Background: an optimization exercise with open tools, aiming at small area and a short achievable clock period. Do not read the settings as production practice. Function was checked by simulation only, so behaviour that the tests miss may differ from the original. The series may have gaps, and a smaller design here may also do less where the tests do not look.

--- rotor_types.hex ---
04
0a
0c
05
0b
06
03
10
15
19
0d
13
0e
16
18
07
17
14
12
0f
00
08
01
11
02
09
14
16
18
06
00
03
05
0f
15
19
01
04
02
0a
0c
13
07
17
12
0b
11
08
0d
10
0e
09
00
09
03
0a
12
08
11
14
17
01
0b
07
16
13
0c
02
10
06
19
0d
0f
18
05
15
0e
04
00
09
0f
02
19
16
11
0b
05
01
03
0a
0e
13
18
14
10
06
04
0d
07
17
0c
08
15
12
01
03
05
07
09
0b
02
0f
11
13
17
15
19
0d
18
04
08
16
06
00
0a
0c
14
12
10
0e
13
00
06
01
0f
02
12
03
10
04
14
05
15
0d
19
07
18
08
17
09
16
0b
11
0a
0e
0c
04
12
0e
15
0f
19
09
00
18
10
14
08
11
07
17
0b
0d
05
13
06
0a
03
02
0c
16
01
07
19
16
15
00
11
13
0d
0b
06
14
0f
17
10
02
04
09
0c
01
12
0a
03
18
0e
08
05
15
19
01
11
06
08
13
18
14
0f
12
03
0d
07
0b
17
00
16
0c
09
10
0e
05
04
02
0a
10
02
18
0b
17
16
04
0d
05
13
19
0e
12
0c
15
09
14
03
0a
06
08
00
11
0f
07
01
--- run.sh ---
#!/bin/bash
# synth_recipe.tcl (not shown) runs the flow's synth.tcl, then flattens the netlist and writes it again
# the make line also repeats each setting of config.mk as NAME=value (left out here)
make -C /OpenROAD-flow-scripts/flow DESIGN_CONFIG=/design/flow/config.mk WORK_HOME=/design/flow/orfs CLKGATE_MAP_FILE= SYNTH_SCRIPT=/design/flow/synth_recipe.tcl finish
--- config.mk ---
export PLATFORM = sky130hd
export DESIGN_NAME = system
export DESIGN_NICKNAME = system
export VERILOG_FILES = /design/flow/design.v
export SDC_FILE = /design/flow/constraint.sdc
export NUM_CORES = 4
export LEC_CHECK = 0
export CAP_MARGIN = 20
export CORE_MARGIN = 2
export CORE_UTILIZATION = 40
export SLEW_MARGIN = 20
--- constraint.sdc ---
create_clock -name core_clock -period 48.0 [get_ports {clk}]
set_input_delay 9.6000 -clock core_clock [delete_from_list [all_inputs] [get_ports {clk}]]
set_output_delay 9.6000 -clock core_clock [all_outputs]
set_load 0.01 [all_outputs]
--- design.v ---
module keyboard_filter(input key_ready,
                       input make,
                       input ext,
                       input [7:0] key_input,
                       output key_ok,
                       output [7:0] key_output);
    parameter KEY_EMPTY = 8'h0;
	 wire key_inside_range, key_release;
    assign key_inside_range = (ext == 0) && (key_input >= "A" && key_input <= "Z");
    assign key_release = (make == 0);
    assign key_ok = key_inside_range && key_release && key_ready;
    assign key_output = (key_inside_range && key_release) ? key_input : KEY_EMPTY;
endmodule
module machine_controller (input clk,
                           input reset,
                           input key_ok,
                           input [7:0] key,
                           output [4:0] _befor,           
                           input [4:0] _after,            
                           output reg [4:0] befor,        
                           output reg [4:0] after,        
                           output reg save_history,       
                           output reg [4:0] shift0,       
                           output reg [4:0] shift1,
                           output reg [4:0] shift2,
                           output reg [2:0] type0,        
                           output reg [2:0] type1,
                           output reg [2:0] type2,
                           input increase_shift_or_type,
                           input increase0,
                           input increase1,
                           input increase2);
    reg [1:0] save_next_counter;  
	 wire save_next;
	 assign save_next = save_next_counter == 2'b11;
    assign _befor = key - "A";
    always @(posedge clk) begin
        if (reset) begin
            befor             <= 0;
            after             <= 0;
            shift0            <= 0;
            shift1            <= 0;
            shift2            <= 0;
            type0             <= 0;
            type1             <= 0;
            type2             <= 0;
				save_history      <= 0;
            save_next_counter <= 0;
        end
        else begin
            if (save_next_counter == 2'b11) begin  
                after             <= _after;
                save_next_counter <= 0;  
					 save_history      <= 1;  
                if (shift0 == 25 && shift1 == 25)
                    shift2 <= (shift2 == 25) ? 0 : (shift2 + 1);
                else
                    shift2 <= shift2;
                if (shift0 == 25)
                    shift1 <= (shift1 == 25) ? 0 : (shift1 + 1);
                else
                    shift1 <= shift1;
                shift0 <= (shift0 == 25) ? 0 : (shift0 + 1);
            end
				else if (save_next_counter != 2'b00) begin  
					save_next_counter <= save_next_counter + 1;
				end
				else begin  
					save_history <= 0;  
					if (key_ok) begin  
						 befor             <= _befor;
						 save_next_counter <= 2'b01;
					end
					else begin
						 if (increase_shift_or_type == 0) begin  
							  if (increase0)
									shift0 <= (shift0 == 25) ? 0 : (shift0 + 1);
							  if (increase1)
									shift1 <= (shift1 == 25) ? 0 : (shift1 + 1);
							  if (increase2)
									shift2 <= (shift2 == 25) ? 0 : (shift2 + 1);
						 end
						 else begin  
							  if (increase0)
									type0 <= (type0 == 4) ? 0 : (type0 + 1);
							  if (increase1)
									type1 <= (type1 == 4) ? 0 : (type1 + 1);
							  if (increase2)
									type2 <= (type2 == 4) ? 0 : (type2 + 1);
						 end     
					end
				end
        end
    end
endmodule
module rotor_rom (input [8:0] addr0,
                  input [8:0] addr1,
                  input [8:0] addr2,
                  input [8:0] addr3,
                  input [8:0] addr4,
                  input [8:0] addr5,
                  output [15:0] dout0,
                  output [15:0] dout1,
                  output [15:0] dout2,
                  output [15:0] dout3,
                  output [15:0] dout4,
                  output [15:0] dout5);
    reg [15:0] mem_array [259:0];
    initial $readmemh("rotor_types.hex", mem_array);
    assign dout0 = mem_array[addr0];
    assign dout1 = mem_array[addr1];
    assign dout2 = mem_array[addr2];
    assign dout3 = mem_array[addr3];
    assign dout4 = mem_array[addr4];
    assign dout5 = mem_array[addr5];
endmodule
module rotor (input [15:0] rtype,
              input [15:0] shift,
              input [15:0] first_in,
              output [15:0] first_out,
              input [15:0] second_in,
              output [15:0] second_out,
              output [8:0] first_addr,
              input [15:0] first_din,
              output [8:0] second_addr,
              input [15:0] second_din);
    assign first_addr = ((first_in + shift) % 16'd26) + 16'd52 * rtype;
    assign first_out  = first_din;
    assign second_addr = second_in + 16'd26 + (16'd52 * rtype);
    assign second_out  = (second_din + (16'd26 - shift)) % 16'd26;
endmodule
module reflector(input [15:0] in,
                 output [15:0] out);
    assign out = 25 - in;
endmodule
module history_keeper (input clk,
                       input reset,
                       input save_history,
                       input [4:0] befor,
                       input [4:0] after,
                       output reg [4:0] waddr,
                       output reg we,
                       output reg [7:0] dout);
    parameter WAIT       = 2'h0;  
    parameter SAVE       = 2'h1;  
    parameter CLEAR_NEXT = 2'h2;  
    parameter CLEAR_ALL  = 2'h3;  
    reg [1:0] state, next_state;
    reg [4:0] index, next_index;
    reg [4:0] to_save, next_to_save;
    wire [4:0] index_plus_1;  
    assign index_plus_1 = index + 1;
    always @(posedge clk)
        if (reset) begin
            state   <= CLEAR_ALL;
            index   <= 0;
            to_save <= 0;
        end
        else begin
            state   <= next_state;
            index   <= next_index;
            to_save <= next_to_save;
        end
    always @(*) begin
        waddr = index;
        we    = 1'h0;
        dout  = " ";
        case (state)
            WAIT: begin
                if (save_history) begin  
                    next_state   = SAVE;
                    next_index   = index;
                    next_to_save = befor;
                end
                else begin  
                    next_state   = WAIT;
                    next_index   = index;
                    next_to_save = to_save;
                end
            end
            SAVE: begin
                we   = 1;
                dout = to_save + "A";
                if (index[4] == 0) begin 
                    next_state   = SAVE;
                    next_index   = {1'b1, index[3:0]};  
                    next_to_save = after;
                end
                else begin
                    next_state   = CLEAR_NEXT;
                    next_index   = {1'b0, index_plus_1[3:0]};  
                    next_to_save = 0;
                end
            end
            CLEAR_NEXT: begin
                we   = 1;
                dout = " ";
                if (index[4] == 0) begin  
                    next_state   = CLEAR_NEXT;
                    next_index   = {1'b1, index[3:0]};  
                    next_to_save = 0;
                end
                else begin  
                    next_state   = WAIT;
                    next_index   = {1'b0, index[3:0]};  
                    next_to_save = 0;
                end
            end
            CLEAR_ALL: begin
                we   = 1;
                dout = " ";
                if (index == 5'h1f) begin  
                    next_state   = WAIT;
                    next_index   = 5'h0;
                    next_to_save = 0;
                end
                else begin  
                    next_state   = CLEAR_ALL;
                    next_index   = index + 1;
                    next_to_save = 0;
                end
            end
        endcase
    end
endmodule
module history_ram (input clk,
                    input [4:0] raddr,
                    input [7:0] din,
                    input [4:0] waddr,
                    input we,
                    output [7:0] dout);
    reg [7:0] m [0:31];
    always@(posedge clk)
        if (we)
            m[waddr] <= din;
    assign dout = m[raddr];
endmodule
module system(input clk,
              input reset,
              input key_ready,
              input make,
              input ext,
              input [7:0] key_input,
              output [4:0] befor,
              output [4:0] after,
              output [4:0] shift0,
              output [4:0] shift1,
              output [4:0] shift2,
              output [2:0] type0,
              output [2:0] type1,
              output [2:0] type2,
              input increase_shift_or_type,
              input increase0,
              input increase1,
              input increase2,
              input [4:0] history_raddr,
              output [7:0] history_dout);
    wire key_ok;
    wire [7:0] key;
    wire [15:0] from0to1, from1to2, from2toR, fromRto2, from2to1, from1to0;
    wire [4:0] _befor, _after;
    wire [8:0] addr0, addr1, addr2, addr3, addr4, addr5;
    wire [15:0] dout0, dout1, dout2, dout3, dout4, dout5;
    wire save_history;
    wire [7:0] history_din;
    wire [4:0] history_waddr;
    wire history_we;
    keyboard_filter keyboard_filter(
        .key_ready(key_ready),
        .make(make),
        .ext(ext),
        .key_input(key_input),
        .key_ok(key_ok),
        .key_output(key)
    );
    machine_controller machine_controller(
        .clk(clk),
        .reset(reset),
        .key_ok(key_ok),
        .key(key),
        ._befor(_befor),
        ._after(_after),
        .befor(befor),
        .after(after),
        .save_history(save_history),
        .shift0(shift0),
        .shift1(shift1),
        .shift2(shift2),
        .type0(type0),
        .type1(type1),
        .type2(type2),
        .increase_shift_or_type(increase_shift_or_type),
        .increase0(increase0),
        .increase1(increase1),
        .increase2(increase2)
    );
    rotor_rom rotor_rom(
        .addr0(addr0),
        .addr1(addr1),
        .addr2(addr2),
        .addr3(addr3),
        .addr4(addr4),
        .addr5(addr5),
        .dout0(dout0),
        .dout1(dout1),
        .dout2(dout2),
        .dout3(dout3),
        .dout4(dout4),
        .dout5(dout5)
    );
    rotor rotor0(
        .rtype({13'd0,type0}),  
        .shift({11'd0,shift0}),
        .first_in({11'd0,befor}),    
        .first_out(from0to1),
        .second_in(from1to0),
        .second_out(_after),
        .first_addr(addr0),
        .first_din(dout0),
        .second_addr(addr1),
        .second_din(dout1)
    );
    rotor rotor1(
        .rtype({13'd0,type1}),
        .shift({11'd0,shift1}),
        .first_in(from0to1),
        .first_out(from1to2),
        .second_in(from2to1),
        .second_out(from1to0),
        .first_addr(addr2),
        .first_din(dout2),
        .second_addr(addr3),
        .second_din(dout3)
    );
    rotor rotor2(
        .rtype({13'd0,type2}),
        .shift({11'd0,shift2}),
        .first_in(from1to2),
        .first_out(from2toR),
        .second_in(fromRto2),
        .second_out(from2to1),
        .first_addr(addr4),
        .first_din(dout4),
        .second_addr(addr5),
        .second_din(dout5)
    );
    reflector reflector(
        .in(from2toR),
        .out(fromRto2)
    );
    history_keeper history_keeper(
        .clk(clk),
        .reset(reset),
        .save_history(save_history),
        .befor(befor),
        .after(after),
        .dout(history_din),
        .waddr(history_waddr),
        .we(history_we)
    );
    history_ram history_ram(
        .clk(clk),
        .raddr(history_raddr),
        .dout(history_dout),
        .waddr(history_waddr),
        .we(history_we),
        .din(history_din)
    );
endmodule
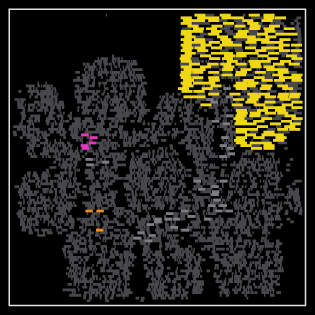
Run 1: register map, names as in the netlist
Scale: 1 px per um. Other sequential cells in the stronger gray, the rest of the logic in the fainter gray.
Yellow shows history_ram.m, flops 224, where top right. Orange shows machine_controller.type0, flops 3. Magenta shows machine_controller.shift1, flops 5, where left middle.
Another 41 sequential cells are not colored.

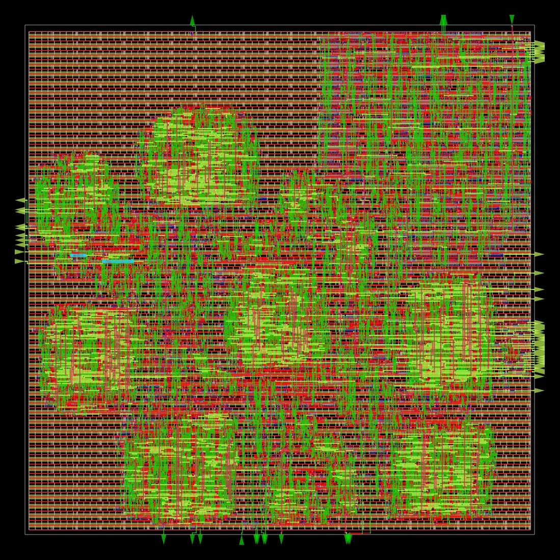
Run 1: wires after detailed routing
final wirelength: 115000 um
wire per inst: 21.4 um
top layer in use: met5

==> notes.md, run 1 <==
outcome=complete, no violations; Synth Area in Simple Gates=19.8%; max cap viols=0; Most used DFF post-synth=edfxtp_1; Hold Path Depth=2; Slew Limit Fails=0; most frequent cell after synthesis=nor2_1; kind of path behind the tightest hold check=flip-flop to flip-flop; mux contribution to synthesized area=7.67%; vias per cell=6.57; GPL Wtd Cong=0.993; antenna violations before repair=2; Final min period=44.98 ns; flops & latches, synth=273; largest net degree at the start of global routing=100; min-delay src=history_keeper.to_save[4]$_SDFFE_PP0P_; HPWL after DPL=79900 um; largest family of logic cells by synthesized area=compound AO/OA/AOI/OAI gates; Tot GR Track Use=24.9%; Max clock buf depth=3; syn avg cell area=7.82 um2; Antenna Violating Nets Remaining=0; synth cell count leaders=nor2_1 (508), nand2_1 (423), a21oi_1 (378); Final nets=4477; n_diodes=0; top cells by area, synth=edfxtp_1 (20%), ha_1 (7.8%), mux4_2 (6.2%), nor2_1 (5.6%), a21oi_1 (5.6%); Port Buffer Count=62; clk slew on worst S/H paths=0.07 ns; DIE WIDTH=295 um; CTS tree=done; Clock Latency Late Sink=0.59 ns; Post-Synth Adder-Cell Area=8.86%; Seq/Total Area, Yosys=22.8%; Critical R2R Launch=machine_controller.befor[0]$_SDFFE_PP0P_; Sum Neg Setup Slack=0 ns; hold endpoint=history_keeper.to_save[4]$_SDFFE_PP0P_; cell accounting for the most synthesized area=edfxtp_1; Worst setup SP type=flip-flop; XOR/XNOR share of the synthesized area=3.65%; Yosys top cell area share=19.9%; Req. time, crit path=48.53 ns; Top Ports=64; reg2reg end=machine_controller.after[2]$_SDFFE_PP0P_; total CTS buffers=29; final hold violation count=0; Final Skew=0.0322 ns; vias in the first global route=31808; peak per-stage delay on the critical path=0.81 ns; first-pass GRT wire length=178000 um; # clock sinks=273; FMAX=22.2 MHz; crit-path max FO=48; share of post-route cells with drive strength above 1=11.2%; Syn-to-layout area delta=9.99%; CP max stage cell=fa_4; FFs w/ async S/R, synth=0%; Crit Path Category=flip-flop to flip-flop; Core Region=83700 um2; root buf cell=clkbuf_16; Setup violations, final=0; die height=295 um; DR pass1 iterations=7; Post-Syn Instances=4327; worst slew pin tran=1.08 ns; worst rel slew slack=27.6%; DR iter-0 viols=5279; CP Buf/Inv Count=14; final worst-path cycle share=93.7%; total grt overflow=0
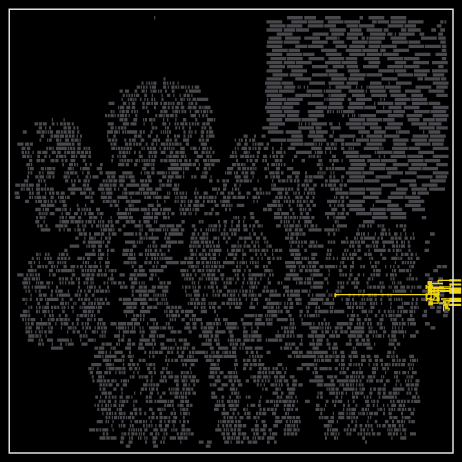
Run 1: wires at chosen ports, followed through buffers
Scale: 1.5 px per um.
Yellow shows key_input, bits 8, direction input, end cells 13, buffers 8, wire 269 um.

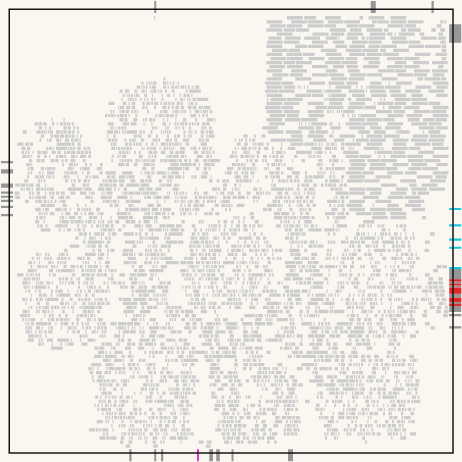
Run 1: I/O pins on the die edge
Scale: 1.5 px per um. Pins as bars across the die edge, other pins in gray.
Cyan shows after, pins 5, direction output, edge right. Red shows key_input, pins 8, direction input, edge right. Magenta shows increase0, pins 1, direction input, edge bottom.
All pins by edge: 37 right, 12 bottom, 10 left, 5 top.

[run 1: layer usage]
layer | share of wire (%) | routed length (um) | GRT usage [%]
met1 | 42 | 48300 | 34.9
met2 | 45 | 51300 | 39.5
met3 | 10 | 11800 | 3.98
met4 | 3.3 | 3800 | 7.14
met5 | 0.020 | 23 | 0
[run 1: worst max path at each step]
stage	end	from	cells after the start	slack, ns
after floorplan	machine_controller.after[3]$_SDFFE_PP0P_	machine_controller.shift0[0]$_SDFFE_PP0P_	199	5.49
after global placement	machine_controller.after[2]$_SDFFE_PP0P_	machine_controller.befor[1]$_SDFFE_PP0P_	177	1.46
after detailed placement	machine_controller.after[2]$_SDFFE_PP0P_	machine_controller.befor[0]$_SDFFE_PP0P_	176	1.01
after CTS	machine_controller.after[2]$_SDFFE_PP0P_	machine_controller.befor[0]$_SDFFE_PP0P_	176	0.84
after global routing	machine_controller.after[3]$_SDFFE_PP0P_	machine_controller.shift0[1]$_SDFFE_PP0P_	186	-0.01
final	machine_controller.after[2]$_SDFFE_PP0P_	machine_controller.befor[0]$_SDFFE_PP0P_	181	3.02
[run 1: metrics by stage]
step                      cell area, um2  worst slack, ns  util (%)  cells
final                              37200             3.02      44.5   5382
after global routing               37200         -0.00981      44.5   5382
after CTS                          36500            0.841      43.7   5347
after detailed placement           35600             1.01      42.6   5296
after global placement             35600             1.46      42.6   5295
after floorplan                    33900             5.49         -   4333
[run 1: kinds of logic after synthesis]
kind of cell / count (synthesis)
flops: 273
fa+ha+maj: 230
other cells: 1
buf+inv: 500
xor+xnor: 140
simple gates: 1473
compound gates: 1569
mux: 141
[run 1: cell usage in the layout (no fill, tap or decap), types with 114 or more instances in the layout]
cell      synthesis  layout
inv_1           133     127
edfxtp_1        224     224
nand2_1         423     423
nor3_1          115     114
o21ai_0         320     318
buf_4             4     142
ha_1            210     196
nand3_1         127     127
nor2_1          508     501
a21oi_1         378     373
[run 1: state kept, by name (all words and copies together) (netlist names), 5 cells and up]
name / count
machine_controller.shift0: 5
machine_controller.shift2: 5
machine_controller.shift1: 5
history_keeper.to_save: 5
history_keeper.index: 5
history_ram.m: 224
machine_controller.befor: 5
machine_controller.after: 5
[run 1: worst min-delay path, cell delays in order, from the launching register on]
cell	delay (ns)
dfxtp_1	0.33
nor2_1	0.10
nor3_1	0.04
[run 1: cell type report]
class,instances,area (um2),area share [%]
multi-input combinational,3561,24700,66.4
sequential,273,7710,20.7
timing repair buffer,218,1890,5.09
tap,1134,1420,3.81
clock buffer,35,748,2.01
inverter,142,563,1.51
clock inverter,16,154,0.414
timing repair inverter,3,15.0,0.0403
[run 1: what timing repair did]
action | 4_1_cts | 5_1_grt
setup endpoints to repair | 0 | 4
resized for setup | 0 | 74
setup buffers | 0 | 30
--- run 2 (changed files replaced; the others as in run 1) ---
removed: rotor_types.hex
==> design.v <==
module keyboard_filter(input key_ready,
                       input make,
                       input ext,
                       input [7:0] key_input,
                       output key_ok,
                       output [4:0] letter);
    wire key_inside_range = (ext == 0) && (key_input >= "A" && key_input <= "Z");
    assign key_ok = key_inside_range && (make == 0) && key_ready;
    assign letter = key_input[4:0] - 5'd1;
endmodule
module machine_controller (input clk,
                           input reset,
                           input key_ok,
                           input [4:0] letter,
                           output reg [4:0] befor,
                           output reg [4:0] after,
                           output reg save_history,
                           output reg [4:0] shift0,
                           output reg [4:0] shift1,
                           output reg [4:0] shift2,
                           output reg [2:0] type0,
                           output reg [2:0] type1,
                           output reg [2:0] type2,
                           input increase_shift_or_type,
                           input increase0,
                           input increase1,
                           input increase2);
    reg [1:0] save_next_counter;
    reg [4:0] x;                  
    wire [4:0] next_x, result;
    rotor rotor(.slot(save_next_counter), .letter(letter), .x(x),
                .shift0(shift0), .shift1(shift1), .shift2(shift2),
                .type0(type0), .type1(type1), .type2(type2),
                .next_x(next_x), .result(result));
    function [4:0] inc26(input [4:0] s);
        inc26 = (s == 5'd25) ? 5'd0 : s + 5'd1;
    endfunction
    function [2:0] inc5(input [2:0] t);
        inc5 = (t == 3'd4) ? 3'd0 : t + 3'd1;
    endfunction
    always @(posedge clk)
        x <= next_x;
    always @(posedge clk) begin
        if (reset) begin
            befor             <= 0;
            after             <= 0;
            shift0            <= 0;
            shift1            <= 0;
            shift2            <= 0;
            type0             <= 0;
            type1             <= 0;
            type2             <= 0;
            save_history      <= 0;
            save_next_counter <= 0;
        end
        else if (save_next_counter == 2'b11) begin
            after             <= result;
            save_next_counter <= 0;
            save_history      <= 1;
            if (shift0 == 25 && shift1 == 25)
                shift2 <= inc26(shift2);
            if (shift0 == 25)
                shift1 <= inc26(shift1);
            shift0 <= inc26(shift0);
        end
        else if (save_next_counter != 2'b00) begin
            save_next_counter <= save_next_counter + 1;
        end
        else begin
            save_history <= 0;
            if (key_ok) begin
                befor             <= letter;
                save_next_counter <= 2'b01;
            end
            else if (increase_shift_or_type == 0) begin
                if (increase0) shift0 <= inc26(shift0);
                if (increase1) shift1 <= inc26(shift1);
                if (increase2) shift2 <= inc26(shift2);
            end
            else begin
                if (increase0) type0 <= inc5(type0);
                if (increase1) type1 <= inc5(type1);
                if (increase2) type2 <= inc5(type2);
            end
        end
    end
endmodule
module rotor_u1 (input dir, input [2:0] rtype, input [4:0] idx, output reg [4:0] dout);
    wire [2:0] t = rtype[2] ? 3'd4 : {1'b0, rtype[1:0]};
    always @(*)
        case ({dir, t, idx})
            9'd0: dout = 5'd4;
            9'd1: dout = 5'd10;
            9'd2: dout = 5'd12;
            9'd3: dout = 5'd5;
            9'd4: dout = 5'd11;
            9'd5: dout = 5'd6;
            9'd6: dout = 5'd3;
            9'd7: dout = 5'd16;
            9'd8: dout = 5'd21;
            9'd9: dout = 5'd25;
            9'd10: dout = 5'd13;
            9'd11: dout = 5'd19;
            9'd12: dout = 5'd14;
            9'd13: dout = 5'd22;
            9'd14: dout = 5'd24;
            9'd15: dout = 5'd7;
            9'd16: dout = 5'd23;
            9'd17: dout = 5'd20;
            9'd18: dout = 5'd18;
            9'd19: dout = 5'd15;
            9'd20: dout = 5'd0;
            9'd21: dout = 5'd8;
            9'd22: dout = 5'd1;
            9'd23: dout = 5'd17;
            9'd24: dout = 5'd2;
            9'd25: dout = 5'd9;
            9'd32: dout = 5'd0;
            9'd33: dout = 5'd9;
            9'd34: dout = 5'd3;
            9'd35: dout = 5'd10;
            9'd36: dout = 5'd18;
            9'd37: dout = 5'd8;
            9'd38: dout = 5'd17;
            9'd39: dout = 5'd20;
            9'd40: dout = 5'd23;
            9'd41: dout = 5'd1;
            9'd42: dout = 5'd11;
            9'd43: dout = 5'd7;
            9'd44: dout = 5'd22;
            9'd45: dout = 5'd19;
            9'd46: dout = 5'd12;
            9'd47: dout = 5'd2;
            9'd48: dout = 5'd16;
            9'd49: dout = 5'd6;
            9'd50: dout = 5'd25;
            9'd51: dout = 5'd13;
            9'd52: dout = 5'd15;
            9'd53: dout = 5'd24;
            9'd54: dout = 5'd5;
            9'd55: dout = 5'd21;
            9'd56: dout = 5'd14;
            9'd57: dout = 5'd4;
            9'd64: dout = 5'd1;
            9'd65: dout = 5'd3;
            9'd66: dout = 5'd5;
            9'd67: dout = 5'd7;
            9'd68: dout = 5'd9;
            9'd69: dout = 5'd11;
            9'd70: dout = 5'd2;
            9'd71: dout = 5'd15;
            9'd72: dout = 5'd17;
            9'd73: dout = 5'd19;
            9'd74: dout = 5'd23;
            9'd75: dout = 5'd21;
            9'd76: dout = 5'd25;
            9'd77: dout = 5'd13;
            9'd78: dout = 5'd24;
            9'd79: dout = 5'd4;
            9'd80: dout = 5'd8;
            9'd81: dout = 5'd22;
            9'd82: dout = 5'd6;
            9'd83: dout = 5'd0;
            9'd84: dout = 5'd10;
            9'd85: dout = 5'd12;
            9'd86: dout = 5'd20;
            9'd87: dout = 5'd18;
            9'd88: dout = 5'd16;
            9'd89: dout = 5'd14;
            9'd96: dout = 5'd4;
            9'd97: dout = 5'd18;
            9'd98: dout = 5'd14;
            9'd99: dout = 5'd21;
            9'd100: dout = 5'd15;
            9'd101: dout = 5'd25;
            9'd102: dout = 5'd9;
            9'd103: dout = 5'd0;
            9'd104: dout = 5'd24;
            9'd105: dout = 5'd16;
            9'd106: dout = 5'd20;
            9'd107: dout = 5'd8;
            9'd108: dout = 5'd17;
            9'd109: dout = 5'd7;
            9'd110: dout = 5'd23;
            9'd111: dout = 5'd11;
            9'd112: dout = 5'd13;
            9'd113: dout = 5'd5;
            9'd114: dout = 5'd19;
            9'd115: dout = 5'd6;
            9'd116: dout = 5'd10;
            9'd117: dout = 5'd3;
            9'd118: dout = 5'd2;
            9'd119: dout = 5'd12;
            9'd120: dout = 5'd22;
            9'd121: dout = 5'd1;
            9'd128: dout = 5'd21;
            9'd129: dout = 5'd25;
            9'd130: dout = 5'd1;
            9'd131: dout = 5'd17;
            9'd132: dout = 5'd6;
            9'd133: dout = 5'd8;
            9'd134: dout = 5'd19;
            9'd135: dout = 5'd24;
            9'd136: dout = 5'd20;
            9'd137: dout = 5'd15;
            9'd138: dout = 5'd18;
            9'd139: dout = 5'd3;
            9'd140: dout = 5'd13;
            9'd141: dout = 5'd7;
            9'd142: dout = 5'd11;
            9'd143: dout = 5'd23;
            9'd144: dout = 5'd0;
            9'd145: dout = 5'd22;
            9'd146: dout = 5'd12;
            9'd147: dout = 5'd9;
            9'd148: dout = 5'd16;
            9'd149: dout = 5'd14;
            9'd150: dout = 5'd5;
            9'd151: dout = 5'd4;
            9'd152: dout = 5'd2;
            9'd153: dout = 5'd10;
            9'd256: dout = 5'd5;
            9'd257: dout = 5'd3;
            9'd258: dout = 5'd1;
            9'd259: dout = 5'd19;
            9'd260: dout = 5'd25;
            9'd261: dout = 5'd22;
            9'd262: dout = 5'd20;
            9'd263: dout = 5'd10;
            9'd264: dout = 5'd4;
            9'd265: dout = 5'd0;
            9'd266: dout = 5'd24;
            9'd267: dout = 5'd21;
            9'd268: dout = 5'd23;
            9'd269: dout = 5'd15;
            9'd270: dout = 5'd13;
            9'd271: dout = 5'd6;
            9'd272: dout = 5'd18;
            9'd273: dout = 5'd2;
            9'd274: dout = 5'd7;
            9'd275: dout = 5'd14;
            9'd276: dout = 5'd8;
            9'd277: dout = 5'd17;
            9'd278: dout = 5'd12;
            9'd279: dout = 5'd9;
            9'd280: dout = 5'd11;
            9'd281: dout = 5'd16;
            9'd288: dout = 5'd25;
            9'd289: dout = 5'd16;
            9'd290: dout = 5'd10;
            9'd291: dout = 5'd23;
            9'd292: dout = 5'd0;
            9'd293: dout = 5'd3;
            9'd294: dout = 5'd8;
            9'd295: dout = 5'd14;
            9'd296: dout = 5'd20;
            9'd297: dout = 5'd24;
            9'd298: dout = 5'd22;
            9'd299: dout = 5'd15;
            9'd300: dout = 5'd11;
            9'd301: dout = 5'd6;
            9'd302: dout = 5'd1;
            9'd303: dout = 5'd5;
            9'd304: dout = 5'd9;
            9'd305: dout = 5'd19;
            9'd306: dout = 5'd21;
            9'd307: dout = 5'd12;
            9'd308: dout = 5'd18;
            9'd309: dout = 5'd2;
            9'd310: dout = 5'd13;
            9'd311: dout = 5'd17;
            9'd312: dout = 5'd4;
            9'd313: dout = 5'd7;
            9'd320: dout = 5'd6;
            9'd321: dout = 5'd25;
            9'd322: dout = 5'd19;
            9'd323: dout = 5'd24;
            9'd324: dout = 5'd10;
            9'd325: dout = 5'd23;
            9'd326: dout = 5'd7;
            9'd327: dout = 5'd22;
            9'd328: dout = 5'd9;
            9'd329: dout = 5'd21;
            9'd330: dout = 5'd5;
            9'd331: dout = 5'd20;
            9'd332: dout = 5'd4;
            9'd333: dout = 5'd12;
            9'd334: dout = 5'd0;
            9'd335: dout = 5'd18;
            9'd336: dout = 5'd1;
            9'd337: dout = 5'd17;
            9'd338: dout = 5'd2;
            9'd339: dout = 5'd16;
            9'd340: dout = 5'd3;
            9'd341: dout = 5'd14;
            9'd342: dout = 5'd8;
            9'd343: dout = 5'd15;
            9'd344: dout = 5'd11;
            9'd345: dout = 5'd13;
            9'd352: dout = 5'd18;
            9'd353: dout = 5'd0;
            9'd354: dout = 5'd3;
            9'd355: dout = 5'd4;
            9'd356: dout = 5'd25;
            9'd357: dout = 5'd8;
            9'd358: dout = 5'd6;
            9'd359: dout = 5'd12;
            9'd360: dout = 5'd14;
            9'd361: dout = 5'd19;
            9'd362: dout = 5'd5;
            9'd363: dout = 5'd10;
            9'd364: dout = 5'd2;
            9'd365: dout = 5'd9;
            9'd366: dout = 5'd23;
            9'd367: dout = 5'd21;
            9'd368: dout = 5'd16;
            9'd369: dout = 5'd13;
            9'd370: dout = 5'd24;
            9'd371: dout = 5'd7;
            9'd372: dout = 5'd15;
            9'd373: dout = 5'd22;
            9'd374: dout = 5'd1;
            9'd375: dout = 5'd11;
            9'd376: dout = 5'd17;
            9'd377: dout = 5'd20;
            9'd384: dout = 5'd9;
            9'd385: dout = 5'd23;
            9'd386: dout = 5'd1;
            9'd387: dout = 5'd14;
            9'd388: dout = 5'd2;
            9'd389: dout = 5'd3;
            9'd390: dout = 5'd21;
            9'd391: dout = 5'd12;
            9'd392: dout = 5'd20;
            9'd393: dout = 5'd6;
            9'd394: dout = 5'd0;
            9'd395: dout = 5'd11;
            9'd396: dout = 5'd7;
            9'd397: dout = 5'd13;
            9'd398: dout = 5'd4;
            9'd399: dout = 5'd16;
            9'd400: dout = 5'd5;
            9'd401: dout = 5'd22;
            9'd402: dout = 5'd15;
            9'd403: dout = 5'd19;
            9'd404: dout = 5'd17;
            9'd405: dout = 5'd25;
            9'd406: dout = 5'd8;
            9'd407: dout = 5'd10;
            9'd408: dout = 5'd18;
            9'd409: dout = 5'd24;
            default: dout = 5'd0;
        endcase
endmodule
module rotor_u2 (input dir, input [2:0] rtype, input [4:0] idx, output reg [4:0] dout);
    wire [2:0] t = rtype[2] ? 3'd4 : {1'b0, rtype[1:0]};
    always @(*)
        case ({dir, t, idx})
            9'd0: dout = 5'd9;
            9'd1: dout = 5'd14;
            9'd2: dout = 5'd16;
            9'd3: dout = 5'd13;
            9'd4: dout = 5'd8;
            9'd5: dout = 5'd17;
            9'd6: dout = 5'd11;
            9'd7: dout = 5'd18;
            9'd8: dout = 5'd23;
            9'd9: dout = 5'd7;
            9'd10: dout = 5'd19;
            9'd11: dout = 5'd12;
            9'd12: dout = 5'd10;
            9'd13: dout = 5'd2;
            9'd14: dout = 5'd4;
            9'd15: dout = 5'd1;
            9'd16: dout = 5'd25;
            9'd17: dout = 5'd21;
            9'd18: dout = 5'd15;
            9'd19: dout = 5'd5;
            9'd20: dout = 5'd3;
            9'd21: dout = 5'd0;
            9'd22: dout = 5'd6;
            9'd23: dout = 5'd24;
            9'd24: dout = 5'd22;
            9'd25: dout = 5'd20;
            9'd32: dout = 5'd18;
            9'd33: dout = 5'd21;
            9'd34: dout = 5'd8;
            9'd35: dout = 5'd12;
            9'd36: dout = 5'd23;
            9'd37: dout = 5'd7;
            9'd38: dout = 5'd13;
            9'd39: dout = 5'd4;
            9'd40: dout = 5'd6;
            9'd41: dout = 5'd16;
            9'd42: dout = 5'd20;
            9'd43: dout = 5'd24;
            9'd44: dout = 5'd19;
            9'd45: dout = 5'd14;
            9'd46: dout = 5'd10;
            9'd47: dout = 5'd3;
            9'd48: dout = 5'd1;
            9'd49: dout = 5'd5;
            9'd50: dout = 5'd11;
            9'd51: dout = 5'd17;
            9'd52: dout = 5'd22;
            9'd53: dout = 5'd25;
            9'd54: dout = 5'd2;
            9'd55: dout = 5'd15;
            9'd56: dout = 5'd9;
            9'd57: dout = 5'd0;
            9'd64: dout = 5'd12;
            9'd65: dout = 5'd14;
            9'd66: dout = 5'd10;
            9'd67: dout = 5'd17;
            9'd68: dout = 5'd11;
            9'd69: dout = 5'd22;
            9'd70: dout = 5'd9;
            9'd71: dout = 5'd23;
            9'd72: dout = 5'd8;
            9'd73: dout = 5'd24;
            9'd74: dout = 5'd7;
            9'd75: dout = 5'd25;
            9'd76: dout = 5'd13;
            9'd77: dout = 5'd21;
            9'd78: dout = 5'd5;
            9'd79: dout = 5'd20;
            9'd80: dout = 5'd4;
            9'd81: dout = 5'd16;
            9'd82: dout = 5'd3;
            9'd83: dout = 5'd18;
            9'd84: dout = 5'd2;
            9'd85: dout = 5'd15;
            9'd86: dout = 5'd1;
            9'd87: dout = 5'd6;
            9'd88: dout = 5'd0;
            9'd89: dout = 5'd19;
            9'd96: dout = 5'd5;
            9'd97: dout = 5'd8;
            9'd98: dout = 5'd14;
            9'd99: dout = 5'd24;
            9'd100: dout = 5'd3;
            9'd101: dout = 5'd10;
            9'd102: dout = 5'd18;
            9'd103: dout = 5'd1;
            9'd104: dout = 5'd12;
            9'd105: dout = 5'd9;
            9'd106: dout = 5'd4;
            9'd107: dout = 5'd2;
            9'd108: dout = 5'd16;
            9'd109: dout = 5'd23;
            9'd110: dout = 5'd15;
            9'd111: dout = 5'd20;
            9'd112: dout = 5'd6;
            9'd113: dout = 5'd11;
            9'd114: dout = 5'd13;
            9'd115: dout = 5'd19;
            9'd116: dout = 5'd17;
            9'd117: dout = 5'd0;
            9'd118: dout = 5'd21;
            9'd119: dout = 5'd22;
            9'd120: dout = 5'd25;
            9'd121: dout = 5'd7;
            9'd128: dout = 5'd1;
            9'd129: dout = 5'd7;
            9'd130: dout = 5'd15;
            9'd131: dout = 5'd17;
            9'd132: dout = 5'd0;
            9'd133: dout = 5'd8;
            9'd134: dout = 5'd6;
            9'd135: dout = 5'd10;
            9'd136: dout = 5'd3;
            9'd137: dout = 5'd20;
            9'd138: dout = 5'd9;
            9'd139: dout = 5'd21;
            9'd140: dout = 5'd12;
            9'd141: dout = 5'd18;
            9'd142: dout = 5'd14;
            9'd143: dout = 5'd25;
            9'd144: dout = 5'd19;
            9'd145: dout = 5'd5;
            9'd146: dout = 5'd13;
            9'd147: dout = 5'd4;
            9'd148: dout = 5'd22;
            9'd149: dout = 5'd23;
            9'd150: dout = 5'd11;
            9'd151: dout = 5'd24;
            9'd152: dout = 5'd2;
            9'd153: dout = 5'd16;
            default: dout = 5'd0;
        endcase
endmodule
module rotor (input [1:0] slot,
              input [4:0] letter,
              input [4:0] x,
              input [4:0] shift0, input [4:0] shift1, input [4:0] shift2,
              input [2:0] type0, input [2:0] type1, input [2:0] type2,
              output [4:0] next_x,
              output [4:0] result);
    function [4:0] add26(input [4:0] a, input [4:0] b);
        reg [5:0] s;
        begin
            s = a + b;
            add26 = (s >= 6'd26) ? s - 6'd26 : s[4:0];
        end
    endfunction
    wire p0 = (slot == 2'd0);
    wire p3 = (slot == 2'd3);
    wire [4:0] a1 = p0 ? letter : x;
    reg  [4:0] d1;
    reg  [2:0] t1;
    always @(*)
        case (slot)
            2'd0: begin d1 = shift0;          t1 = type0; end
            2'd1: begin d1 = shift1;          t1 = type1; end
            2'd2: begin d1 = shift2;          t1 = type2; end
            2'd3: begin d1 = 5'd26 - shift2;  t1 = type1; end
        endcase
    wire [4:0] o1;
    rotor_u1 u1(.dir(p3), .rtype(t1), .idx(add26(a1, d1)), .dout(o1));
    wire [4:0] o2;
    rotor_u2 u2(.dir(1'b0), .rtype(p3 ? type0 : type2), .idx(add26(o1, p3 ? shift1 : 5'd0)), .dout(o2));
    assign next_x = slot[1] ? o2 : o1;
    assign result = add26(o2, 5'd26 - shift0);
endmodule
module history_keeper (input clk,
                       input reset,
                       input save_history,
                       input [4:0] befor,
                       input [4:0] after,
                       output [4:0] waddr,
                       output reg we,
                       output reg [4:0] dout);
    parameter WAIT       = 2'h0;
    parameter SAVE       = 2'h1;
    parameter CLEAR_NEXT = 2'h2;
    parameter CLEAR_ALL  = 2'h3;
    reg [1:0] state, next_state;
    reg [4:0] index, next_index;
    reg [4:0] to_save, next_to_save;
    wire [4:0] index_plus_1 = index + 1;
    assign waddr = index;
    always @(posedge clk)
        if (reset) begin
            state   <= CLEAR_ALL;
            index   <= 0;
            to_save <= 0;
        end
        else begin
            state   <= next_state;
            index   <= next_index;
            to_save <= next_to_save;
        end
    always @(*) begin
        we           = 1'b1;
        dout         = 5'd0;
        next_state   = state;
        next_index   = index;
        next_to_save = 0;
        case (state)
            WAIT: begin
                we = 1'b0;
                if (save_history) begin
                    next_state   = SAVE;
                    next_to_save = befor;
                end
                else
                    next_to_save = to_save;
            end
            SAVE: begin
                dout = to_save + 5'd1;
                if (index[4] == 0) begin
                    next_index   = {1'b1, index[3:0]};
                    next_to_save = after;
                end
                else begin
                    next_state = CLEAR_NEXT;
                    next_index = {1'b0, index_plus_1[3:0]};
                end
            end
            CLEAR_NEXT: begin
                if (index[4] == 0)
                    next_index = {1'b1, index[3:0]};
                else begin
                    next_state = WAIT;
                    next_index = {1'b0, index[3:0]};
                end
            end
            CLEAR_ALL: begin
                if (index == 5'h1f) begin
                    next_state = WAIT;
                    next_index = 5'h0;
                end
                else
                    next_index = index_plus_1;
            end
        endcase
    end
endmodule
module history_ram (input clk,
                    input [4:0] raddr,
                    input [4:0] din,
                    input [4:0] waddr,
                    input we,
                    output [7:0] dout);
    reg [4:0] m [0:31];
    always @(posedge clk)
        if (we)
            m[waddr] <= din;
    wire [4:0] e = m[raddr];
    wire letter = |e;
    assign dout = {1'b0, letter, ~letter, e};
endmodule
module system(input clk,
              input reset,
              input key_ready,
              input make,
              input ext,
              input [7:0] key_input,
              output [4:0] befor,
              output [4:0] after,
              output [4:0] shift0,
              output [4:0] shift1,
              output [4:0] shift2,
              output [2:0] type0,
              output [2:0] type1,
              output [2:0] type2,
              input increase_shift_or_type,
              input increase0,
              input increase1,
              input increase2,
              input [4:0] history_raddr,
              output [7:0] history_dout);
    wire key_ok;
    wire [4:0] letter;
    wire save_history;
    wire [4:0] history_din;
    wire [4:0] history_waddr;
    wire history_we;
    keyboard_filter keyboard_filter(
        .key_ready(key_ready),
        .make(make),
        .ext(ext),
        .key_input(key_input),
        .key_ok(key_ok),
        .letter(letter)
    );
    machine_controller machine_controller(
        .clk(clk),
        .reset(reset),
        .key_ok(key_ok),
        .letter(letter),
        .befor(befor),
        .after(after),
        .save_history(save_history),
        .shift0(shift0),
        .shift1(shift1),
        .shift2(shift2),
        .type0(type0),
        .type1(type1),
        .type2(type2),
        .increase_shift_or_type(increase_shift_or_type),
        .increase0(increase0),
        .increase1(increase1),
        .increase2(increase2)
    );
    history_keeper history_keeper(
        .clk(clk),
        .reset(reset),
        .save_history(save_history),
        .befor(befor),
        .after(after),
        .dout(history_din),
        .waddr(history_waddr),
        .we(history_we)
    );
    history_ram history_ram(
        .clk(clk),
        .raddr(history_raddr),
        .dout(history_dout),
        .waddr(history_waddr),
        .we(history_we),
        .din(history_din)
    );
endmodule
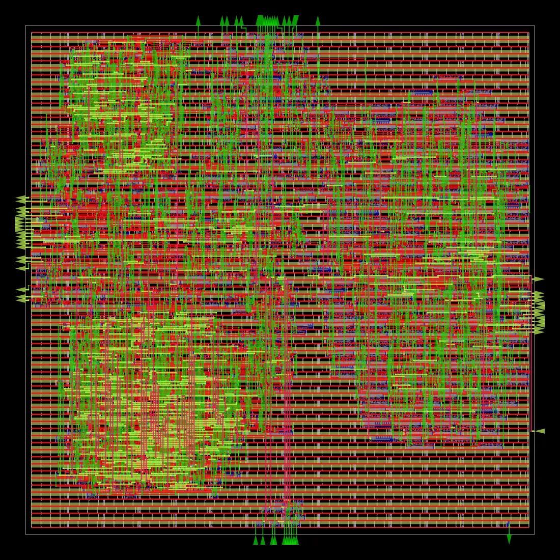
Run 2: wires after detailed routing
wl on met1: 19400 um
top layer in use: met4
wire per inst: 23.9 um
WL met3: 4150 um

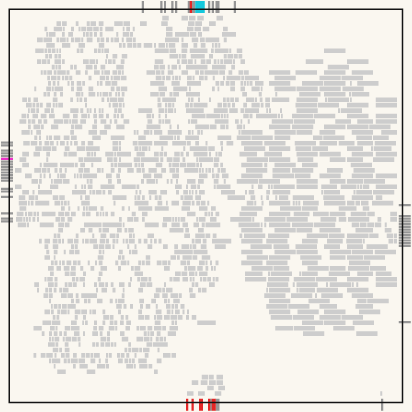
Run 2: I/O pins on the die edge
Scale: 2 px per um. Pins as bars across the die edge, other pins in gray.
Magenta shows increase0, pins 1, direction input, edge left. Cyan shows after, pins 5, direction output, edge top. Red shows key_input, pins 8, direction input, edge 7 bottom, 1 top.
All pins by edge: 20 left, 19 top, 14 right, 11 bottom.

==> notes.md, run 2 <==
top cells by area, synth=edfxtp_1 (33%), mux4_2 (7.8%), dfxtp_1 (7.3%), ha_1 (6.0%), nor2_1 (3.9%); syn avg cell area=9.96 um2; flops & latches, synth=214; # clock sinks=214; final hold violation count=0; worst slew pin tran=1.10 ns; outcome=complete, no violations; Yosys top cell area share=32.6%; hold_buf cts=0; CTS tree=done; Setup violations, final=0; Top Ports=64; RSZ-0062 raised after global routing=no; clk slew on worst S/H paths=0.06 ns; Core Region=36400 um2; Antenna Violating Nets Remaining=0; max reg flops=160; postcts setup bufs=0; Final nets=1586; Worst R2R Path Depth=44; FFs w/ async S/R, synth=0%; number of remaining DRC errors=0; antenna violations before repair=0; CP Buf/Inv Count=4; Final min period=22.66 ns; root buf cell=clkbuf_16; Seq/Total Area, Yosys=40.0%; first-pass GRT wire length=73100 um; Req. time, crit path=38.40 ns; DR iter-0 viols=1977; total CTS buffers=23; Synth Warn #=6; cell accounting for the most synthesized area=edfxtp_1; Sum Neg Setup Slack=0 ns; largest net degree at the start of global routing=41; leading cell type in the layout, fill and taps excluded=edfxtp_1; kind of path behind the tightest hold check=flip-flop to flip-flop; synth cell count leaders=edfxtp_1 (160), nor2_1 (154), a21oi_1 (107); Tot GR Track Use=24.2%; Post-Syn Instances=1477; Hold Path Depth=2; FMAX=44.1 MHz; final wirelength=47300 um; vias per cell=6.54; Final Skew=0.0228 ns; peak per-stage delay on the critical path=0.60 ns; share of post-route cells with drive strength above 1=11.4%; die height=196 um; Clock Latency Late Sink=0.53 ns; commonest non-fill, non-tap cells in the layout=edfxtp_1 (160), nor2_1 (149), a21oi_1 (107); cts repair resizes=0; total grt overflow=0; CP Capture Type=primary output; vias in the first global route=12244; CP max stage cell=mux4_2; DR pass1 iterations=7; GPL Wtd Cong=1.01; Crit Path Category=input port to primary output; crit-path max FO=40; Worst setup SP type=input port; most frequent cell after synthesis=edfxtp_1; final worst-path cycle share=47.2%; Syn-to-layout area delta=12.4%; DIE WIDTH=196 um; stages on the worst setup path=9; Most used DFF post-synth=edfxtp_1; worst rel slew slack=26.1%; largest register by flop count=history_ram.m; starting density of the core=40.4%; Max clock buf depth=3; Port Buffer Count=62; htree depth=1; Slew Limit Fails=0; n_diodes=0; HPWL after DPL=32400 um; max cap viols=0
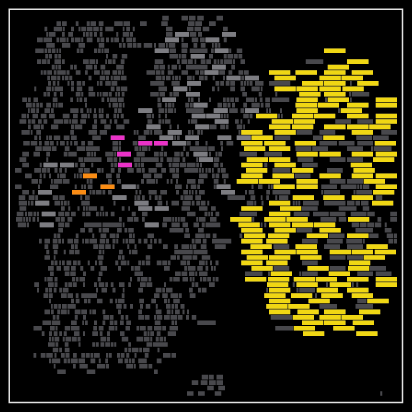
Run 2: register map, names as in the netlist
Scale: 2 px per um. Other sequential cells in the stronger gray, the rest of the logic in the fainter gray.
Magenta shows machine_controller.shift1, flops 5. Yellow shows history_ram.m, flops 160. Orange shows machine_controller.type0, flops 3.
Another 46 sequential cells are not colored.

==> run 2: cell types whose count changed after synthesis, moves of 57 or more <==
cell | before | now
a211oi_1 | 115 | 26
a21oi_1 | 378 | 107
a31oi_1 | 91 | 31
clkbuf_1 | 275 | 66
edfxtp_1 | 224 | 160
ha_1 | 210 | 70
inv_1 | 133 | 43
nand2_1 | 423 | 94
nand3_1 | 127 | 53
nor2_1 | 508 | 154
nor3_1 | 115 | 40
o211ai_1 | 78 | 21
o21ai_0 | 320 | 83
xnor2_1 | 93 | 20
==> run 2: per-layer routing <==
metal	part of all wire (%)	wire length (um)	global-route usage (%)	vias up
li1	-	-	-	5774
met1	41	19400	32.7	6172
met2	45	21300	38.4	808
met3	8.8	4150	3.95	170
met4	5.2	2440	10.3	0
met5	0	0	0	-
==> run 2: kinds of logic after synthesis <==
family | after synthesis | share of synthesized area (%)
flops | 214 | 40.0
other cells | 1 | 0.0255
compound gates | 475 | 22.7
simple gates | 438 | 14.0
mux | 85 | 10.2
buf+inv | 152 | 4.22
fa+ha+maj | 73 | 6.36
xor+xnor | 39 | 2.50
==> run 2: path summary, 6_finish.rpt <==
kind,start,endpoint,slack [ns]
worst max-delay path,history_raddr[0],history_dout[5],25.34
worst min-delay path,machine_controller.befor[4]$_SDFFE_PP0P_,machine_controller.befor[4]$_SDFFE_PP0P_,0.50
worst max register to register,machine_controller.save_next_counter[1]$_SDFFE_PP0P_,machine_controller.after[3]$_SDFFE_PP0N_,34.44
worst min register to register,machine_controller.befor[4]$_SDFFE_PP0P_,machine_controller.befor[4]$_SDFFE_PP0P_,0.50
==> run 2: per-stage QoR <==
stage | std cells | hold WS (ns) | util (%) | cell area, um2 | worst slack (ns)
after floorplan | 1477 | 0.477 | - | 14700 | 25.89
after global placement | 1934 | 0.492 | 43.2 | 15700 | 25.35
after detailed placement | 1934 | 0.498 | 43.2 | 15700 | 25.30
after CTS | 1976 | 0.508 | 45.4 | 16500 | 25.29
after global routing | 1976 | 0.515 | 45.4 | 16500 | 25.08
final | 1976 | 0.501 | 45.4 | 16500 | 25.34
==> run 2: worst register-to-register path: cells and delay by family (launching register included) <==
kind	cells	cell delay, ns
compound gates	20	5.30
buf+inv	6	1.73
fa+ha+maj	8	3.46
simple gates	7	1.98
xor+xnor	3	0.48
flops	1	0.50
==> run 2: area by class of cell <==
class / instances / area [um2]
fillers: 3405 / 19900
multi-input cells: 1111 / 8240
flip-flops and latches: 214 / 5890
repair buffers: 92 / 836
clock buffers: 33 / 654
well taps: 468 / 586
inverters: 49 / 184
clock inverters: 9 / 166
## Run 3: what changed since run 2
--- a/design.v
+++ b/design.v
@@ -6,7 +6,8 @@
                        output [4:0] letter);
     wire key_inside_range = (ext == 0) && (key_input >= "A" && key_input <= "Z");
     assign key_ok = key_inside_range && (make == 0) && key_ready;
-    assign letter = key_input[4:0] - 5'd1;
+    wire [4:0] k = key_input[4:0];
+    assign letter = {k[4] ^ ~|k[3:0], k[3] ^ ~|k[2:0], k[2] ^ ~|k[1:0], k[1] ^ ~k[0], ~k[0]};
 endmodule
 module machine_controller (input clk,
                            input reset,
@@ -33,10 +34,11 @@
                 .type0(type0), .type1(type1), .type2(type2),
                 .next_x(next_x), .result(result));
     function [4:0] inc26(input [4:0] s);
-        inc26 = (s == 5'd25) ? 5'd0 : s + 5'd1;
+        inc26 = (s[4] & s[3] & s[0]) ? 5'd0 :
+                {s[4] ^ &s[3:0], s[3] ^ &s[2:0], s[2] ^ &s[1:0], s[1] ^ s[0], ~s[0]};
     endfunction
     function [2:0] inc5(input [2:0] t);
-        inc5 = (t == 3'd4) ? 3'd0 : t + 3'd1;
+        inc5 = t[2] ? 3'd0 : {t[1] & t[0], t[1] ^ t[0], ~t[0]};
     endfunction
     always @(posedge clk)
         x <= next_x;
@@ -64,7 +66,7 @@
             shift0 <= inc26(shift0);
         end
         else if (save_next_counter != 2'b00) begin
-            save_next_counter <= save_next_counter + 1;
+            save_next_counter <= {save_next_counter[1] ^ save_next_counter[0], ~save_next_counter[0]};
         end
         else begin
             save_history <= 0;
@@ -498,9 +500,35 @@
               output [4:0] result);
     function [4:0] add26(input [4:0] a, input [4:0] b);
         reg [5:0] s;
+        reg [4:0] m;
+        reg c;
+        integer i;
         begin
-            s = a + b;
-            add26 = (s >= 6'd26) ? s - 6'd26 : s[4:0];
+            c = 1'b0;
+            for (i = 0; i < 5; i = i + 1) begin
+                s[i] = a[i] ^ b[i] ^ c;
+                c = (a[i] & b[i]) | (c & (a[i] ^ b[i]));
+            end
+            s[5] = c;
+            c = 1'b0;
+            for (i = 0; i < 5; i = i + 1) begin
+                m[i] = s[i] ^ (6'b100110 >> i) & 1'b1 ^ c;
+                c = (s[i] & ((6'b100110 >> i) & 1'b1)) | (c & (s[i] ^ ((6'b100110 >> i) & 1'b1)));
+            end
+            add26 = (s[5] | (s[4] & s[3] & (s[2] | s[1]))) ? m : s[4:0];
+        end
+    endfunction
+    function [4:0] neg26(input [4:0] v);
+        reg [4:0] r;
+        reg c;
+        integer i;
+        begin
+            c = 1'b0;
+            for (i = 0; i < 5; i = i + 1) begin
+                r[i] = ~v[i] ^ ((5'd27 >> i) & 1'b1) ^ c;
+                c = (~v[i] & ((5'd27 >> i) & 1'b1)) | (c & (~v[i] ^ ((5'd27 >> i) & 1'b1)));
+            end
+            neg26 = r;
         end
     endfunction
     wire p0 = (slot == 2'd0);
@@ -513,14 +541,14 @@
             2'd0: begin d1 = shift0;          t1 = type0; end
             2'd1: begin d1 = shift1;          t1 = type1; end
             2'd2: begin d1 = shift2;          t1 = type2; end
-            2'd3: begin d1 = 5'd26 - shift2;  t1 = type1; end
+            2'd3: begin d1 = neg26(shift2);  t1 = type1; end
         endcase
     wire [4:0] o1;
     rotor_u1 u1(.dir(p3), .rtype(t1), .idx(add26(a1, d1)), .dout(o1));
     wire [4:0] o2;
     rotor_u2 u2(.dir(1'b0), .rtype(p3 ? type0 : type2), .idx(add26(o1, p3 ? shift1 : 5'd0)), .dout(o2));
     assign next_x = slot[1] ? o2 : o1;
-    assign result = add26(o2, 5'd26 - shift0);
+    assign result = add26(o2, neg26(shift0));
 endmodule
 module history_keeper (input clk,
                        input reset,
@@ -537,7 +565,7 @@
     reg [1:0] state, next_state;
     reg [4:0] index, next_index;
     reg [4:0] to_save, next_to_save;
-    wire [4:0] index_plus_1 = index + 1;
+    wire [4:0] index_plus_1 = {index[4] ^ &index[3:0], index[3] ^ &index[2:0], index[2] ^ &index[1:0], index[1] ^ index[0], ~index[0]};
     assign waddr = index;
     always @(posedge clk)
         if (reset) begin
@@ -567,7 +595,7 @@
                     next_to_save = to_save;
             end
             SAVE: begin
-                dout = to_save + 5'd1;
+                dout = {to_save[4] ^ &to_save[3:0], to_save[3] ^ &to_save[2:0], to_save[2] ^ &to_save[1:0], to_save[1] ^ to_save[0], ~to_save[0]};
                 if (index[4] == 0) begin
                     next_index   = {1'b1, index[3:0]};
                     next_to_save = after;
--- a/config.mk
+++ b/config.mk
@@ -5,7 +5,10 @@
 export SDC_FILE = /design/flow/constraint.sdc
 export NUM_CORES = 4
 export LEC_CHECK = 0
+export ABC_AREA = 1
 export CAP_MARGIN = 20
 export CORE_MARGIN = 2
 export CORE_UTILIZATION = 40
+export CTS_BUF_LIST = sky130_fd_sc_hd__clkbuf_8
+export CTS_CLUSTER_SIZE = 20
 export SLEW_MARGIN = 20
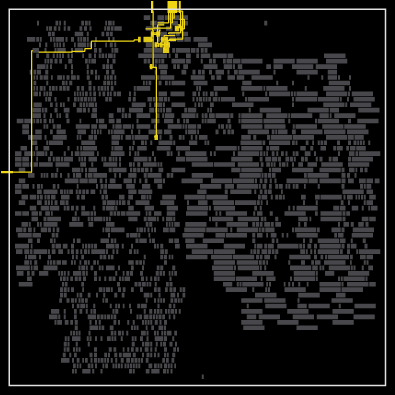
Run 3: wires at chosen ports, followed through buffers
Scale: 2 px per um.
Yellow shows key_input, bits 8, direction input, end cells 14, buffers 8, wire 350 um.

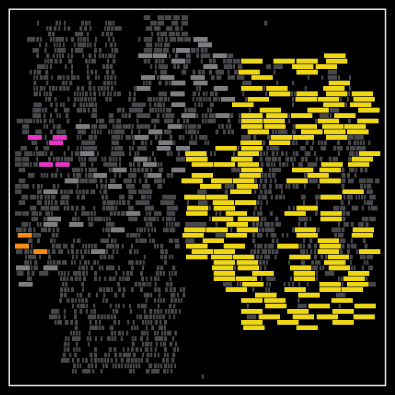
Run 3: register map, names as in the netlist
Scale: 2 px per um. Other sequential cells in the stronger gray, the rest of the logic in the fainter gray.
Magenta shows machine_controller.shift1, flops 5. Yellow shows history_ram.m, flops 160. Orange shows machine_controller.type0, flops 3.
Another 46 sequential cells are not colored.

==> notes.md, run 3 <==
crit path launch=history_raddr[1]; Final nets=1808; vias per cell=5.61; Reg2Reg Setup Slack=35.66 ns; kind of path behind the tightest hold check=flip-flop to flip-flop; Slew Limit Fails=0; FMAX=44.8 MHz; Crit Path Category=input port to primary output; CTS tree=done; fill cell total of the finished layout=3357; starting density of the core=40.3%; hold_buf cts=0; hold endpoint=machine_controller.after[0]$_SDFFE_PP0N_; Critical R2R Launch=machine_controller.save_next_counter[1]$_SDFFE_PP0P_; Tot GR Track Use=23.1%; Setup violations, final=0; htree depth=2; flops & latches, synth=214; worst rel slew slack=29.4%; largest net degree at the start of global routing=82; worst slew pin tran=1.06 ns; Multi-input gate area=6640 um2; HPWL after DPL=28500 um; Yosys top cell area share=35.7%; n_diodes=0; Synth Warn #=6; Clock Latency Late Sink=0.55 ns; CP max stage cell=inv_1; Port Buffer Count=62; most frequent cell after synthesis=nand2_1; peak per-stage delay on the critical path=0.75 ns; root buf cell=clkbuf_8; min-delay src=machine_controller.after[0]$_SDFFE_PP0N_; DIE WIDTH=187 um; max reg flops=160; syn avg cell area=8.08 um2; final worst-path cycle share=46.5%; DR iter-0 viols=1480; die height=187 um; cts repair resizes=0; commonest non-fill, non-tap cells in the layout=nand2_1 (330), nor2_1 (194), o21ai_0 (186); GPL Wtd Cong=0.969; Hold Path Depth=2; Worst setup SP type=input port; wire per inst=18.9 um; outcome=complete, no violations; first-pass GRT wire length=64800 um; synth cell count leaders=nand2_1 (330), nor2_1 (199), o21ai_0 (186); Req. time, crit path=38.40 ns
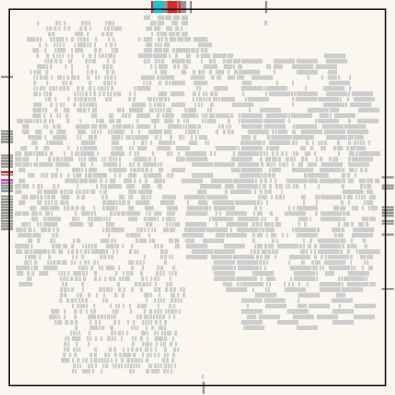
Run 3: I/O pins on the die edge
Scale: 2 px per um. Pins as bars across the die edge, other pins in gray.
Red shows key_input, pins 8, direction input, edge 7 top, 1 left. Cyan shows after, pins 5, direction output, edge top. Magenta shows increase0, pins 1, direction input, edge left.

==> run 3: cell types whose count changed after synthesis, moves of 23 or more <==
cell | previous run | this run
a21oi_1 | 107 | 67
clkbuf_1 | 66 | 38
inv_1 | 43 | 143
mux2i_1 | 23 | 0
mux4_2 | 51 | 0
nand2_1 | 94 | 330
nand3_1 | 53 | 176
nor2_1 | 154 | 199
nor3_1 | 40 | 7
o21ai_0 | 83 | 186
o221ai_1 | 2 | 32
==> run 3: layer usage <==
metal  routed length (um)  global-route usage, %  vias up
met2                19200                   38.6      605
met5                    0                      0        -
li1                     -                      -     5853
met4                 1490                   8.96        0
met3                 3370                   3.94      111
met1                17100                   30.0     5690
==> run 3: kinds of logic (layout without fill, tap and decap cells) <==
group	count (synthesis)	in the layout	share of synthesized area, %
AO/OA/AOI/OAI	388	388	16.9
XOR/XNOR	14	14	0.967
adder cells (fa/ha/maj)	79	79	8.01
buffers and inverters	229	300	7.20
flip-flops	214	214	43.7
other	1	1	0.0279
AND/OR/NAND/NOR	740	740	23.1
==> run 3: stage by stage <==
| stage | util [%] | setup WS [ns] | cells | hold WS (ns) |
|---|---|---|---|---|
| after CTS | 45.3 | 25.68 | 2184 | 0.503 |
| after global placement | 43.2 | 25.73 | 2116 | 0.481 |
| final | 45.3 | 25.68 | 2184 | 0.496 |
| after floorplan | - | 27.28 | 1665 | 0.463 |
| after global routing | 45.3 | 25.46 | 2184 | 0.520 |
| after detailed placement | 43.2 | 25.69 | 2116 | 0.494 |
==> run 3: layout make-up <==
cell class | instances | area share (%)
Clock buffer | 41 | 3.73
Clock inverter | 27 | 0.984
Inverter | 150 | 3.74
Multi-Input combinational cell | 1222 | 43.9
Sequential cell | 214 | 38.9
Tap cell | 448 | 3.70
Timing Repair Buffer | 82 | 5.06
==> run 3: worst max-delay path by stage <==
stage	endpoint	cells past startpoint
3_3_place_gp	history_dout[6]	13
3_5_place_dp	history_dout[6]	13
4_1_cts	history_dout[6]	13
6_report	history_dout[6]	13
2_1_floorplan	history_dout[6]	10
5_1_grt	history_dout[6]	13
==> run 3: tightest hold or removal path, cell delays in order, from the launching register on <==
cell and delay, ns:
dfxtp_1 0.33, nand2_1 0.08, nand2_1 0.04
## Run 4: what changed since run 3
==> flow/run.sh (new file) <==
#!/bin/bash
# Layout flow: the standard ORFS flow (standard.sh) with
#  - a stronger, area-oriented ABC script in synthesis (flow/abc_area.script,
#    used through a copy of the ORFS scripts folder; nothing else changes),
#  - plain buffers (buf_2) as the port buffers,
#  - CTS with clkbuf_8 and no dummy loads,
#  - repair_timing asked for a larger setup margin, so that it also speeds up
#    the combinational history read path (history_raddr -> history_dout).
# Each tool's output goes to the ORFS logs under orfs/logs; make's to flow_run.log.
set -euo pipefail
W=$PWD
rm -rf "$W/scripts_own"
cp -r "$FLOW_HOME/scripts" "$W/scripts_own"
cp "$W/flow/abc_area.script" "$W/scripts_own/abc_area.script"
export BUFFER_PORTS_ARGS="-buffer_cell sky130_fd_sc_hd__buf_2"
export CTS_ARGS="-sink_clustering_enable -repair_clock_nets -buf_list sky130_fd_sc_hd__clkbuf_8 -dont_use_dummy_load -sink_clustering_size 18 -sink_clustering_max_diameter 60"
export SETUP_SLACK_MARGIN=26.5
bash standard.sh SCRIPTS_DIR="$W/scripts_own" ABC_AREA=1 finish > "$W/flow_run.log" 2>&1
==> flow/abc_area.script (new file) <==
strash
&get -n
&deepsyn -T 120
&put
dch
amap
topo
stime -c
buffer -c
upsize -c
dnsize -c
==> standard.sh (new file) <==
#!/bin/bash
# synth_recipe.tcl (not shown) runs the flow's synth.tcl, then flattens the netlist and writes it again
# the make line also repeats each setting of config.mk as NAME=value (left out here)
make -C /OpenROAD-flow-scripts/flow DESIGN_CONFIG=/design/flow/config.mk WORK_HOME=/design/flow/orfs CLKGATE_MAP_FILE= SYNTH_SCRIPT=/design/flow/synth_recipe.tcl "${@:-finish}"
==> config.mk (replaced) <==
export PLATFORM = sky130hd
export DESIGN_NAME = system
export DESIGN_NICKNAME = system
export VERILOG_FILES = /design/flow/design.v
export SDC_FILE = /design/flow/constraint.sdc
export NUM_CORES = 4
export LEC_CHECK = 0
export CAP_MARGIN = 20
export CORE_MARGIN = 2
export CORE_UTILIZATION = 40
export SLEW_MARGIN = 20
removed: run.sh
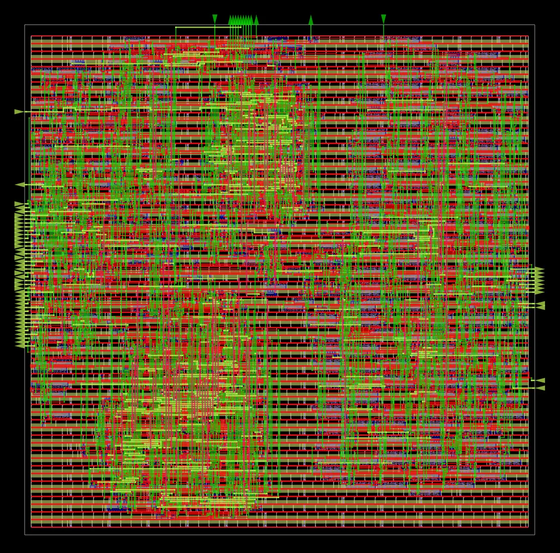
Run 4: wires after detailed routing
wl on met1: 17500 um
met2 WL post-DR: 21000 um
wire per inst: 24.1 um
Tot GR Track Use: 26.1%
final wirelength: 43400 um

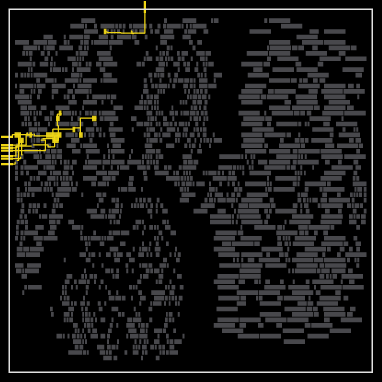
Run 4: wires at chosen ports, followed through buffers
Scale: 2 px per um.
Yellow shows key_input, bits 8, direction input, end cells 13, buffers 8, wire 228 um.

==> notes.md, run 4 <==
outcome=complete, no violations; fill cell total of the finished layout=2938; FMAX=46.9 MHz; number of remaining DRC errors=0; Core Region=30700 um2; max reg flops=160; DIE WIDTH=181 um; Req. time, crit path=38.40 ns; hold_buf cts=0; synth cell count leaders=nor2_1 (243), edfxtp_1 (160), inv_1 (130); FFs w/ async S/R, synth=0%; vias per cell=6.19; CP Buf/Inv Count=5; top cells by area, synth=edfxtp_1 (38%), dfxtp_1 (8.6%), nor2_1 (7.3%), ha_1 (6.7%), inv_1 (3.9%); # clock sinks=214; Final min period=21.31 ns; Post-Syn Instances=1320; largest net degree at the start of global routing=33; Final nets=1508; antenna violations before repair=0; Antenna Violating Nets Remaining=0; CTS tree=done; peak per-stage delay on the critical path=0.46 ns; kind of path behind the tightest hold check=flip-flop to flip-flop; Worst setup SP type=input port; total grt overflow=0; share of post-route cells with drive strength above 1=13.9%; Syn-to-layout area delta=10.8%; starting density of the core=40.8%; vias in the first global route=10660; Final Skew=0.118 ns; Slew Limit Fails=0; Seq/Total Area, Yosys=47.1%; Finished Layout Cells=1801; most frequent cell after synthesis=nor2_1; Util after Layout=45.2%; worst slew pin tran=1.02 ns; final hold violation count=0; Yosys top cell area share=38.4%; max cap viols=0; crit-path max FO=23; GPL Wtd Cong=1.03; syn avg cell area=9.47 um2; cell accounting for the most synthesized area=edfxtp_1; Synth Warn #=6; total CTS buffers=23; Multi-input gate area=5920 um2; die height=181 um; Sequential Area=5890 um2; Top Ports=64; Max clock buf depth=3; DR iter-0 viols=1153; n_diodes=0; flops & latches, synth=214; commonest non-fill, non-tap cells in the layout=nor2_1 (234), edfxtp_1 (160), inv_1 (125); Setup violations, final=0; root buf cell=clkbuf_8; HPWL after DPL=31900 um; CP Capture Type=primary output; DR pass1 iterations=7; htree depth=1
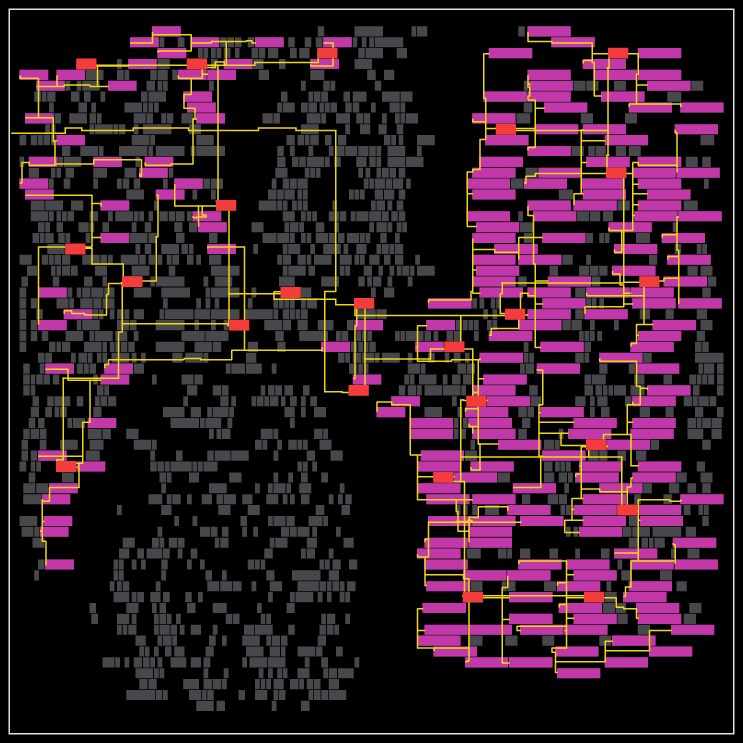
Run 4: clock distribution
Scale: 4 px per um.
Yellow shows clock wires, length 2670 um. Magenta shows flip-flops, count 214. Red shows clock-net drivers, count 23.
Position of the flops: spread over the die.

[run 4: changes by cell type in the layout (fill, tap and decap cells not counted), sizes merged, moves of 22 or more]
cell	previous run	this run
nand2	338	80
nand3	178	20
o21ai	200	70
buf	21	99
clkdlybuf4s50	61	0
nor2	201	257
o22ai	19	66
nor3	7	47
a22o	2	31
nor4	1	28
o21a	3	26
o221ai	32	10
[run 4: cell families after synthesis]
family	count (synthesis)	synth area share (%)
AND/OR/NAND/NOR	471	17.0
AO/OA/AOI/OAI	368	21.0
flip-flops	214	47.1
other	1	0.0300
adder cells (fa/ha/maj)	79	8.63
buffers and inverters	187	6.24
[run 4: repair_timing]
item / 4_1_cts / 5_1_grt
resized for setup: 3 / 20
pin swaps: 0 / 3
setup buffers: 5 / 16
endpoints found under the setup margin: 2 / 6
[run 4: path summary, 6_finish.rpt]
| path | startpoint | end | depth (start not counted) |
|---|---|---|---|
| min | history_keeper.to_save[1]$_SDFFE_PP0N_ | history_keeper.to_save[1]$_SDFFE_PP0N_ | 1 |
| min reg2reg | history_keeper.to_save[1]$_SDFFE_PP0N_ | history_keeper.to_save[1]$_SDFFE_PP0N_ | 1 |
| max | history_raddr[1] | history_dout[5] | 13 |
| max reg2reg | machine_controller.save_next_counter[1]$_SDFFE_PP0P_ | machine_controller.after[4]$_SDFFE_PP0N_ | 52 |
[run 4: final cells by class]
class,instances,share of cell area [%]
inverter,150,4.37
sequential,214,42.5
timing repair buffer,99,4.48
multi-input combinational,919,42.8
clock buffer,23,2.29
tap,396,3.58
[run 4: metrics by stage]
step,area [um2],worst slack [ns]
after floorplan,12500,26.96
after global placement,13300,26.16
after detailed placement,13300,26.20
after CTS,13600,26.58
after global routing,13800,26.45
final,13800,26.69
[run 4: worst register-to-register path: cells and delay by family (launching register included)]
family,cells,cell delay (ns)
adders and majority gates,16,5.81
AOI/OAI and AO/OA,16,3.70
buffers and inverters,11,1.63
and+or+nand+nor,9,1.34
DFF,1,0.54
[run 4: metal layers]
layer / track usage (%) / vias to the layer above / part of all wire, %
met5: 0 / - / 0
met4: 10.7 / 0 / 4.7
met3: 3.75 / 157 / 6.7
met2: 44.5 / 563 / 48
met1: 33.1 / 5391 / 40
li1: - / 5044 / -
## Run 5: what changed since run 4
--- a/flow/run.sh
+++ b/flow/run.sh
@@ -13,6 +13,6 @@
 cp -r "$FLOW_HOME/scripts" "$W/scripts_own"
 cp "$W/flow/abc_area.script" "$W/scripts_own/abc_area.script"
 export BUFFER_PORTS_ARGS="-buffer_cell sky130_fd_sc_hd__buf_2"
-export CTS_ARGS="-sink_clustering_enable -repair_clock_nets -buf_list sky130_fd_sc_hd__clkbuf_8 -dont_use_dummy_load -sink_clustering_size 18 -sink_clustering_max_diameter 60"
+export CTS_ARGS="-sink_clustering_enable -repair_clock_nets -buf_list sky130_fd_sc_hd__clkbuf_16 -dont_use_dummy_load -sink_clustering_size 30 -sink_clustering_max_diameter 80"
 export SETUP_SLACK_MARGIN=26.5
 bash standard.sh SCRIPTS_DIR="$W/scripts_own" ABC_AREA=1 finish > "$W/flow_run.log" 2>&1
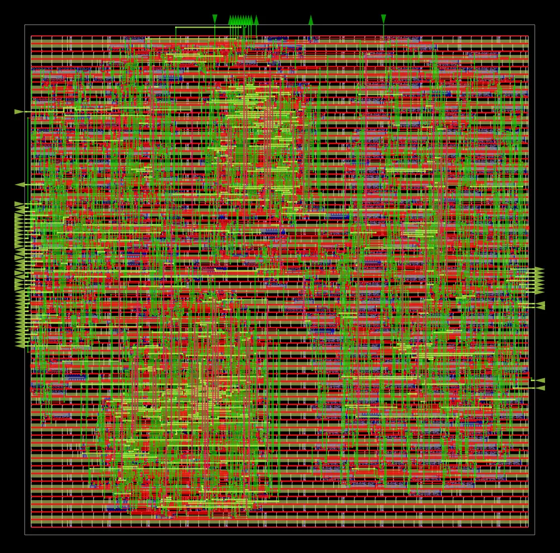
Run 5: wires after detailed routing
met2 WL post-DR: 20900 um
Tot GR Track Use: 25.9%
vias: 10983
final wirelength: 43200 um

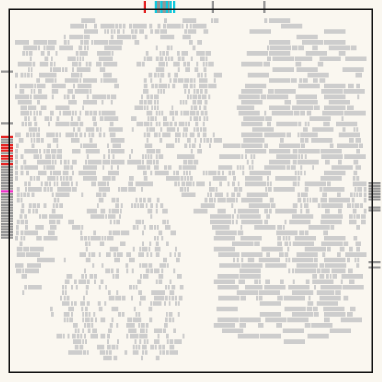
Run 5: I/O pins on the die edge
Scale: 2 px per um. Pins as bars across the die edge, other pins in gray.
Magenta shows increase0, pins 1, direction input, edge left. Cyan shows after, pins 5, direction output, edge top. Red shows key_input, pins 8, direction input, edge 7 left, 1 top.
All pins by edge: 40 left, 13 top, 11 right.

==> notes.md, run 5 <==
clk slew on worst S/H paths=0.08 ns; DR pass1 iterations=6; CP Capture Type=primary output; total CTS buffers=14; RSZ-0062 raised after global routing=yes; vias per cell=6.13; Req. time, crit path=38.40 ns; Final Skew=0.0548 ns; final worst-path cycle share=44.4%; Reg2Reg Setup Slack=35.05 ns; crit-path max FO=23; # clock sinks=214; Top Ports=64; Critical R2R Launch=machine_controller.save_next_counter[1]$_SDFFE_PP0P_; top cells by area, synth=edfxtp_1 (38%), dfxtp_1 (8.6%), nor2_1 (7.3%), ha_1 (6.7%), inv_1 (3.9%); htree depth=1; cell accounting for the most synthesized area=edfxtp_1; n_diodes=0; starting density of the core=40.8%; commonest non-fill, non-tap cells in the layout=nor2_1 (234), edfxtp_1 (160), inv_1 (125); synth cell count leaders=nor2_1 (243), edfxtp_1 (160), inv_1 (130); Yosys top cell area share=38.4%; syn avg cell area=9.47 um2; DR iter-0 viols=1196; Post-Syn Instances=1320; Syn-to-layout area delta=11.2%; crit path launch=history_raddr[1]; total grt overflow=0; Max clock buf depth=3; FMAX=46.9 MHz; Final min period=21.30 ns; flops & latches, synth=214; FFs w/ async S/R, synth=0%; max cap viols=0; antenna violations before repair=0; HPWL after DPL=31900 um; largest register by flop count=history_ram.m; wire per inst=24.1 um; CTS tree=done; hold_buf cts=0; leading cell type in the layout, fill and taps excluded=nor2_1; max reg flops=160; most frequent cell after synthesis=nor2_1; worst rel slew slack=31.7%; vias in the first global route=10563; Port Buffer Count=62; Antenna Violating Nets Remaining=0; Crit Path Category=input port to primary output; Sum Neg Setup Slack=0 ns; Most used DFF post-synth=edfxtp_1; DIE WIDTH=181 um; Final WS setup=26.70 ns; min-delay src=history_keeper.to_save[1]$_SDFFE_PP0N_; worst slew pin tran=1.02 ns; Core Region=30700 um2; share of post-route cells with drive strength above 1=13.5%; kind of path behind the tightest hold check=flip-flop to flip-flop; Final nets=1500; final hold violation count=0; largest net degree at the start of global routing=33; GPL Wtd Cong=1.03; first-pass GRT wire length=65500 um; Worst setup SP type=input port; Finished Layout Cells=1793; outcome=complete, no violations; placed cells=1757; die height=181 um; Slew Limit Fails=0; dpl ws=26.20 ns; Synth Warn #=6
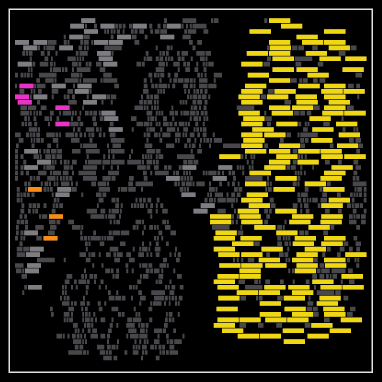
Run 5: register map, names as in the netlist
Scale: 2 px per um. Other sequential cells in the stronger gray, the rest of the logic in the fainter gray.
Orange shows machine_controller.type0, flops 3. Magenta shows machine_controller.shift1, flops 5, where top left. Yellow shows history_ram.m, flops 160.
Another 46 sequential cells are not colored.

-- run 5: worst paths after layout --
| path | cells after the start | end |
|---|---|---|
| max | 13 | history_dout[5] |
| min | 1 | history_keeper.to_save[1]$_SDFFE_PP0N_ |
| max reg2reg | 54 | machine_controller.after[4]$_SDFFE_PP0N_ |
| min reg2reg | 1 | history_keeper.to_save[1]$_SDFFE_PP0N_ |
-- run 5: layout make-up --
class	instances	area [um2]
sequential	214	5890
clock buffer	14	350
fill	2933	16800
timing repair buffer	100	628
multi-input combinational	919	5930
tap	396	495
inverter	150	606
-- run 5: worst max-delay path, cell delays in order --
cell and delay [ns]:
buf_2 0.12, inv_1 0.09, nor2_2 0.04, buf_4 0.23
a22o_1 0.23, a221oi_1 0.47, o31ai_1 0.18, nor4_1 0.19
a31oi_1 0.12, nor3_1 0.17, nand2_1 0.08, inv_1 0.05
buf_2 0.11
-- run 5: layer usage --
layer / share of wire, % / GRT usage (%) / routed length [um]
met3: 6.5 / 3.47 / 2830
met2: 48 / 44.5 / 20900
met5: 0 / 0 / 0
met4: 4.6 / 10.3 / 1990
met1: 40 / 32.9 / 17500
-- run 5: metrics by stage --
stage | cell area, um2 | utilization (%)
after floorplan | 12500 | -
after global placement | 13300 | 43.2
after detailed placement | 13300 | 43.2
after CTS | 13700 | 44.6
after global routing | 13900 | 45.3
final | 13900 | 45.3
-- run 5: kinds of logic (layout without fill, tap and decap cells) --
| group | after synthesis | in the layout | share of synthesized area (%) |
|---|---|---|---|
| and+or+nand+nor | 471 | 471 | 17.0 |
| other | 1 | 1 | 0.0300 |
| buffers and inverters | 187 | 264 | 6.24 |
| AOI/OAI and AO/OA | 368 | 368 | 21.0 |
| adders and majority gates | 79 | 79 | 8.63 |
| DFF | 214 | 214 | 47.1 |
-- run 5: what timing repair did --
item,4_1_cts,5_1_grt
cloned,0,0
setup endpoints to repair,2,6
pin swaps,0,3
gates resized for setup,3,21
setup buffers,5,17
## Run 6: what changed since run 5
--- a/flow/run.sh
+++ b/flow/run.sh
@@ -13,6 +13,6 @@
 cp -r "$FLOW_HOME/scripts" "$W/scripts_own"
 cp "$W/flow/abc_area.script" "$W/scripts_own/abc_area.script"
 export BUFFER_PORTS_ARGS="-buffer_cell sky130_fd_sc_hd__buf_2"
-export CTS_ARGS="-sink_clustering_enable -repair_clock_nets -buf_list sky130_fd_sc_hd__clkbuf_16 -dont_use_dummy_load -sink_clustering_size 30 -sink_clustering_max_diameter 80"
-export SETUP_SLACK_MARGIN=26.5
+export CTS_ARGS="-sink_clustering_enable -repair_clock_nets -buf_list sky130_fd_sc_hd__clkbuf_8 -dont_use_dummy_load"
+export SETUP_SLACK_MARGIN=27
 bash standard.sh SCRIPTS_DIR="$W/scripts_own" ABC_AREA=1 finish > "$W/flow_run.log" 2>&1
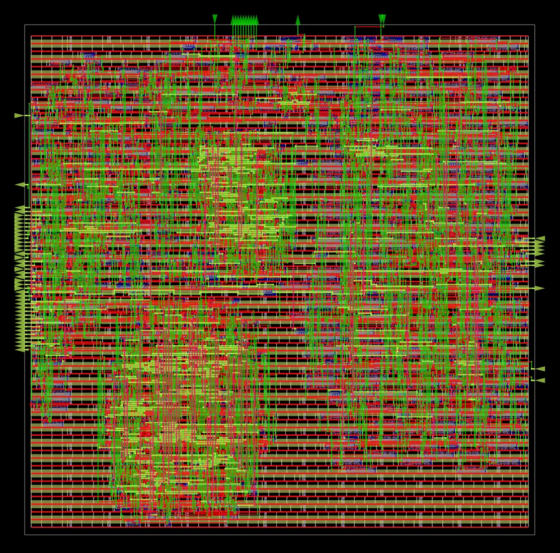
Run 6: wires after detailed routing
Tot GR Track Use: 26.6%
final wirelength: 44600 um
wl on met1: 17100 um
wire per inst: 24.2 um

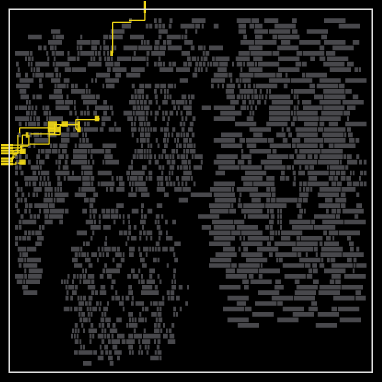
Run 6: wires at chosen ports, followed through buffers
Scale: 2 px per um.
Yellow shows key_input, bits 8, direction input, end cells 13, buffers 8, wire 215 um.

==> notes.md, run 6 <==
Core Region=30700 um2; final hold violation count=0; cell accounting for the most synthesized area=edfxtp_1; top cells by area, synth=edfxtp_1 (38%), dfxtp_1 (8.6%), nor2_1 (7.3%), ha_1 (6.7%), inv_1 (3.9%); final worst-path cycle share=43.9%; share of post-route cells with drive strength above 1=18.6%; Top Ports=64; placed instance area=13300 um2; kind of path behind the tightest hold check=flip-flop to flip-flop; number of remaining DRC errors=0; worst rel slew slack=44.6%; Most used DFF post-synth=edfxtp_1; n_diodes=0; Worst setup SP type=input port; largest register by flop count=history_ram.m; vias=11497; fill cell total of the finished layout=2939; outcome=complete, no violations; CTS tree=done; XOR/XNOR share of the synthesized area=0%; CP cell instances=buf_12, clkinv_8, nor2_4, buf_12, buf_8, a22o_4, a221oi_4, nor2_2, nor4_4, nor4_4, nor3_2, nand2_1, inv_1, buf_2; flops & latches, synth=214; post-route design area=14600 um2; Max clock buf depth=3; Req. time, crit path=38.40 ns; RSZ-0062 raised after global routing=yes; total grt overflow=0; HPWL after DPL=30800 um; max reg flops=160; Synth Area in Simple Gates=17.0%; DIE WIDTH=181 um; Seq/Total Area, Yosys=47.1%; Setup violations, final=0; dpl ws=26.23 ns; most frequent cell after synthesis=nor2_1; CP Buf/Inv Count=6; FMAX=47.4 MHz; Util after Layout=47.8%; Slew Limit Fails=0; mux contribution to synthesized area=0%; Port Buffer Count=62; CP max stage cell=nor4_4; worst slew pin tran=0.831 ns; Antenna Violating Nets Remaining=0; leading cell type in the layout, fill and taps excluded=nor2_1; Final WS setup=26.92 ns; die area=32700 um2; largest net degree at the start of global routing=33; DR pass1 iterations=7; root buf cell=clkbuf_8; Final nets=1545; largest family of logic cells by synthesized area=compound AO/OA/AOI/OAI gates; critical path's top delay family=simple AND/OR/NAND/NOR gates; Sum Neg Setup Slack=0 ns; syn avg cell area=9.47 um2; # clock sinks=214; Finished Layout Cells=1838; FFs w/ async S/R, synth=0%; first-pass GRT wire length=67700 um; starting density of the core=40.8%; antenna violations before repair=0; Final Skew=0.0318 ns; crit-path max FO=4; post-synthesis compound-gate area fraction=21.0%; vias per cell=6.26; Crit Path Category=input port to primary output; vias in the first global route=11048; Syn-to-layout area delta=17.2%; max cap viols=0; DR iter-0 viols=1259; synth cell count leaders=nor2_1 (243), edfxtp_1 (160), inv_1 (130); Yosys top cell area share=38.4%; GPL Wtd Cong=1.06; peak per-stage delay on the critical path=0.38 ns; CP Capture Type=primary output; mapped cell area=12500 um2; placed cells=1758; Post-Syn Instances=1320; die height=181 um; total CTS buffers=36; Post-Synth Adder-Cell Area=8.63%; htree depth=2; commonest non-fill, non-tap cells in the layout=nor2_1 (224), edfxtp_1 (160), inv_1 (120); Synth Warn #=6
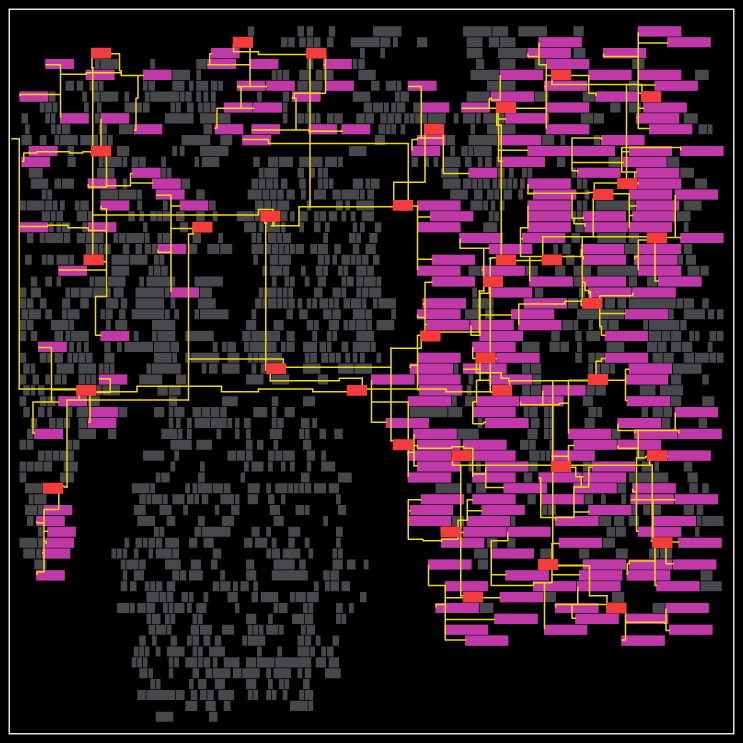
Run 6: clock distribution
Scale: 4 px per um.
Magenta shows flip-flops, count 214. Yellow shows clock wires, length 2820 um. Red shows clock-net drivers, count 36.
There are 37 routed clock nets.

## run 6: cell counts after synthesis
Identical to the previous run, type by type.
## run 6: cells by family (layout without fill, tap and decap cells)
kind of cell / Yosys count / after routing
and+or+nand+nor: 471 / 471
AOI/OAI and AO/OA: 368 / 368
DFF: 214 / 214
buffers and inverters: 187 / 309
adders and majority gates: 79 / 79
other: 1 / 1
## run 6: repair_timing
action | CTS | global route
cloned | 4 | 0
setup buffers | 25 | 15
gates resized for setup | 59 | 53
endpoints found under the setup margin | 7 | 6
hold buffers | 0 | 0
pin swaps | 14 | 16
## run 6: area by class of cell
| type | instances | area [um2] | share of cell area, % |
|---|---|---|---|
| Inverter | 150 | 634 | 4.33 |
| Clock buffer | 36 | 495 | 3.38 |
| Tap cell | 396 | 495 | 3.38 |
| Multi-Input combinational cell | 919 | 6140 | 41.9 |
| Sequential cell | 214 | 5890 | 40.2 |
| Timing Repair Buffer | 123 | 998 | 6.82 |
## run 6: per-stage QoR
stage	hold slack [ns]
floorplan	0.456
global placement	0.475
detailed placement	0.484
CTS	0.496
global route	0.512
finish	0.497
## run 6: worst reg2reg max path: cells and delay by family (launching register included)
kind,cells,cell delay (ns)
fa+ha+maj,15,5.11
flops,1,0.55
simple gates,14,1.99
compound gates,17,3.15
buf+inv,12,1.85
## run 6: final timing paths
| path | depth (start not counted) | slack, ns | startpoint | endpoint |
|---|---|---|---|---|
| worst min-delay path | 1 | 0.50 | history_keeper.to_save[1]$_SDFFE_PP0N_ | history_keeper.to_save[1]$_SDFFE_PP0N_ |
| worst max-delay path | 14 | 26.92 | history_raddr[0] | history_dout[5] |
| worst max register to register | 58 | 35.26 | machine_controller.save_next_counter[1]$_SDFFE_PP0P_ | machine_controller.after[4]$_SDFFE_PP0N_ |
| worst min register to register | 1 | 0.50 | history_keeper.to_save[1]$_SDFFE_PP0N_ | history_keeper.to_save[1]$_SDFFE_PP0N_ |
## run 6: per-layer routing
metal / vias to the layer above / GRT usage [%] / wire, um
met5: - / 0 / 0
met4: 0 / 12.6 / 2380
met1: 5485 / 32.8 / 17100
li1: 5111 / - / -
met2: 706 / 45.9 / 21700
met3: 195 / 3.83 / 3360
## Run 7: what changed since run 6
--- a/design.v
+++ b/design.v
@@ -634,7 +634,15 @@
     always @(posedge clk)
         if (we)
             m[waddr] <= din;
-    wire [4:0] e = m[raddr];
+    wire [3:0] dlo = 4'b0001 << raddr[1:0];
+    wire [7:0] dhi = 8'b00000001 << raddr[4:2];
+    reg  [4:0] e;
+    integer i;
+    always @(*) begin
+        e = 5'd0;
+        for (i = 0; i < 32; i = i + 1)
+            e = e | ({5{dlo[i % 4] & dhi[i / 4]}} & m[i]);
+    end
     wire letter = |e;
     assign dout = {1'b0, letter, ~letter, e};
 endmodule
==> flow/run.sh (replaced) <==
#!/bin/bash
# Layout flow: the standard ORFS flow (standard.sh) with
#  - a stronger, area-oriented ABC script in synthesis (flow/abc_area.script,
#    used through a copy of the ORFS scripts folder; nothing else changes),
#  - plain buffers (buf_1) as the port buffers,
#  - CTS with clkbuf_16 in clusters of up to 30 flip-flops and no dummy loads,
#  - repair_timing asked for a larger setup margin, so that it also speeds up
#    the combinational history read path (history_raddr -> history_dout).
# Each tool's output goes to the ORFS logs under orfs/logs; make's to flow_run.log.
set -euo pipefail
W=$PWD
rm -rf "$W/scripts_own"
cp -r "$FLOW_HOME/scripts" "$W/scripts_own"
cp "$W/flow/abc_area.script" "$W/scripts_own/abc_area.script"
export BUFFER_PORTS_ARGS="-buffer_cell sky130_fd_sc_hd__buf_1"
export CTS_ARGS="-sink_clustering_enable -repair_clock_nets -buf_list sky130_fd_sc_hd__clkbuf_16 -dont_use_dummy_load -sink_clustering_size 30 -sink_clustering_max_diameter 80"
export SETUP_SLACK_MARGIN=27.2
bash standard.sh SCRIPTS_DIR="$W/scripts_own" ABC_AREA=1 finish > "$W/flow_run.log" 2>&1
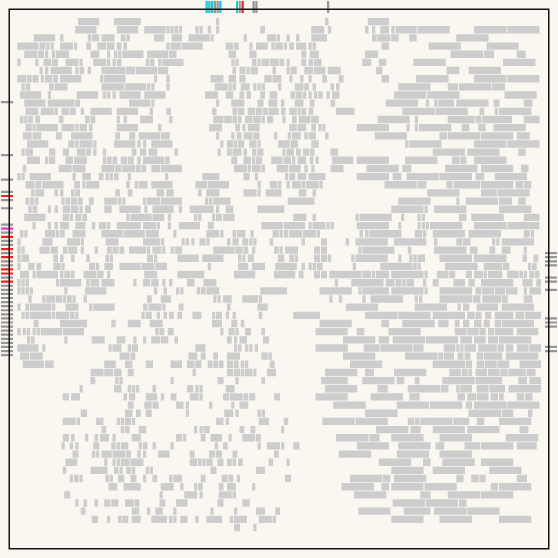
Run 7: I/O pins on the die edge
Scale: 3 px per um. Pins as bars across the die edge, other pins in gray.
Cyan shows after, pins 5, direction output, edge top. Magenta shows increase0, pins 1, direction input, edge left. Red shows key_input, pins 8, direction input, edge 7 left, 1 top.
All pins by edge: 40 left, 12 top, 12 right.

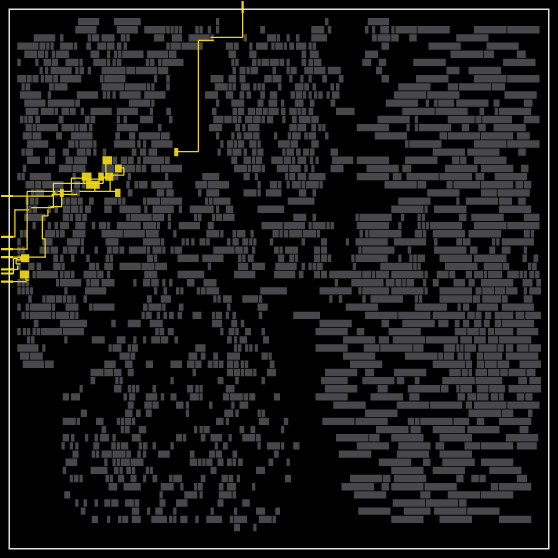
Run 7: wires at chosen ports, followed through buffers
Scale: 3 px per um.
Yellow shows key_input, bits 8, direction input, end cells 13, buffers 8, wire 298 um.

==> notes.md, run 7 <==
first-pass GRT wire length=69900 um; outcome=complete, no violations; DIE WIDTH=179 um; crit-path max FO=6; Critical R2R Launch=machine_controller.save_next_counter[1]$_SDFFE_PP0P_; Sum Neg Setup Slack=0 ns; Slew Limit Fails=0; vias per cell=6.35; starting density of the core=40.4%; final wirelength=48100 um; clk slew on worst S/H paths=0.08 ns; Worst setup SP type=input port; Antenna Violating Nets Remaining=0; commonest non-fill, non-tap cells in the layout=nor2_1 (216), edfxtp_1 (160), inv_1 (105); Final Skew=0.0557 ns; CP Capture Point=history_dout[5]; Final min period=21.30 ns; CTS tree=done; worst hold margin=0.496 ns; antenna violations before repair=0; Crit Path Category=input port to primary output; FFs w/ async S/R, synth=0%; Top Ports=64; Clock Latency Late Sink=0.50 ns; Reg2Reg Setup Slack=35.40 ns; DR iter-0 viols=1361; RSZ-0062 raised after global routing=yes; Syn-to-layout area delta=17.6%; Worst R2R Path Depth=56; leading cell type in the layout, fill and taps excluded=nor2_1; number of remaining DRC errors=0; final hold violation count=0; synth cell count leaders=nor2_1 (256), edfxtp_1 (160), inv_1 (114); cell accounting for the most synthesized area=edfxtp_1; root buf cell=clkbuf_16; Post-Syn Instances=1284; largest register by flop count=history_ram.m; worst rel slew slack=30.9%; GPL Wtd Cong=1.08; final worst-path cycle share=44.4%; # clock sinks=214; HPWL after DPL=35700 um; Setup violations, final=0
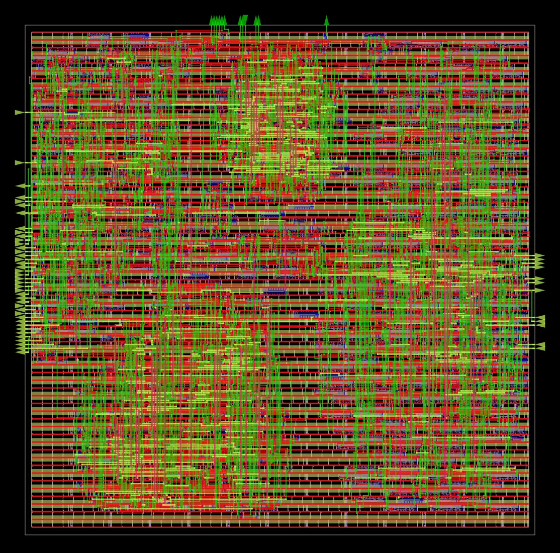
Run 7: wires after detailed routing
met2 WL post-DR: 22800 um
WL met3: 3940 um

## run 7: kinds of logic after synthesis
| family | Yosys count | share of synthesized area (%) |
|---|---|---|
| xor gates and xnor gates | 1 | 0.0713 |
| adders and majority gates | 81 | 8.98 |
| other | 1 | 0.0305 |
| and+or+nand+nor | 481 | 17.6 |
| DFF | 214 | 47.9 |
| buffers and inverters | 164 | 5.21 |
| AOI/OAI and AO/OA | 342 | 20.2 |
## run 7: worst min path at each step
stage / from / cells after the start / to / slack [ns]
global route: machine_controller.after[4]$_SDFFE_PP0N_ / 2 / machine_controller.after[4]$_SDFFE_PP0N_ / 0.52
CTS: machine_controller.after[4]$_SDFFE_PP0N_ / 2 / machine_controller.after[4]$_SDFFE_PP0N_ / 0.50
finish: machine_controller.after[4]$_SDFFE_PP0N_ / 2 / machine_controller.after[4]$_SDFFE_PP0N_ / 0.50
global placement: machine_controller.after[4]$_SDFFE_PP0N_ / 2 / machine_controller.after[4]$_SDFFE_PP0N_ / 0.49
detailed placement: machine_controller.after[4]$_SDFFE_PP0N_ / 2 / machine_controller.after[4]$_SDFFE_PP0N_ / 0.49
floorplan: machine_controller.save_history$_SDFFE_PP0P_ / 2 / machine_controller.save_history$_SDFFE_PP0P_ / 0.45
## run 7: metal layers
layer | GRT usage [%] | part of all wire, % | up-vias
met1 | 37.2 | 39 | 5477
li1 | - | - | 5008
met5 | 0 | 0 | -
met2 | 49.8 | 47 | 704
met3 | 4.92 | 8.2 | 165
met4 | 12.4 | 5.0 | 0
## run 7: worst max-delay path, cell delays in order
cell	delay, ns
buf_12	0.11
clkinv_8	0.04
or2_4	0.18
buf_6	0.12
nor2_4	0.03
a222oi_1	0.57
nand4_1	0.26
or3_4	0.44
nor3_2	0.10
nand2_1	0.08
inv_1	0.05
buf_2	0.11
## run 7: repair_timing
action / in CTS / in global routing
pin swaps: 28 / 20
setup buffers: 7 / 30
gates resized for setup: 97 / 73
cloned: 0 / 1
hold buffers: 0 / 0
setup endpoints to repair: 11 / 11
## run 7: per-stage QoR
step	area, um2	util, %	setup slack [ns]	instances
2_1_floorplan	12400	-	27.15	1284
3_3_place_gp	13200	43.2	25.79	1736
6_report	14500	47.5	26.70	1788
5_1_grt	14500	47.5	26.62	1788
3_5_place_dp	13200	43.2	25.92	1736
4_1_cts	13900	45.8	26.78	1757
## run 7: layout make-up
cell class              count  area (um2)
repair inverters            1        5.00
flip-flops and latches    214        5890
well taps                 396         495
repair buffers            114         742
clock buffers              14         350
multi-input cells         906        6400
inverters                 143         579
fillers                  2888       16000
## Run 8: what changed since run 7
--- a/flow/run.sh
+++ b/flow/run.sh
@@ -14,5 +14,5 @@
 cp "$W/flow/abc_area.script" "$W/scripts_own/abc_area.script"
 export BUFFER_PORTS_ARGS="-buffer_cell sky130_fd_sc_hd__buf_1"
 export CTS_ARGS="-sink_clustering_enable -repair_clock_nets -buf_list sky130_fd_sc_hd__clkbuf_16 -dont_use_dummy_load -sink_clustering_size 30 -sink_clustering_max_diameter 80"
-export SETUP_SLACK_MARGIN=27.2
+export SETUP_SLACK_MARGIN=26.1
 bash standard.sh SCRIPTS_DIR="$W/scripts_own" ABC_AREA=1 finish > "$W/flow_run.log" 2>&1
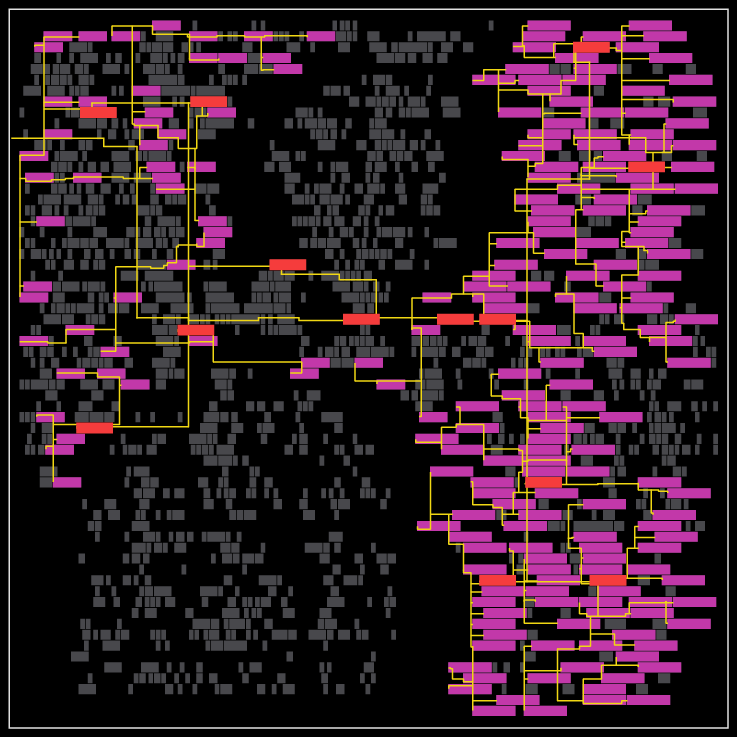
Run 8: clock distribution
Scale: 4 px per um.
Red shows clock-net drivers, count 13. Yellow shows clock wires, length 2410 um. Magenta shows flip-flops, count 214.
Position of the flops: spread over the die. There are 14 routed clock nets.

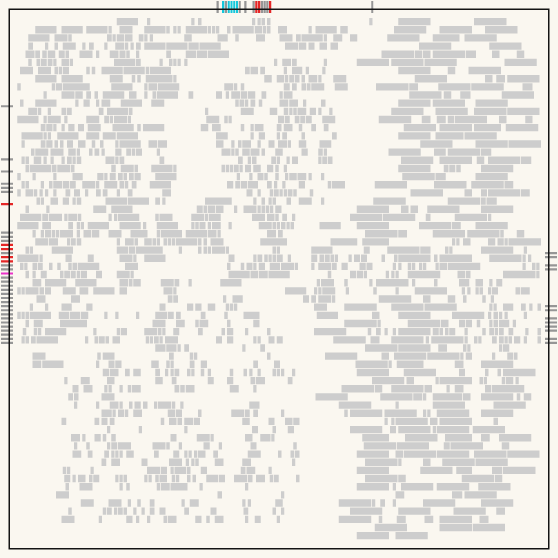
Run 8: I/O pins on the die edge
Scale: 3 px per um. Pins as bars across the die edge, other pins in gray.
Cyan shows after, pins 5, direction output, edge top. Red shows key_input, pins 8, direction input, edge 5 left, 3 top. Magenta shows increase0, pins 1, direction input, edge left.
All pins by edge: 35 left, 17 top, 12 right.

==> notes.md, run 8 <==
fill cell total of the finished layout=3044; cell accounting for the most synthesized area=edfxtp_1; GPL Wtd Cong=1.06; Req. time, crit path=38.40 ns; FFs w/ async S/R, synth=0%; die area=32100 um2; Final nets=1456; synth cell count leaders=nor2_1 (256), edfxtp_1 (160), inv_1 (114); Final Skew=0.0735 ns; Slew Limit Fails=0; Setup violations, final=0; root buf cell=clkbuf_16; Crit Path Category=input port to primary output; worst rel slew slack=31.8%; final worst-path cycle share=45.3%; starting density of the core=40.4%; most frequent cell after synthesis=nor2_1; Most used DFF post-synth=edfxtp_1; vias per cell=6.31; Port Buffer Count=62; mapped cell area=12300 um2; Sequential Area=5890 um2; Worst setup SP type=input port; final hold violation count=0; HPWL after DPL=36300 um; final wirelength=46900 um; Yosys top cell area share=39.1%; hold_buf cts=0; antenna violations before repair=0; Syn-to-layout area delta=9.47%; CP Capture Type=primary output; Sum Neg Setup Slack=0 ns; outcome=complete, no violations; postcts setup bufs=0; max reg flops=160; Max clock buf depth=3; number of remaining DRC errors=0; n_diodes=0; commonest non-fill, non-tap cells in the layout=nor2_1 (249), edfxtp_1 (160), inv_1 (114); worst slew pin tran=1.01 ns; vias in the first global route=10604; top cells by area, synth=edfxtp_1 (39%), dfxtp_1 (8.8%), nor2_1 (7.8%), ha_1 (7.0%), inv_1 (3.5%); share of post-route cells with drive strength above 1=7.77%; total grt overflow=0; Synth Warn #=6; largest register by flop count=history_ram.m; leading cell type in the layout, fill and taps excluded=nor2_1; kind of path behind the tightest hold check=flip-flop to flip-flop; die height=179 um; Top Ports=64; # clock sinks=214; Worst R2R Path Depth=60; htree depth=1; syn avg cell area=9.57 um2; flops & latches, synth=214; max cap viols=0; crit-path max FO=5; FMAX=46.0 MHz; Antenna Violating Nets Remaining=0; Final min period=21.72 ns; DIE WIDTH=179 um; CTS tree=done; largest net degree at the start of global routing=33; wire per inst=26.9 um; Seq/Total Area, Yosys=47.9%; first-pass GRT wire length=68400 um; total CTS buffers=13; clk slew on worst S/H paths=0.08 ns; Clock Latency Late Sink=0.50 ns
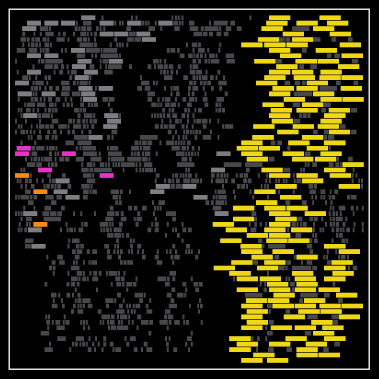
Run 8: register map, names as in the netlist
Scale: 2 px per um. Other sequential cells in the stronger gray, the rest of the logic in the fainter gray.
Orange shows machine_controller.type0, flops 3. Magenta shows machine_controller.shift1, flops 5, where left middle. Yellow shows history_ram.m, flops 160, where a column on the right.

[run 8: cell types whose count changed in the layout (fill, tap and decap cells not counted), sizes merged]
cell	delta
buf	-35
clkbuf	-5
clkinv	-1
inv	+3
clkinvlp	-3
[run 8: layout make-up]
type	instances	share of cell area, %
sequential	214	43.7
tap	396	3.68
multi-input combinational	906	43.7
inverter	143	3.99
timing repair buffer	75	2.45
clock buffer	13	2.42
[run 8: critical path, cell delays in order]
cell and delay [ns]:
buf_1 0.18, inv_1 0.12, nand3_1 0.18, nor2_2 0.12
a22o_1 0.29, a221oi_4 0.29, nand4_1 0.15, or4b_2 0.67
nor3_1 0.24, nand2_1 0.09, inv_1 0.05, buf_1 0.14
[run 8: kinds of logic (layout without fill, tap and decap cells)]
group,Yosys count,after routing,synth area share [%]
buffers and inverters,164,231,5.21
AND/OR/NAND/NOR,481,481,17.6
AO/OA/AOI/OAI,342,342,20.2
adder cells (fa/ha/maj),81,81,8.98
flip-flops,214,214,47.9
XOR/XNOR,1,1,0.0713
other,1,1,0.0305
[run 8: stage by stage]
stage	util, %	hold WS [ns]	setup WS (ns)	instances	area (um2)
global route	44.2	0.516	26.10	1747	13500
CTS	44.0	0.500	26.11	1747	13400
floorplan	-	0.450	26.72	1284	12300
finish	44.2	0.496	26.28	1747	13500
detailed placement	42.9	0.487	25.99	1734	13000
global placement	42.9	0.483	25.81	1734	13000
[run 8: what timing repair did]
item	4_1_cts	5_1_grt
pin swaps	0	1
gates resized for setup	2	16
hold endpoints to repair	0	0
cloned	0	0
endpoints found under the setup margin	2	6
[run 8: per-layer routing]
layer	GRT usage (%)	vias to the layer above	part of all wire [%]
met4	13.2	0	5.6
met1	35.8	5341	39
li1	-	4906	-
met2	49.5	624	48
met3	4.54	157	7.1
met5	0	-	0
[run 8: worst paths after layout]
check,from,endpoint
hold / removal,machine_controller.after[1]$_SDFFE_PP0N_,machine_controller.after[1]$_SDFFE_PP0N_
setup / recovery,history_raddr[0],history_dout[5]
hold reg to reg,machine_controller.after[1]$_SDFFE_PP0N_,machine_controller.after[1]$_SDFFE_PP0N_
setup reg to reg,machine_controller.save_next_counter[1]$_SDFFE_PP0P_,machine_controller.after[4]$_SDFFE_PP0N_
## Run 9: what changed since run 8
==> flow/abc_area.script (replaced) <==
strash
&get -n
&deepsyn -T 120
&put
dch
amap -F 3
topo
stime -c
buffer -c
upsize -c
dnsize -c
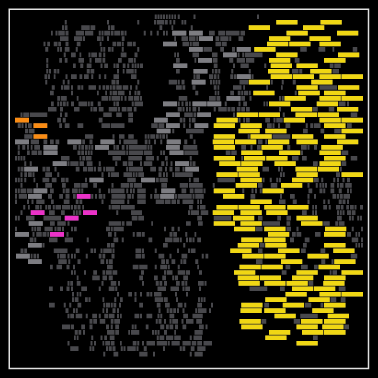
Run 9: register map, names as in the netlist
Scale: 2 px per um. Other sequential cells in the stronger gray, the rest of the logic in the fainter gray.
Orange shows machine_controller.type0, flops 3. Magenta shows machine_controller.shift1, flops 5, where left middle. Yellow shows history_ram.m, flops 160.
Another 46 sequential cells are not colored.

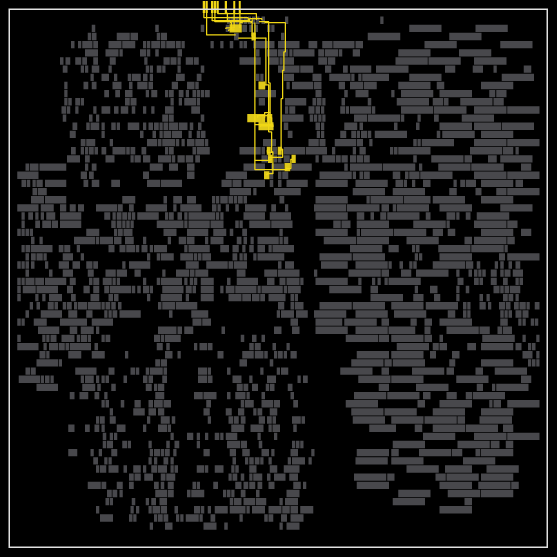
Run 9: wires at chosen ports, followed through buffers
Scale: 3 px per um.
Yellow shows key_input, bits 8, direction input, end cells 14, buffers 8, wire 367 um.

==> notes.md, run 9 <==
Final nets=1455; Clock Latency Late Sink=0.50 ns; final wirelength=45500 um; Max clock buf depth=3; FMAX=45.9 MHz; post-synthesis cell type count=71; largest net degree at the start of global routing=33; Reg2Reg Setup Slack=34.34 ns; root buf cell=clkbuf_16; CTS tree=done; leading cell type in the layout, fill and taps excluded=nor2_1; total CTS buffers=14; crit-path max FO=5; Final Skew=0.0917 ns; commonest non-fill, non-tap cells in the layout=nor2_1 (223), edfxtp_1 (160), inv_1 (131); Slew Limit Fails=0; Final min period=21.77 ns; number of synthesized flops with an enable pin=160; reg2reg end=machine_controller.after[4]$_SDFFE_PP0N_; syn avg cell area=9.63 um2; post-route design area=13600 um2; CP max stage cell=a222oi_1; RSZ-0062 raised after global routing=no; Worst R2R Path Depth=64; max cap viols=0; vias=11146; mapped cell area=12200 um2; DR pass1 iterations=6; die area=32000 um2; cell accounting for the most synthesized area=edfxtp_1; Tot GR Track Use=28.0%; FFs w/ async S/R, synth=0%; vias in the first global route=10492; worst rel slew slack=39.0%; Seq/Total Area, Yosys=48.1%; vias per cell=6.38; die height=179 um; DR iter-0 viols=1791; Core Region=30300 um2; largest register by flop count=history_ram.m; Yosys top cell area share=39.3%; Port Buffer Count=62; starting density of the core=40.3%; total grt overflow=0; Core Rows=64; critical path arrival=12.17 ns; n_diodes=0; Post-Syn Instances=1270; max reg flops=160; wire per inst=26.1 um; CP Capture Type=primary output; Critical R2R Launch=machine_controller.save_next_counter[1]$_SDFFE_PP0P_; CP Capture Point=history_dout[6]; outcome=complete, no violations; GPL Wtd Cong=1.01; Req. time, crit path=38.40 ns; min-delay src=machine_controller.befor[0]$_SDFFE_PP0P_; Syn-to-layout area delta=10.9%; Crit Path Category=input port to primary output; Antenna Violating Nets Remaining=0; most frequent cell after synthesis=nor2_1; CP cell instances=buf_1, inv_1, nand3_2, nor2_2, a222oi_1, nand2_1, or4_1, or3_1, nor3_2, inv_1, buf_1; first-pass GRT wire length=66900 um; Hold Path Depth=2; clk slew on worst S/H paths=0.11 ns; peak per-stage delay on the critical path=0.70 ns; htree depth=1; synth cell count leaders=nor2_1 (237), edfxtp_1 (160), inv_1 (138); Setup violations, final=0; final hold violation count=0; top cells by area, synth=edfxtp_1 (39%), dfxtp_1 (8.8%), nor2_1 (7.3%), ha_1 (7.1%), inv_1 (4.2%); crit path launch=history_raddr[1]; # clock sinks=214; worst slew pin tran=0.915 ns; fill cell total of the finished layout=2947; placed instance area=13000 um2; final worst-path cycle share=45.4%; share of post-route cells with drive strength above 1=9.78%; Worst setup SP type=input port; antenna violations before repair=0; kind of path behind the tightest hold check=flip-flop to flip-flop; Synth Warn #=6; DIE WIDTH=179 um; Most used DFF post-synth=edfxtp_1; Sum Neg Setup Slack=0 ns; number of remaining DRC errors=0; Top Ports=64; HPWL after DPL=34100 um; flops & latches, synth=214
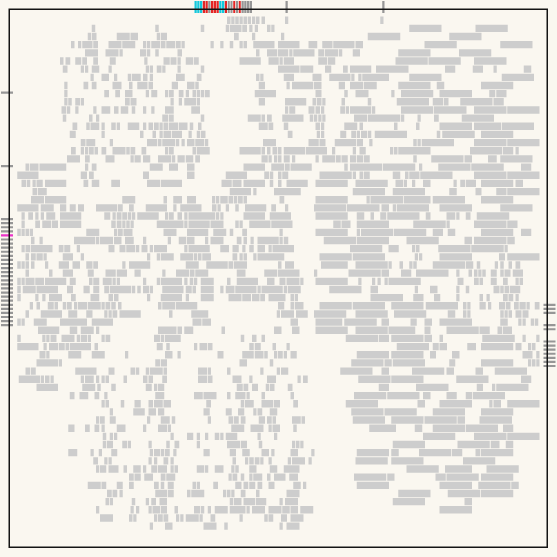
Run 9: I/O pins on the die edge
Scale: 3 px per um. Pins as bars across the die edge, other pins in gray.
Red shows key_input, pins 8, direction input, edge top. Magenta shows increase0, pins 1, direction input, edge left. Cyan shows after, pins 5, direction output, edge top.

[run 9: cell types whose count changed in the layout (fill, tap and decap cells not counted), moves of 9 or more]
cell      previous run  this run
a222oi_1            14        33
a22o_1              19        10
buf_4               13        26
inv_1              114       131
nand2_1             75        65
nor2_1             249       223
nor3_1              24        35
o21ai_0             44        59
[run 9: worst min-delay path by stage]
stage                                                    end  slack, ns
floorplan               history_keeper.index[0]$_SDFFE_PP0P_       0.46
global placement    machine_controller.befor[4]$_SDFFE_PP0P_       0.49
detailed placement    history_keeper.to_save[1]$_SDFFE_PP0N_       0.50
CTS                   history_keeper.to_save[0]$_SDFFE_PP0N_       0.51
global route          history_keeper.to_save[0]$_SDFFE_PP0N_       0.53
finish                history_keeper.to_save[0]$_SDFFE_PP0N_       0.50
[run 9: kinds of logic after synthesis]
| kind of cell | count (synthesis) | synth area share (%) |
|---|---|---|
| and+or+nand+nor | 450 | 16.6 |
| adders and majority gates | 81 | 9.02 |
| other | 1 | 0.0307 |
| buffers and inverters | 182 | 5.85 |
| DFF | 214 | 48.1 |
| xor gates and xnor gates | 1 | 0.0716 |
| AOI/OAI and AO/OA | 341 | 20.3 |
[run 9: layout make-up]
class / count / area (um2) / share of cell area, %
inverters: 159 / 618 / 4.56
repair buffers: 89 / 443 / 3.27
flip-flops and latches: 214 / 5890 / 43.4
clock buffers: 14 / 350 / 2.58
well taps: 396 / 495 / 3.66
multi-input cells: 874 / 5760 / 42.5
[run 9: routing by layer]
| layer | share of wire [%] | routed length (um) | GRT usage, % |
|---|---|---|---|
| met5 | 0 | 0 | 0 |
| met4 | 3.9 | 1760 | 9.15 |
| met3 | 9.0 | 4110 | 4.05 |
| met2 | 48 | 21600 | 46.8 |
| met1 | 40 | 18000 | 37.4 |
[run 9: worst max-delay path: cells and delay by family]
| family | cells | cell delay, ns |
|---|---|---|
| and+or+nand+nor | 6 | 1.38 |
| AOI/OAI and AO/OA | 1 | 0.70 |
| buffers and inverters | 4 | 0.47 |
[run 9: timing repair]
action | in CTS | in global routing
hold endpoints to repair | 0 | 0
buffers inserted | 0 | 12
resized for setup | 2 | 36
setup endpoints to repair | 4 | 6
hold buffers | 0 | 0
pin swaps | 0 | 6
[run 9: stage by stage]
step,cells,setup slack (ns),hold WS (ns),util (%)
floorplan,1270,26.43,0.462,-
detailed placement,1720,25.16,0.495,42.8
finish,1746,26.23,0.503,44.7
CTS,1734,26.12,0.508,44.0
global placement,1720,25.08,0.485,42.8
global route,1746,25.98,0.526,44.7
## Run 10: what changed since run 9
--- a/flow/run.sh
+++ b/flow/run.sh
@@ -14,5 +14,5 @@
 cp "$W/flow/abc_area.script" "$W/scripts_own/abc_area.script"
 export BUFFER_PORTS_ARGS="-buffer_cell sky130_fd_sc_hd__buf_1"
 export CTS_ARGS="-sink_clustering_enable -repair_clock_nets -buf_list sky130_fd_sc_hd__clkbuf_16 -dont_use_dummy_load -sink_clustering_size 30 -sink_clustering_max_diameter 80"
-export SETUP_SLACK_MARGIN=26.1
+export SETUP_SLACK_MARGIN=0
 bash standard.sh SCRIPTS_DIR="$W/scripts_own" ABC_AREA=1 finish > "$W/flow_run.log" 2>&1
==> flow/abc_area.script (replaced) <==
strash
&get -n
&deepsyn -T 120
&put
dch
amap
topo
stime -c
buffer -c
upsize -c
dnsize -c
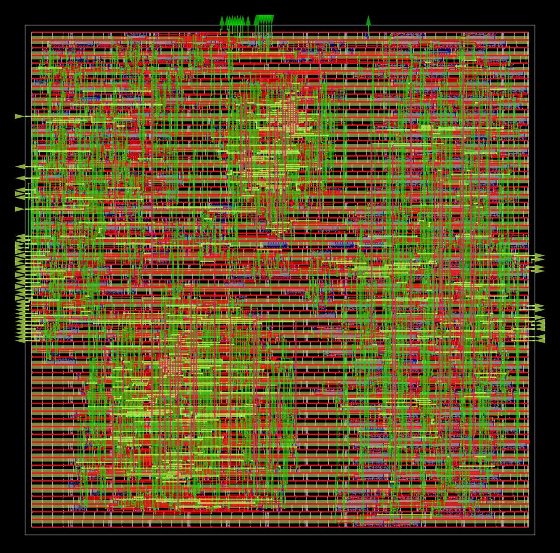
Run 10: wires after detailed routing
met2 WL post-DR: 22600 um
wl on met1: 18300 um
final wirelength: 46900 um
vias: 11077

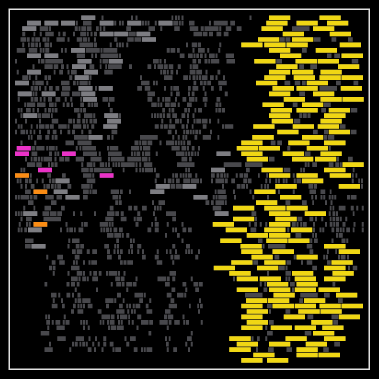
Run 10: register map, names as in the netlist
Scale: 2 px per um. Other sequential cells in the stronger gray, the rest of the logic in the fainter gray.
Orange shows machine_controller.type0, flops 3. Magenta shows machine_controller.shift1, flops 5, where left middle. Yellow shows history_ram.m, flops 160, where a column on the right.
Another 46 sequential cells are not colored.

==> notes.md, run 10 <==
outcome=complete, no violations; n_diodes=0; kind of path behind the tightest hold check=flip-flop to flip-flop; Final Skew=0.0683 ns; syn avg cell area=9.57 um2; Hold Path Depth=2; Slew Limit Fails=0; vias in the first global route=10577; Worst setup SP type=input port; Core Region=30400 um2; total grt overflow=0; HPWL after DPL=36300 um; FMAX=45.3 MHz; CP Capture Type=primary output; cell accounting for the most synthesized area=edfxtp_1; starting density of the core=40.4%; Final min period=22.08 ns; crit-path max FO=5; critical path arrival=12.48 ns; commonest non-fill, non-tap cells in the layout=nor2_1 (255), edfxtp_1 (160), inv_1 (114); root buf cell=clkbuf_16; postcts setup bufs=0; GPL Wtd Cong=1.06; Finished Layout Cells=1747; worst slew pin tran=1.01 ns; post-synthesis cell type count=73; max cap viols=0; post-route design area=13400 um2; top layer in use=met4; Syn-to-layout area delta=8.78%; Top Ports=64; number of remaining DRC errors=0; htree depth=1; WL met3=3530 um; DR iter-0 viols=1468; first-pass GRT wire length=68500 um; DR pass1 iterations=7; Seq/Total Area, Yosys=47.9%; max reg flops=160; FFs w/ async S/R, synth=0%; cts repair resizes=0; number of synthesized flops with an enable pin=160; RSZ-0062 raised after global routing=no; most frequent cell after synthesis=nor2_1; flops & latches, synth=214; Critical R2R Launch=machine_controller.save_next_counter[1]$_SDFFE_PP0P_; CTS tree=done; placed instance area=13000 um2; Clock Latency Late Sink=0.50 ns; largest register by flop count=history_ram.m; Setup violations, final=0; clk slew on worst S/H paths=0.08 ns; share of post-route cells with drive strength above 1=6.88%; antenna violations before repair=0; wire per inst=26.9 um; Most used DFF post-synth=edfxtp_1; die height=179 um; final worst-path cycle share=46.0%; peak per-stage delay on the critical path=0.77 ns; Final nets=1456; Crit Path Category=input port to primary output; Max clock buf depth=3; top cells by area, synth=edfxtp_1 (39%), dfxtp_1 (8.8%), nor2_1 (7.8%), ha_1 (7.0%), inv_1 (3.5%); worst rel slew slack=30.9%; DIE WIDTH=179 um; CP max stage cell=a2111oi_0; synth cell count leaders=nor2_1 (256), edfxtp_1 (160), inv_1 (114); Req. time, crit path=38.40 ns; mapped cell area=12300 um2; final hold violation count=0; fill cell total of the finished layout=3056; largest net degree at the start of global routing=33; Worst R2R Path Depth=61; hold_buf cts=0; total CTS buffers=13; Synth Warn #=6; leading cell type in the layout, fill and taps excluded=nor2_1; reg2reg end=machine_controller.after[2]$_SDFFE_PP0N_; CP Capture Point=history_dout[5]; Antenna Violating Nets Remaining=0; Post-Syn Instances=1284; CP cell instances=buf_1, inv_1, nand3_1, nor2_1, a22o_1, a2111oi_0, or4b_2, nor3_1, nand2_1, inv_1, buf_1; crit path launch=history_raddr[0]; vias per cell=6.34; Reg2Reg Setup Slack=34.22 ns; placed cells=1734; Core Rows=64; Port Buffer Count=62
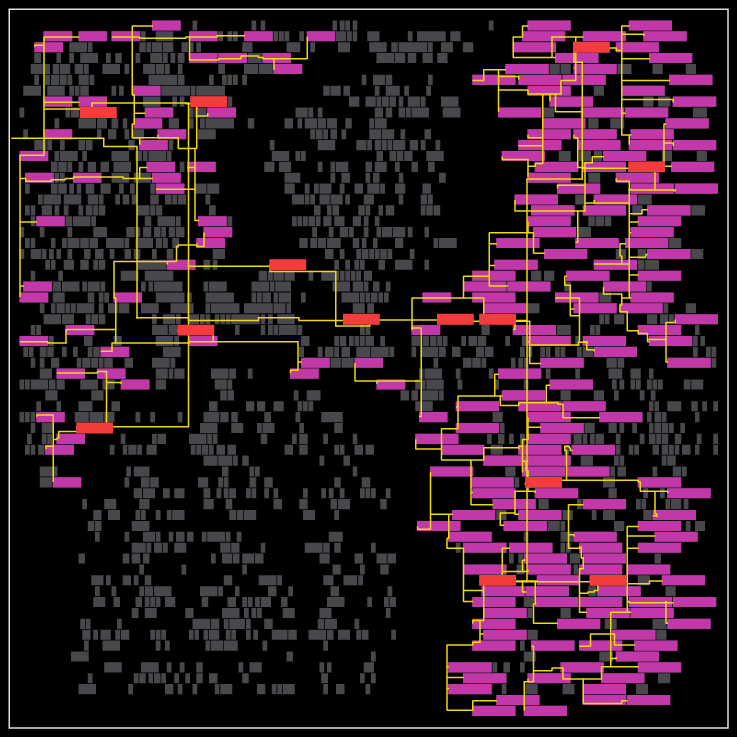
Run 10: clock distribution
Scale: 4 px per um.
Magenta shows flip-flops, count 214. Yellow shows clock wires, length 2410 um. Red shows clock-net drivers, count 13.
Position of the flops: spread over the die.

## run 10: changes by cell type in the layout (fill, tap and decap cells not counted), moves of 7 or more
| cell | previous run | this run |
|---|---|---|
| nand2_1 | 65 | 75 |
| buf_4 | 26 | 13 |
| nor3_1 | 35 | 24 |
| a222oi_1 | 33 | 14 |
| a2111oi_0 | 8 | 15 |
| inv_1 | 131 | 114 |
| a22o_1 | 10 | 19 |
| o21ai_0 | 59 | 44 |
| nor2_1 | 223 | 255 |
| nor2_2 | 20 | 10 |
## run 10: area by class of cell
cell class	instances	area (um2)	share of cell area (%)
multi-input combinational	906	5800	43.4
timing repair buffer	75	330	2.47
inverter	143	537	4.01
sequential	214	5890	44.0
clock buffer	13	325	2.43
tap	396	495	3.71
## run 10: kinds of logic after synthesis
| kind of cell | synth area share [%] |
|---|---|
| AO/OA/AOI/OAI | 20.2 |
| other | 0.0305 |
| flip-flops | 47.9 |
| adder cells (fa/ha/maj) | 8.98 |
| AND/OR/NAND/NOR | 17.6 |
| XOR/XNOR | 0.0713 |
| buffers and inverters | 5.21 |
## run 10: worst min-delay path by stage
stage	from	endpoint	slack, ns
3_5_place_dp	history_keeper.to_save[4]$_SDFFE_PP0N_	history_keeper.to_save[4]$_SDFFE_PP0N_	0.49
6_report	machine_controller.after[1]$_SDFFE_PP0N_	machine_controller.after[1]$_SDFFE_PP0N_	0.50
2_1_floorplan	machine_controller.save_history$_SDFFE_PP0P_	machine_controller.save_history$_SDFFE_PP0P_	0.45
3_3_place_gp	history_keeper.to_save[4]$_SDFFE_PP0N_	history_keeper.to_save[4]$_SDFFE_PP0N_	0.48
5_1_grt	machine_controller.after[1]$_SDFFE_PP0N_	machine_controller.after[1]$_SDFFE_PP0N_	0.52
4_1_cts	machine_controller.after[1]$_SDFFE_PP0N_	machine_controller.after[1]$_SDFFE_PP0N_	0.50
## run 10: critical path, delay by kind of cell
kind | cells | cell delay [ns]
compound gates | 2 | 1.01
buf+inv | 4 | 0.48
simple gates | 5 | 1.38
## run 10: per-layer routing
layer,track usage [%],up-vias
met5,0,-
met1,35.8,5362
met2,49.4,648
met3,4.52,156
li1,-,4911
met4,13.4,0
## run 10: stage by stage
step                      util, %  setup WS [ns]  hold slack [ns]
after floorplan                 -          26.72            0.450
after global placement       42.9          25.81            0.483
after detailed placement     42.9          25.99            0.487
after CTS                    43.9          25.98            0.500
after global routing         43.9          25.72            0.516
final                        43.9          25.92            0.497

[what the ideal ports hide]
The flow's constraints put no driver on any port. The routed layouts listed below were extracted and timed again, unchanged, in two steps. Step 1 sets driving cells, clkbuf_16 on the clock port and buf_2 on the other inputs (assumed; they add their load-dependent delay and slew). Step 2 moves the port delays by t, midway between the first and last clock arrival at a register: inputs arrive t later, outputs are due t later. That takes back most of the time a late clock gives input paths. Three values: ideal ports, drivers, drivers and shift; two values: the first two.
| run | t, ns | slack for setup (ns) | hold WS [ns] | worst data-port slew with drivers (ns) |
|---|---|---|---|---|
| run 1 | 0.642 | 3.015 / 3.016 / 3.016 | 0.519 / 0.519 / 0.519 | 0.08 |
| run 2 | 0.566 | 25.337 / 25.316 / 25.316 | 0.501 / 0.501 / 0.501 | 0.04 |
| run 3 | 0.583 | 25.679 / 25.654 / 25.654 | 0.496 / 0.496 / 0.496 | 0.06 |
| run 4 | 0.572 | 26.686 / 26.666 / 26.436 | 0.502 / 0.502 / 0.502 | 0.04 |
| run 5 | 0.514 | 26.697 / 26.676 / 26.534 | 0.502 / 0.502 / 0.502 | 0.04 |
| run 6 | 0.551 | 26.916 / 26.854 / 26.746 | 0.497 / 0.497 / 0.497 | 0.08 |
| run 7 | 0.516 | 26.701 / 26.650 / 26.650 | 0.496 / 0.496 / 0.496 | 0.06 |
| run 8 | 0.507 | 26.277 / 26.252 / 26.186 | 0.496 / 0.496 / 0.496 | 0.05 |
| run 9 | 0.506 | 26.226 / 26.202 / 26.202 | 0.503 / 0.503 / 0.503 | 0.04 |
| run 10 | 0.503 | 25.923 / 25.899 / 25.811 | 0.497 / 0.497 / 0.497 | 0.05 |
After both steps every run listed still meets setup and hold. The setup slack of run 4, which loses most, moves by -0.020 ns with the drivers and by -0.250 ns with both steps.
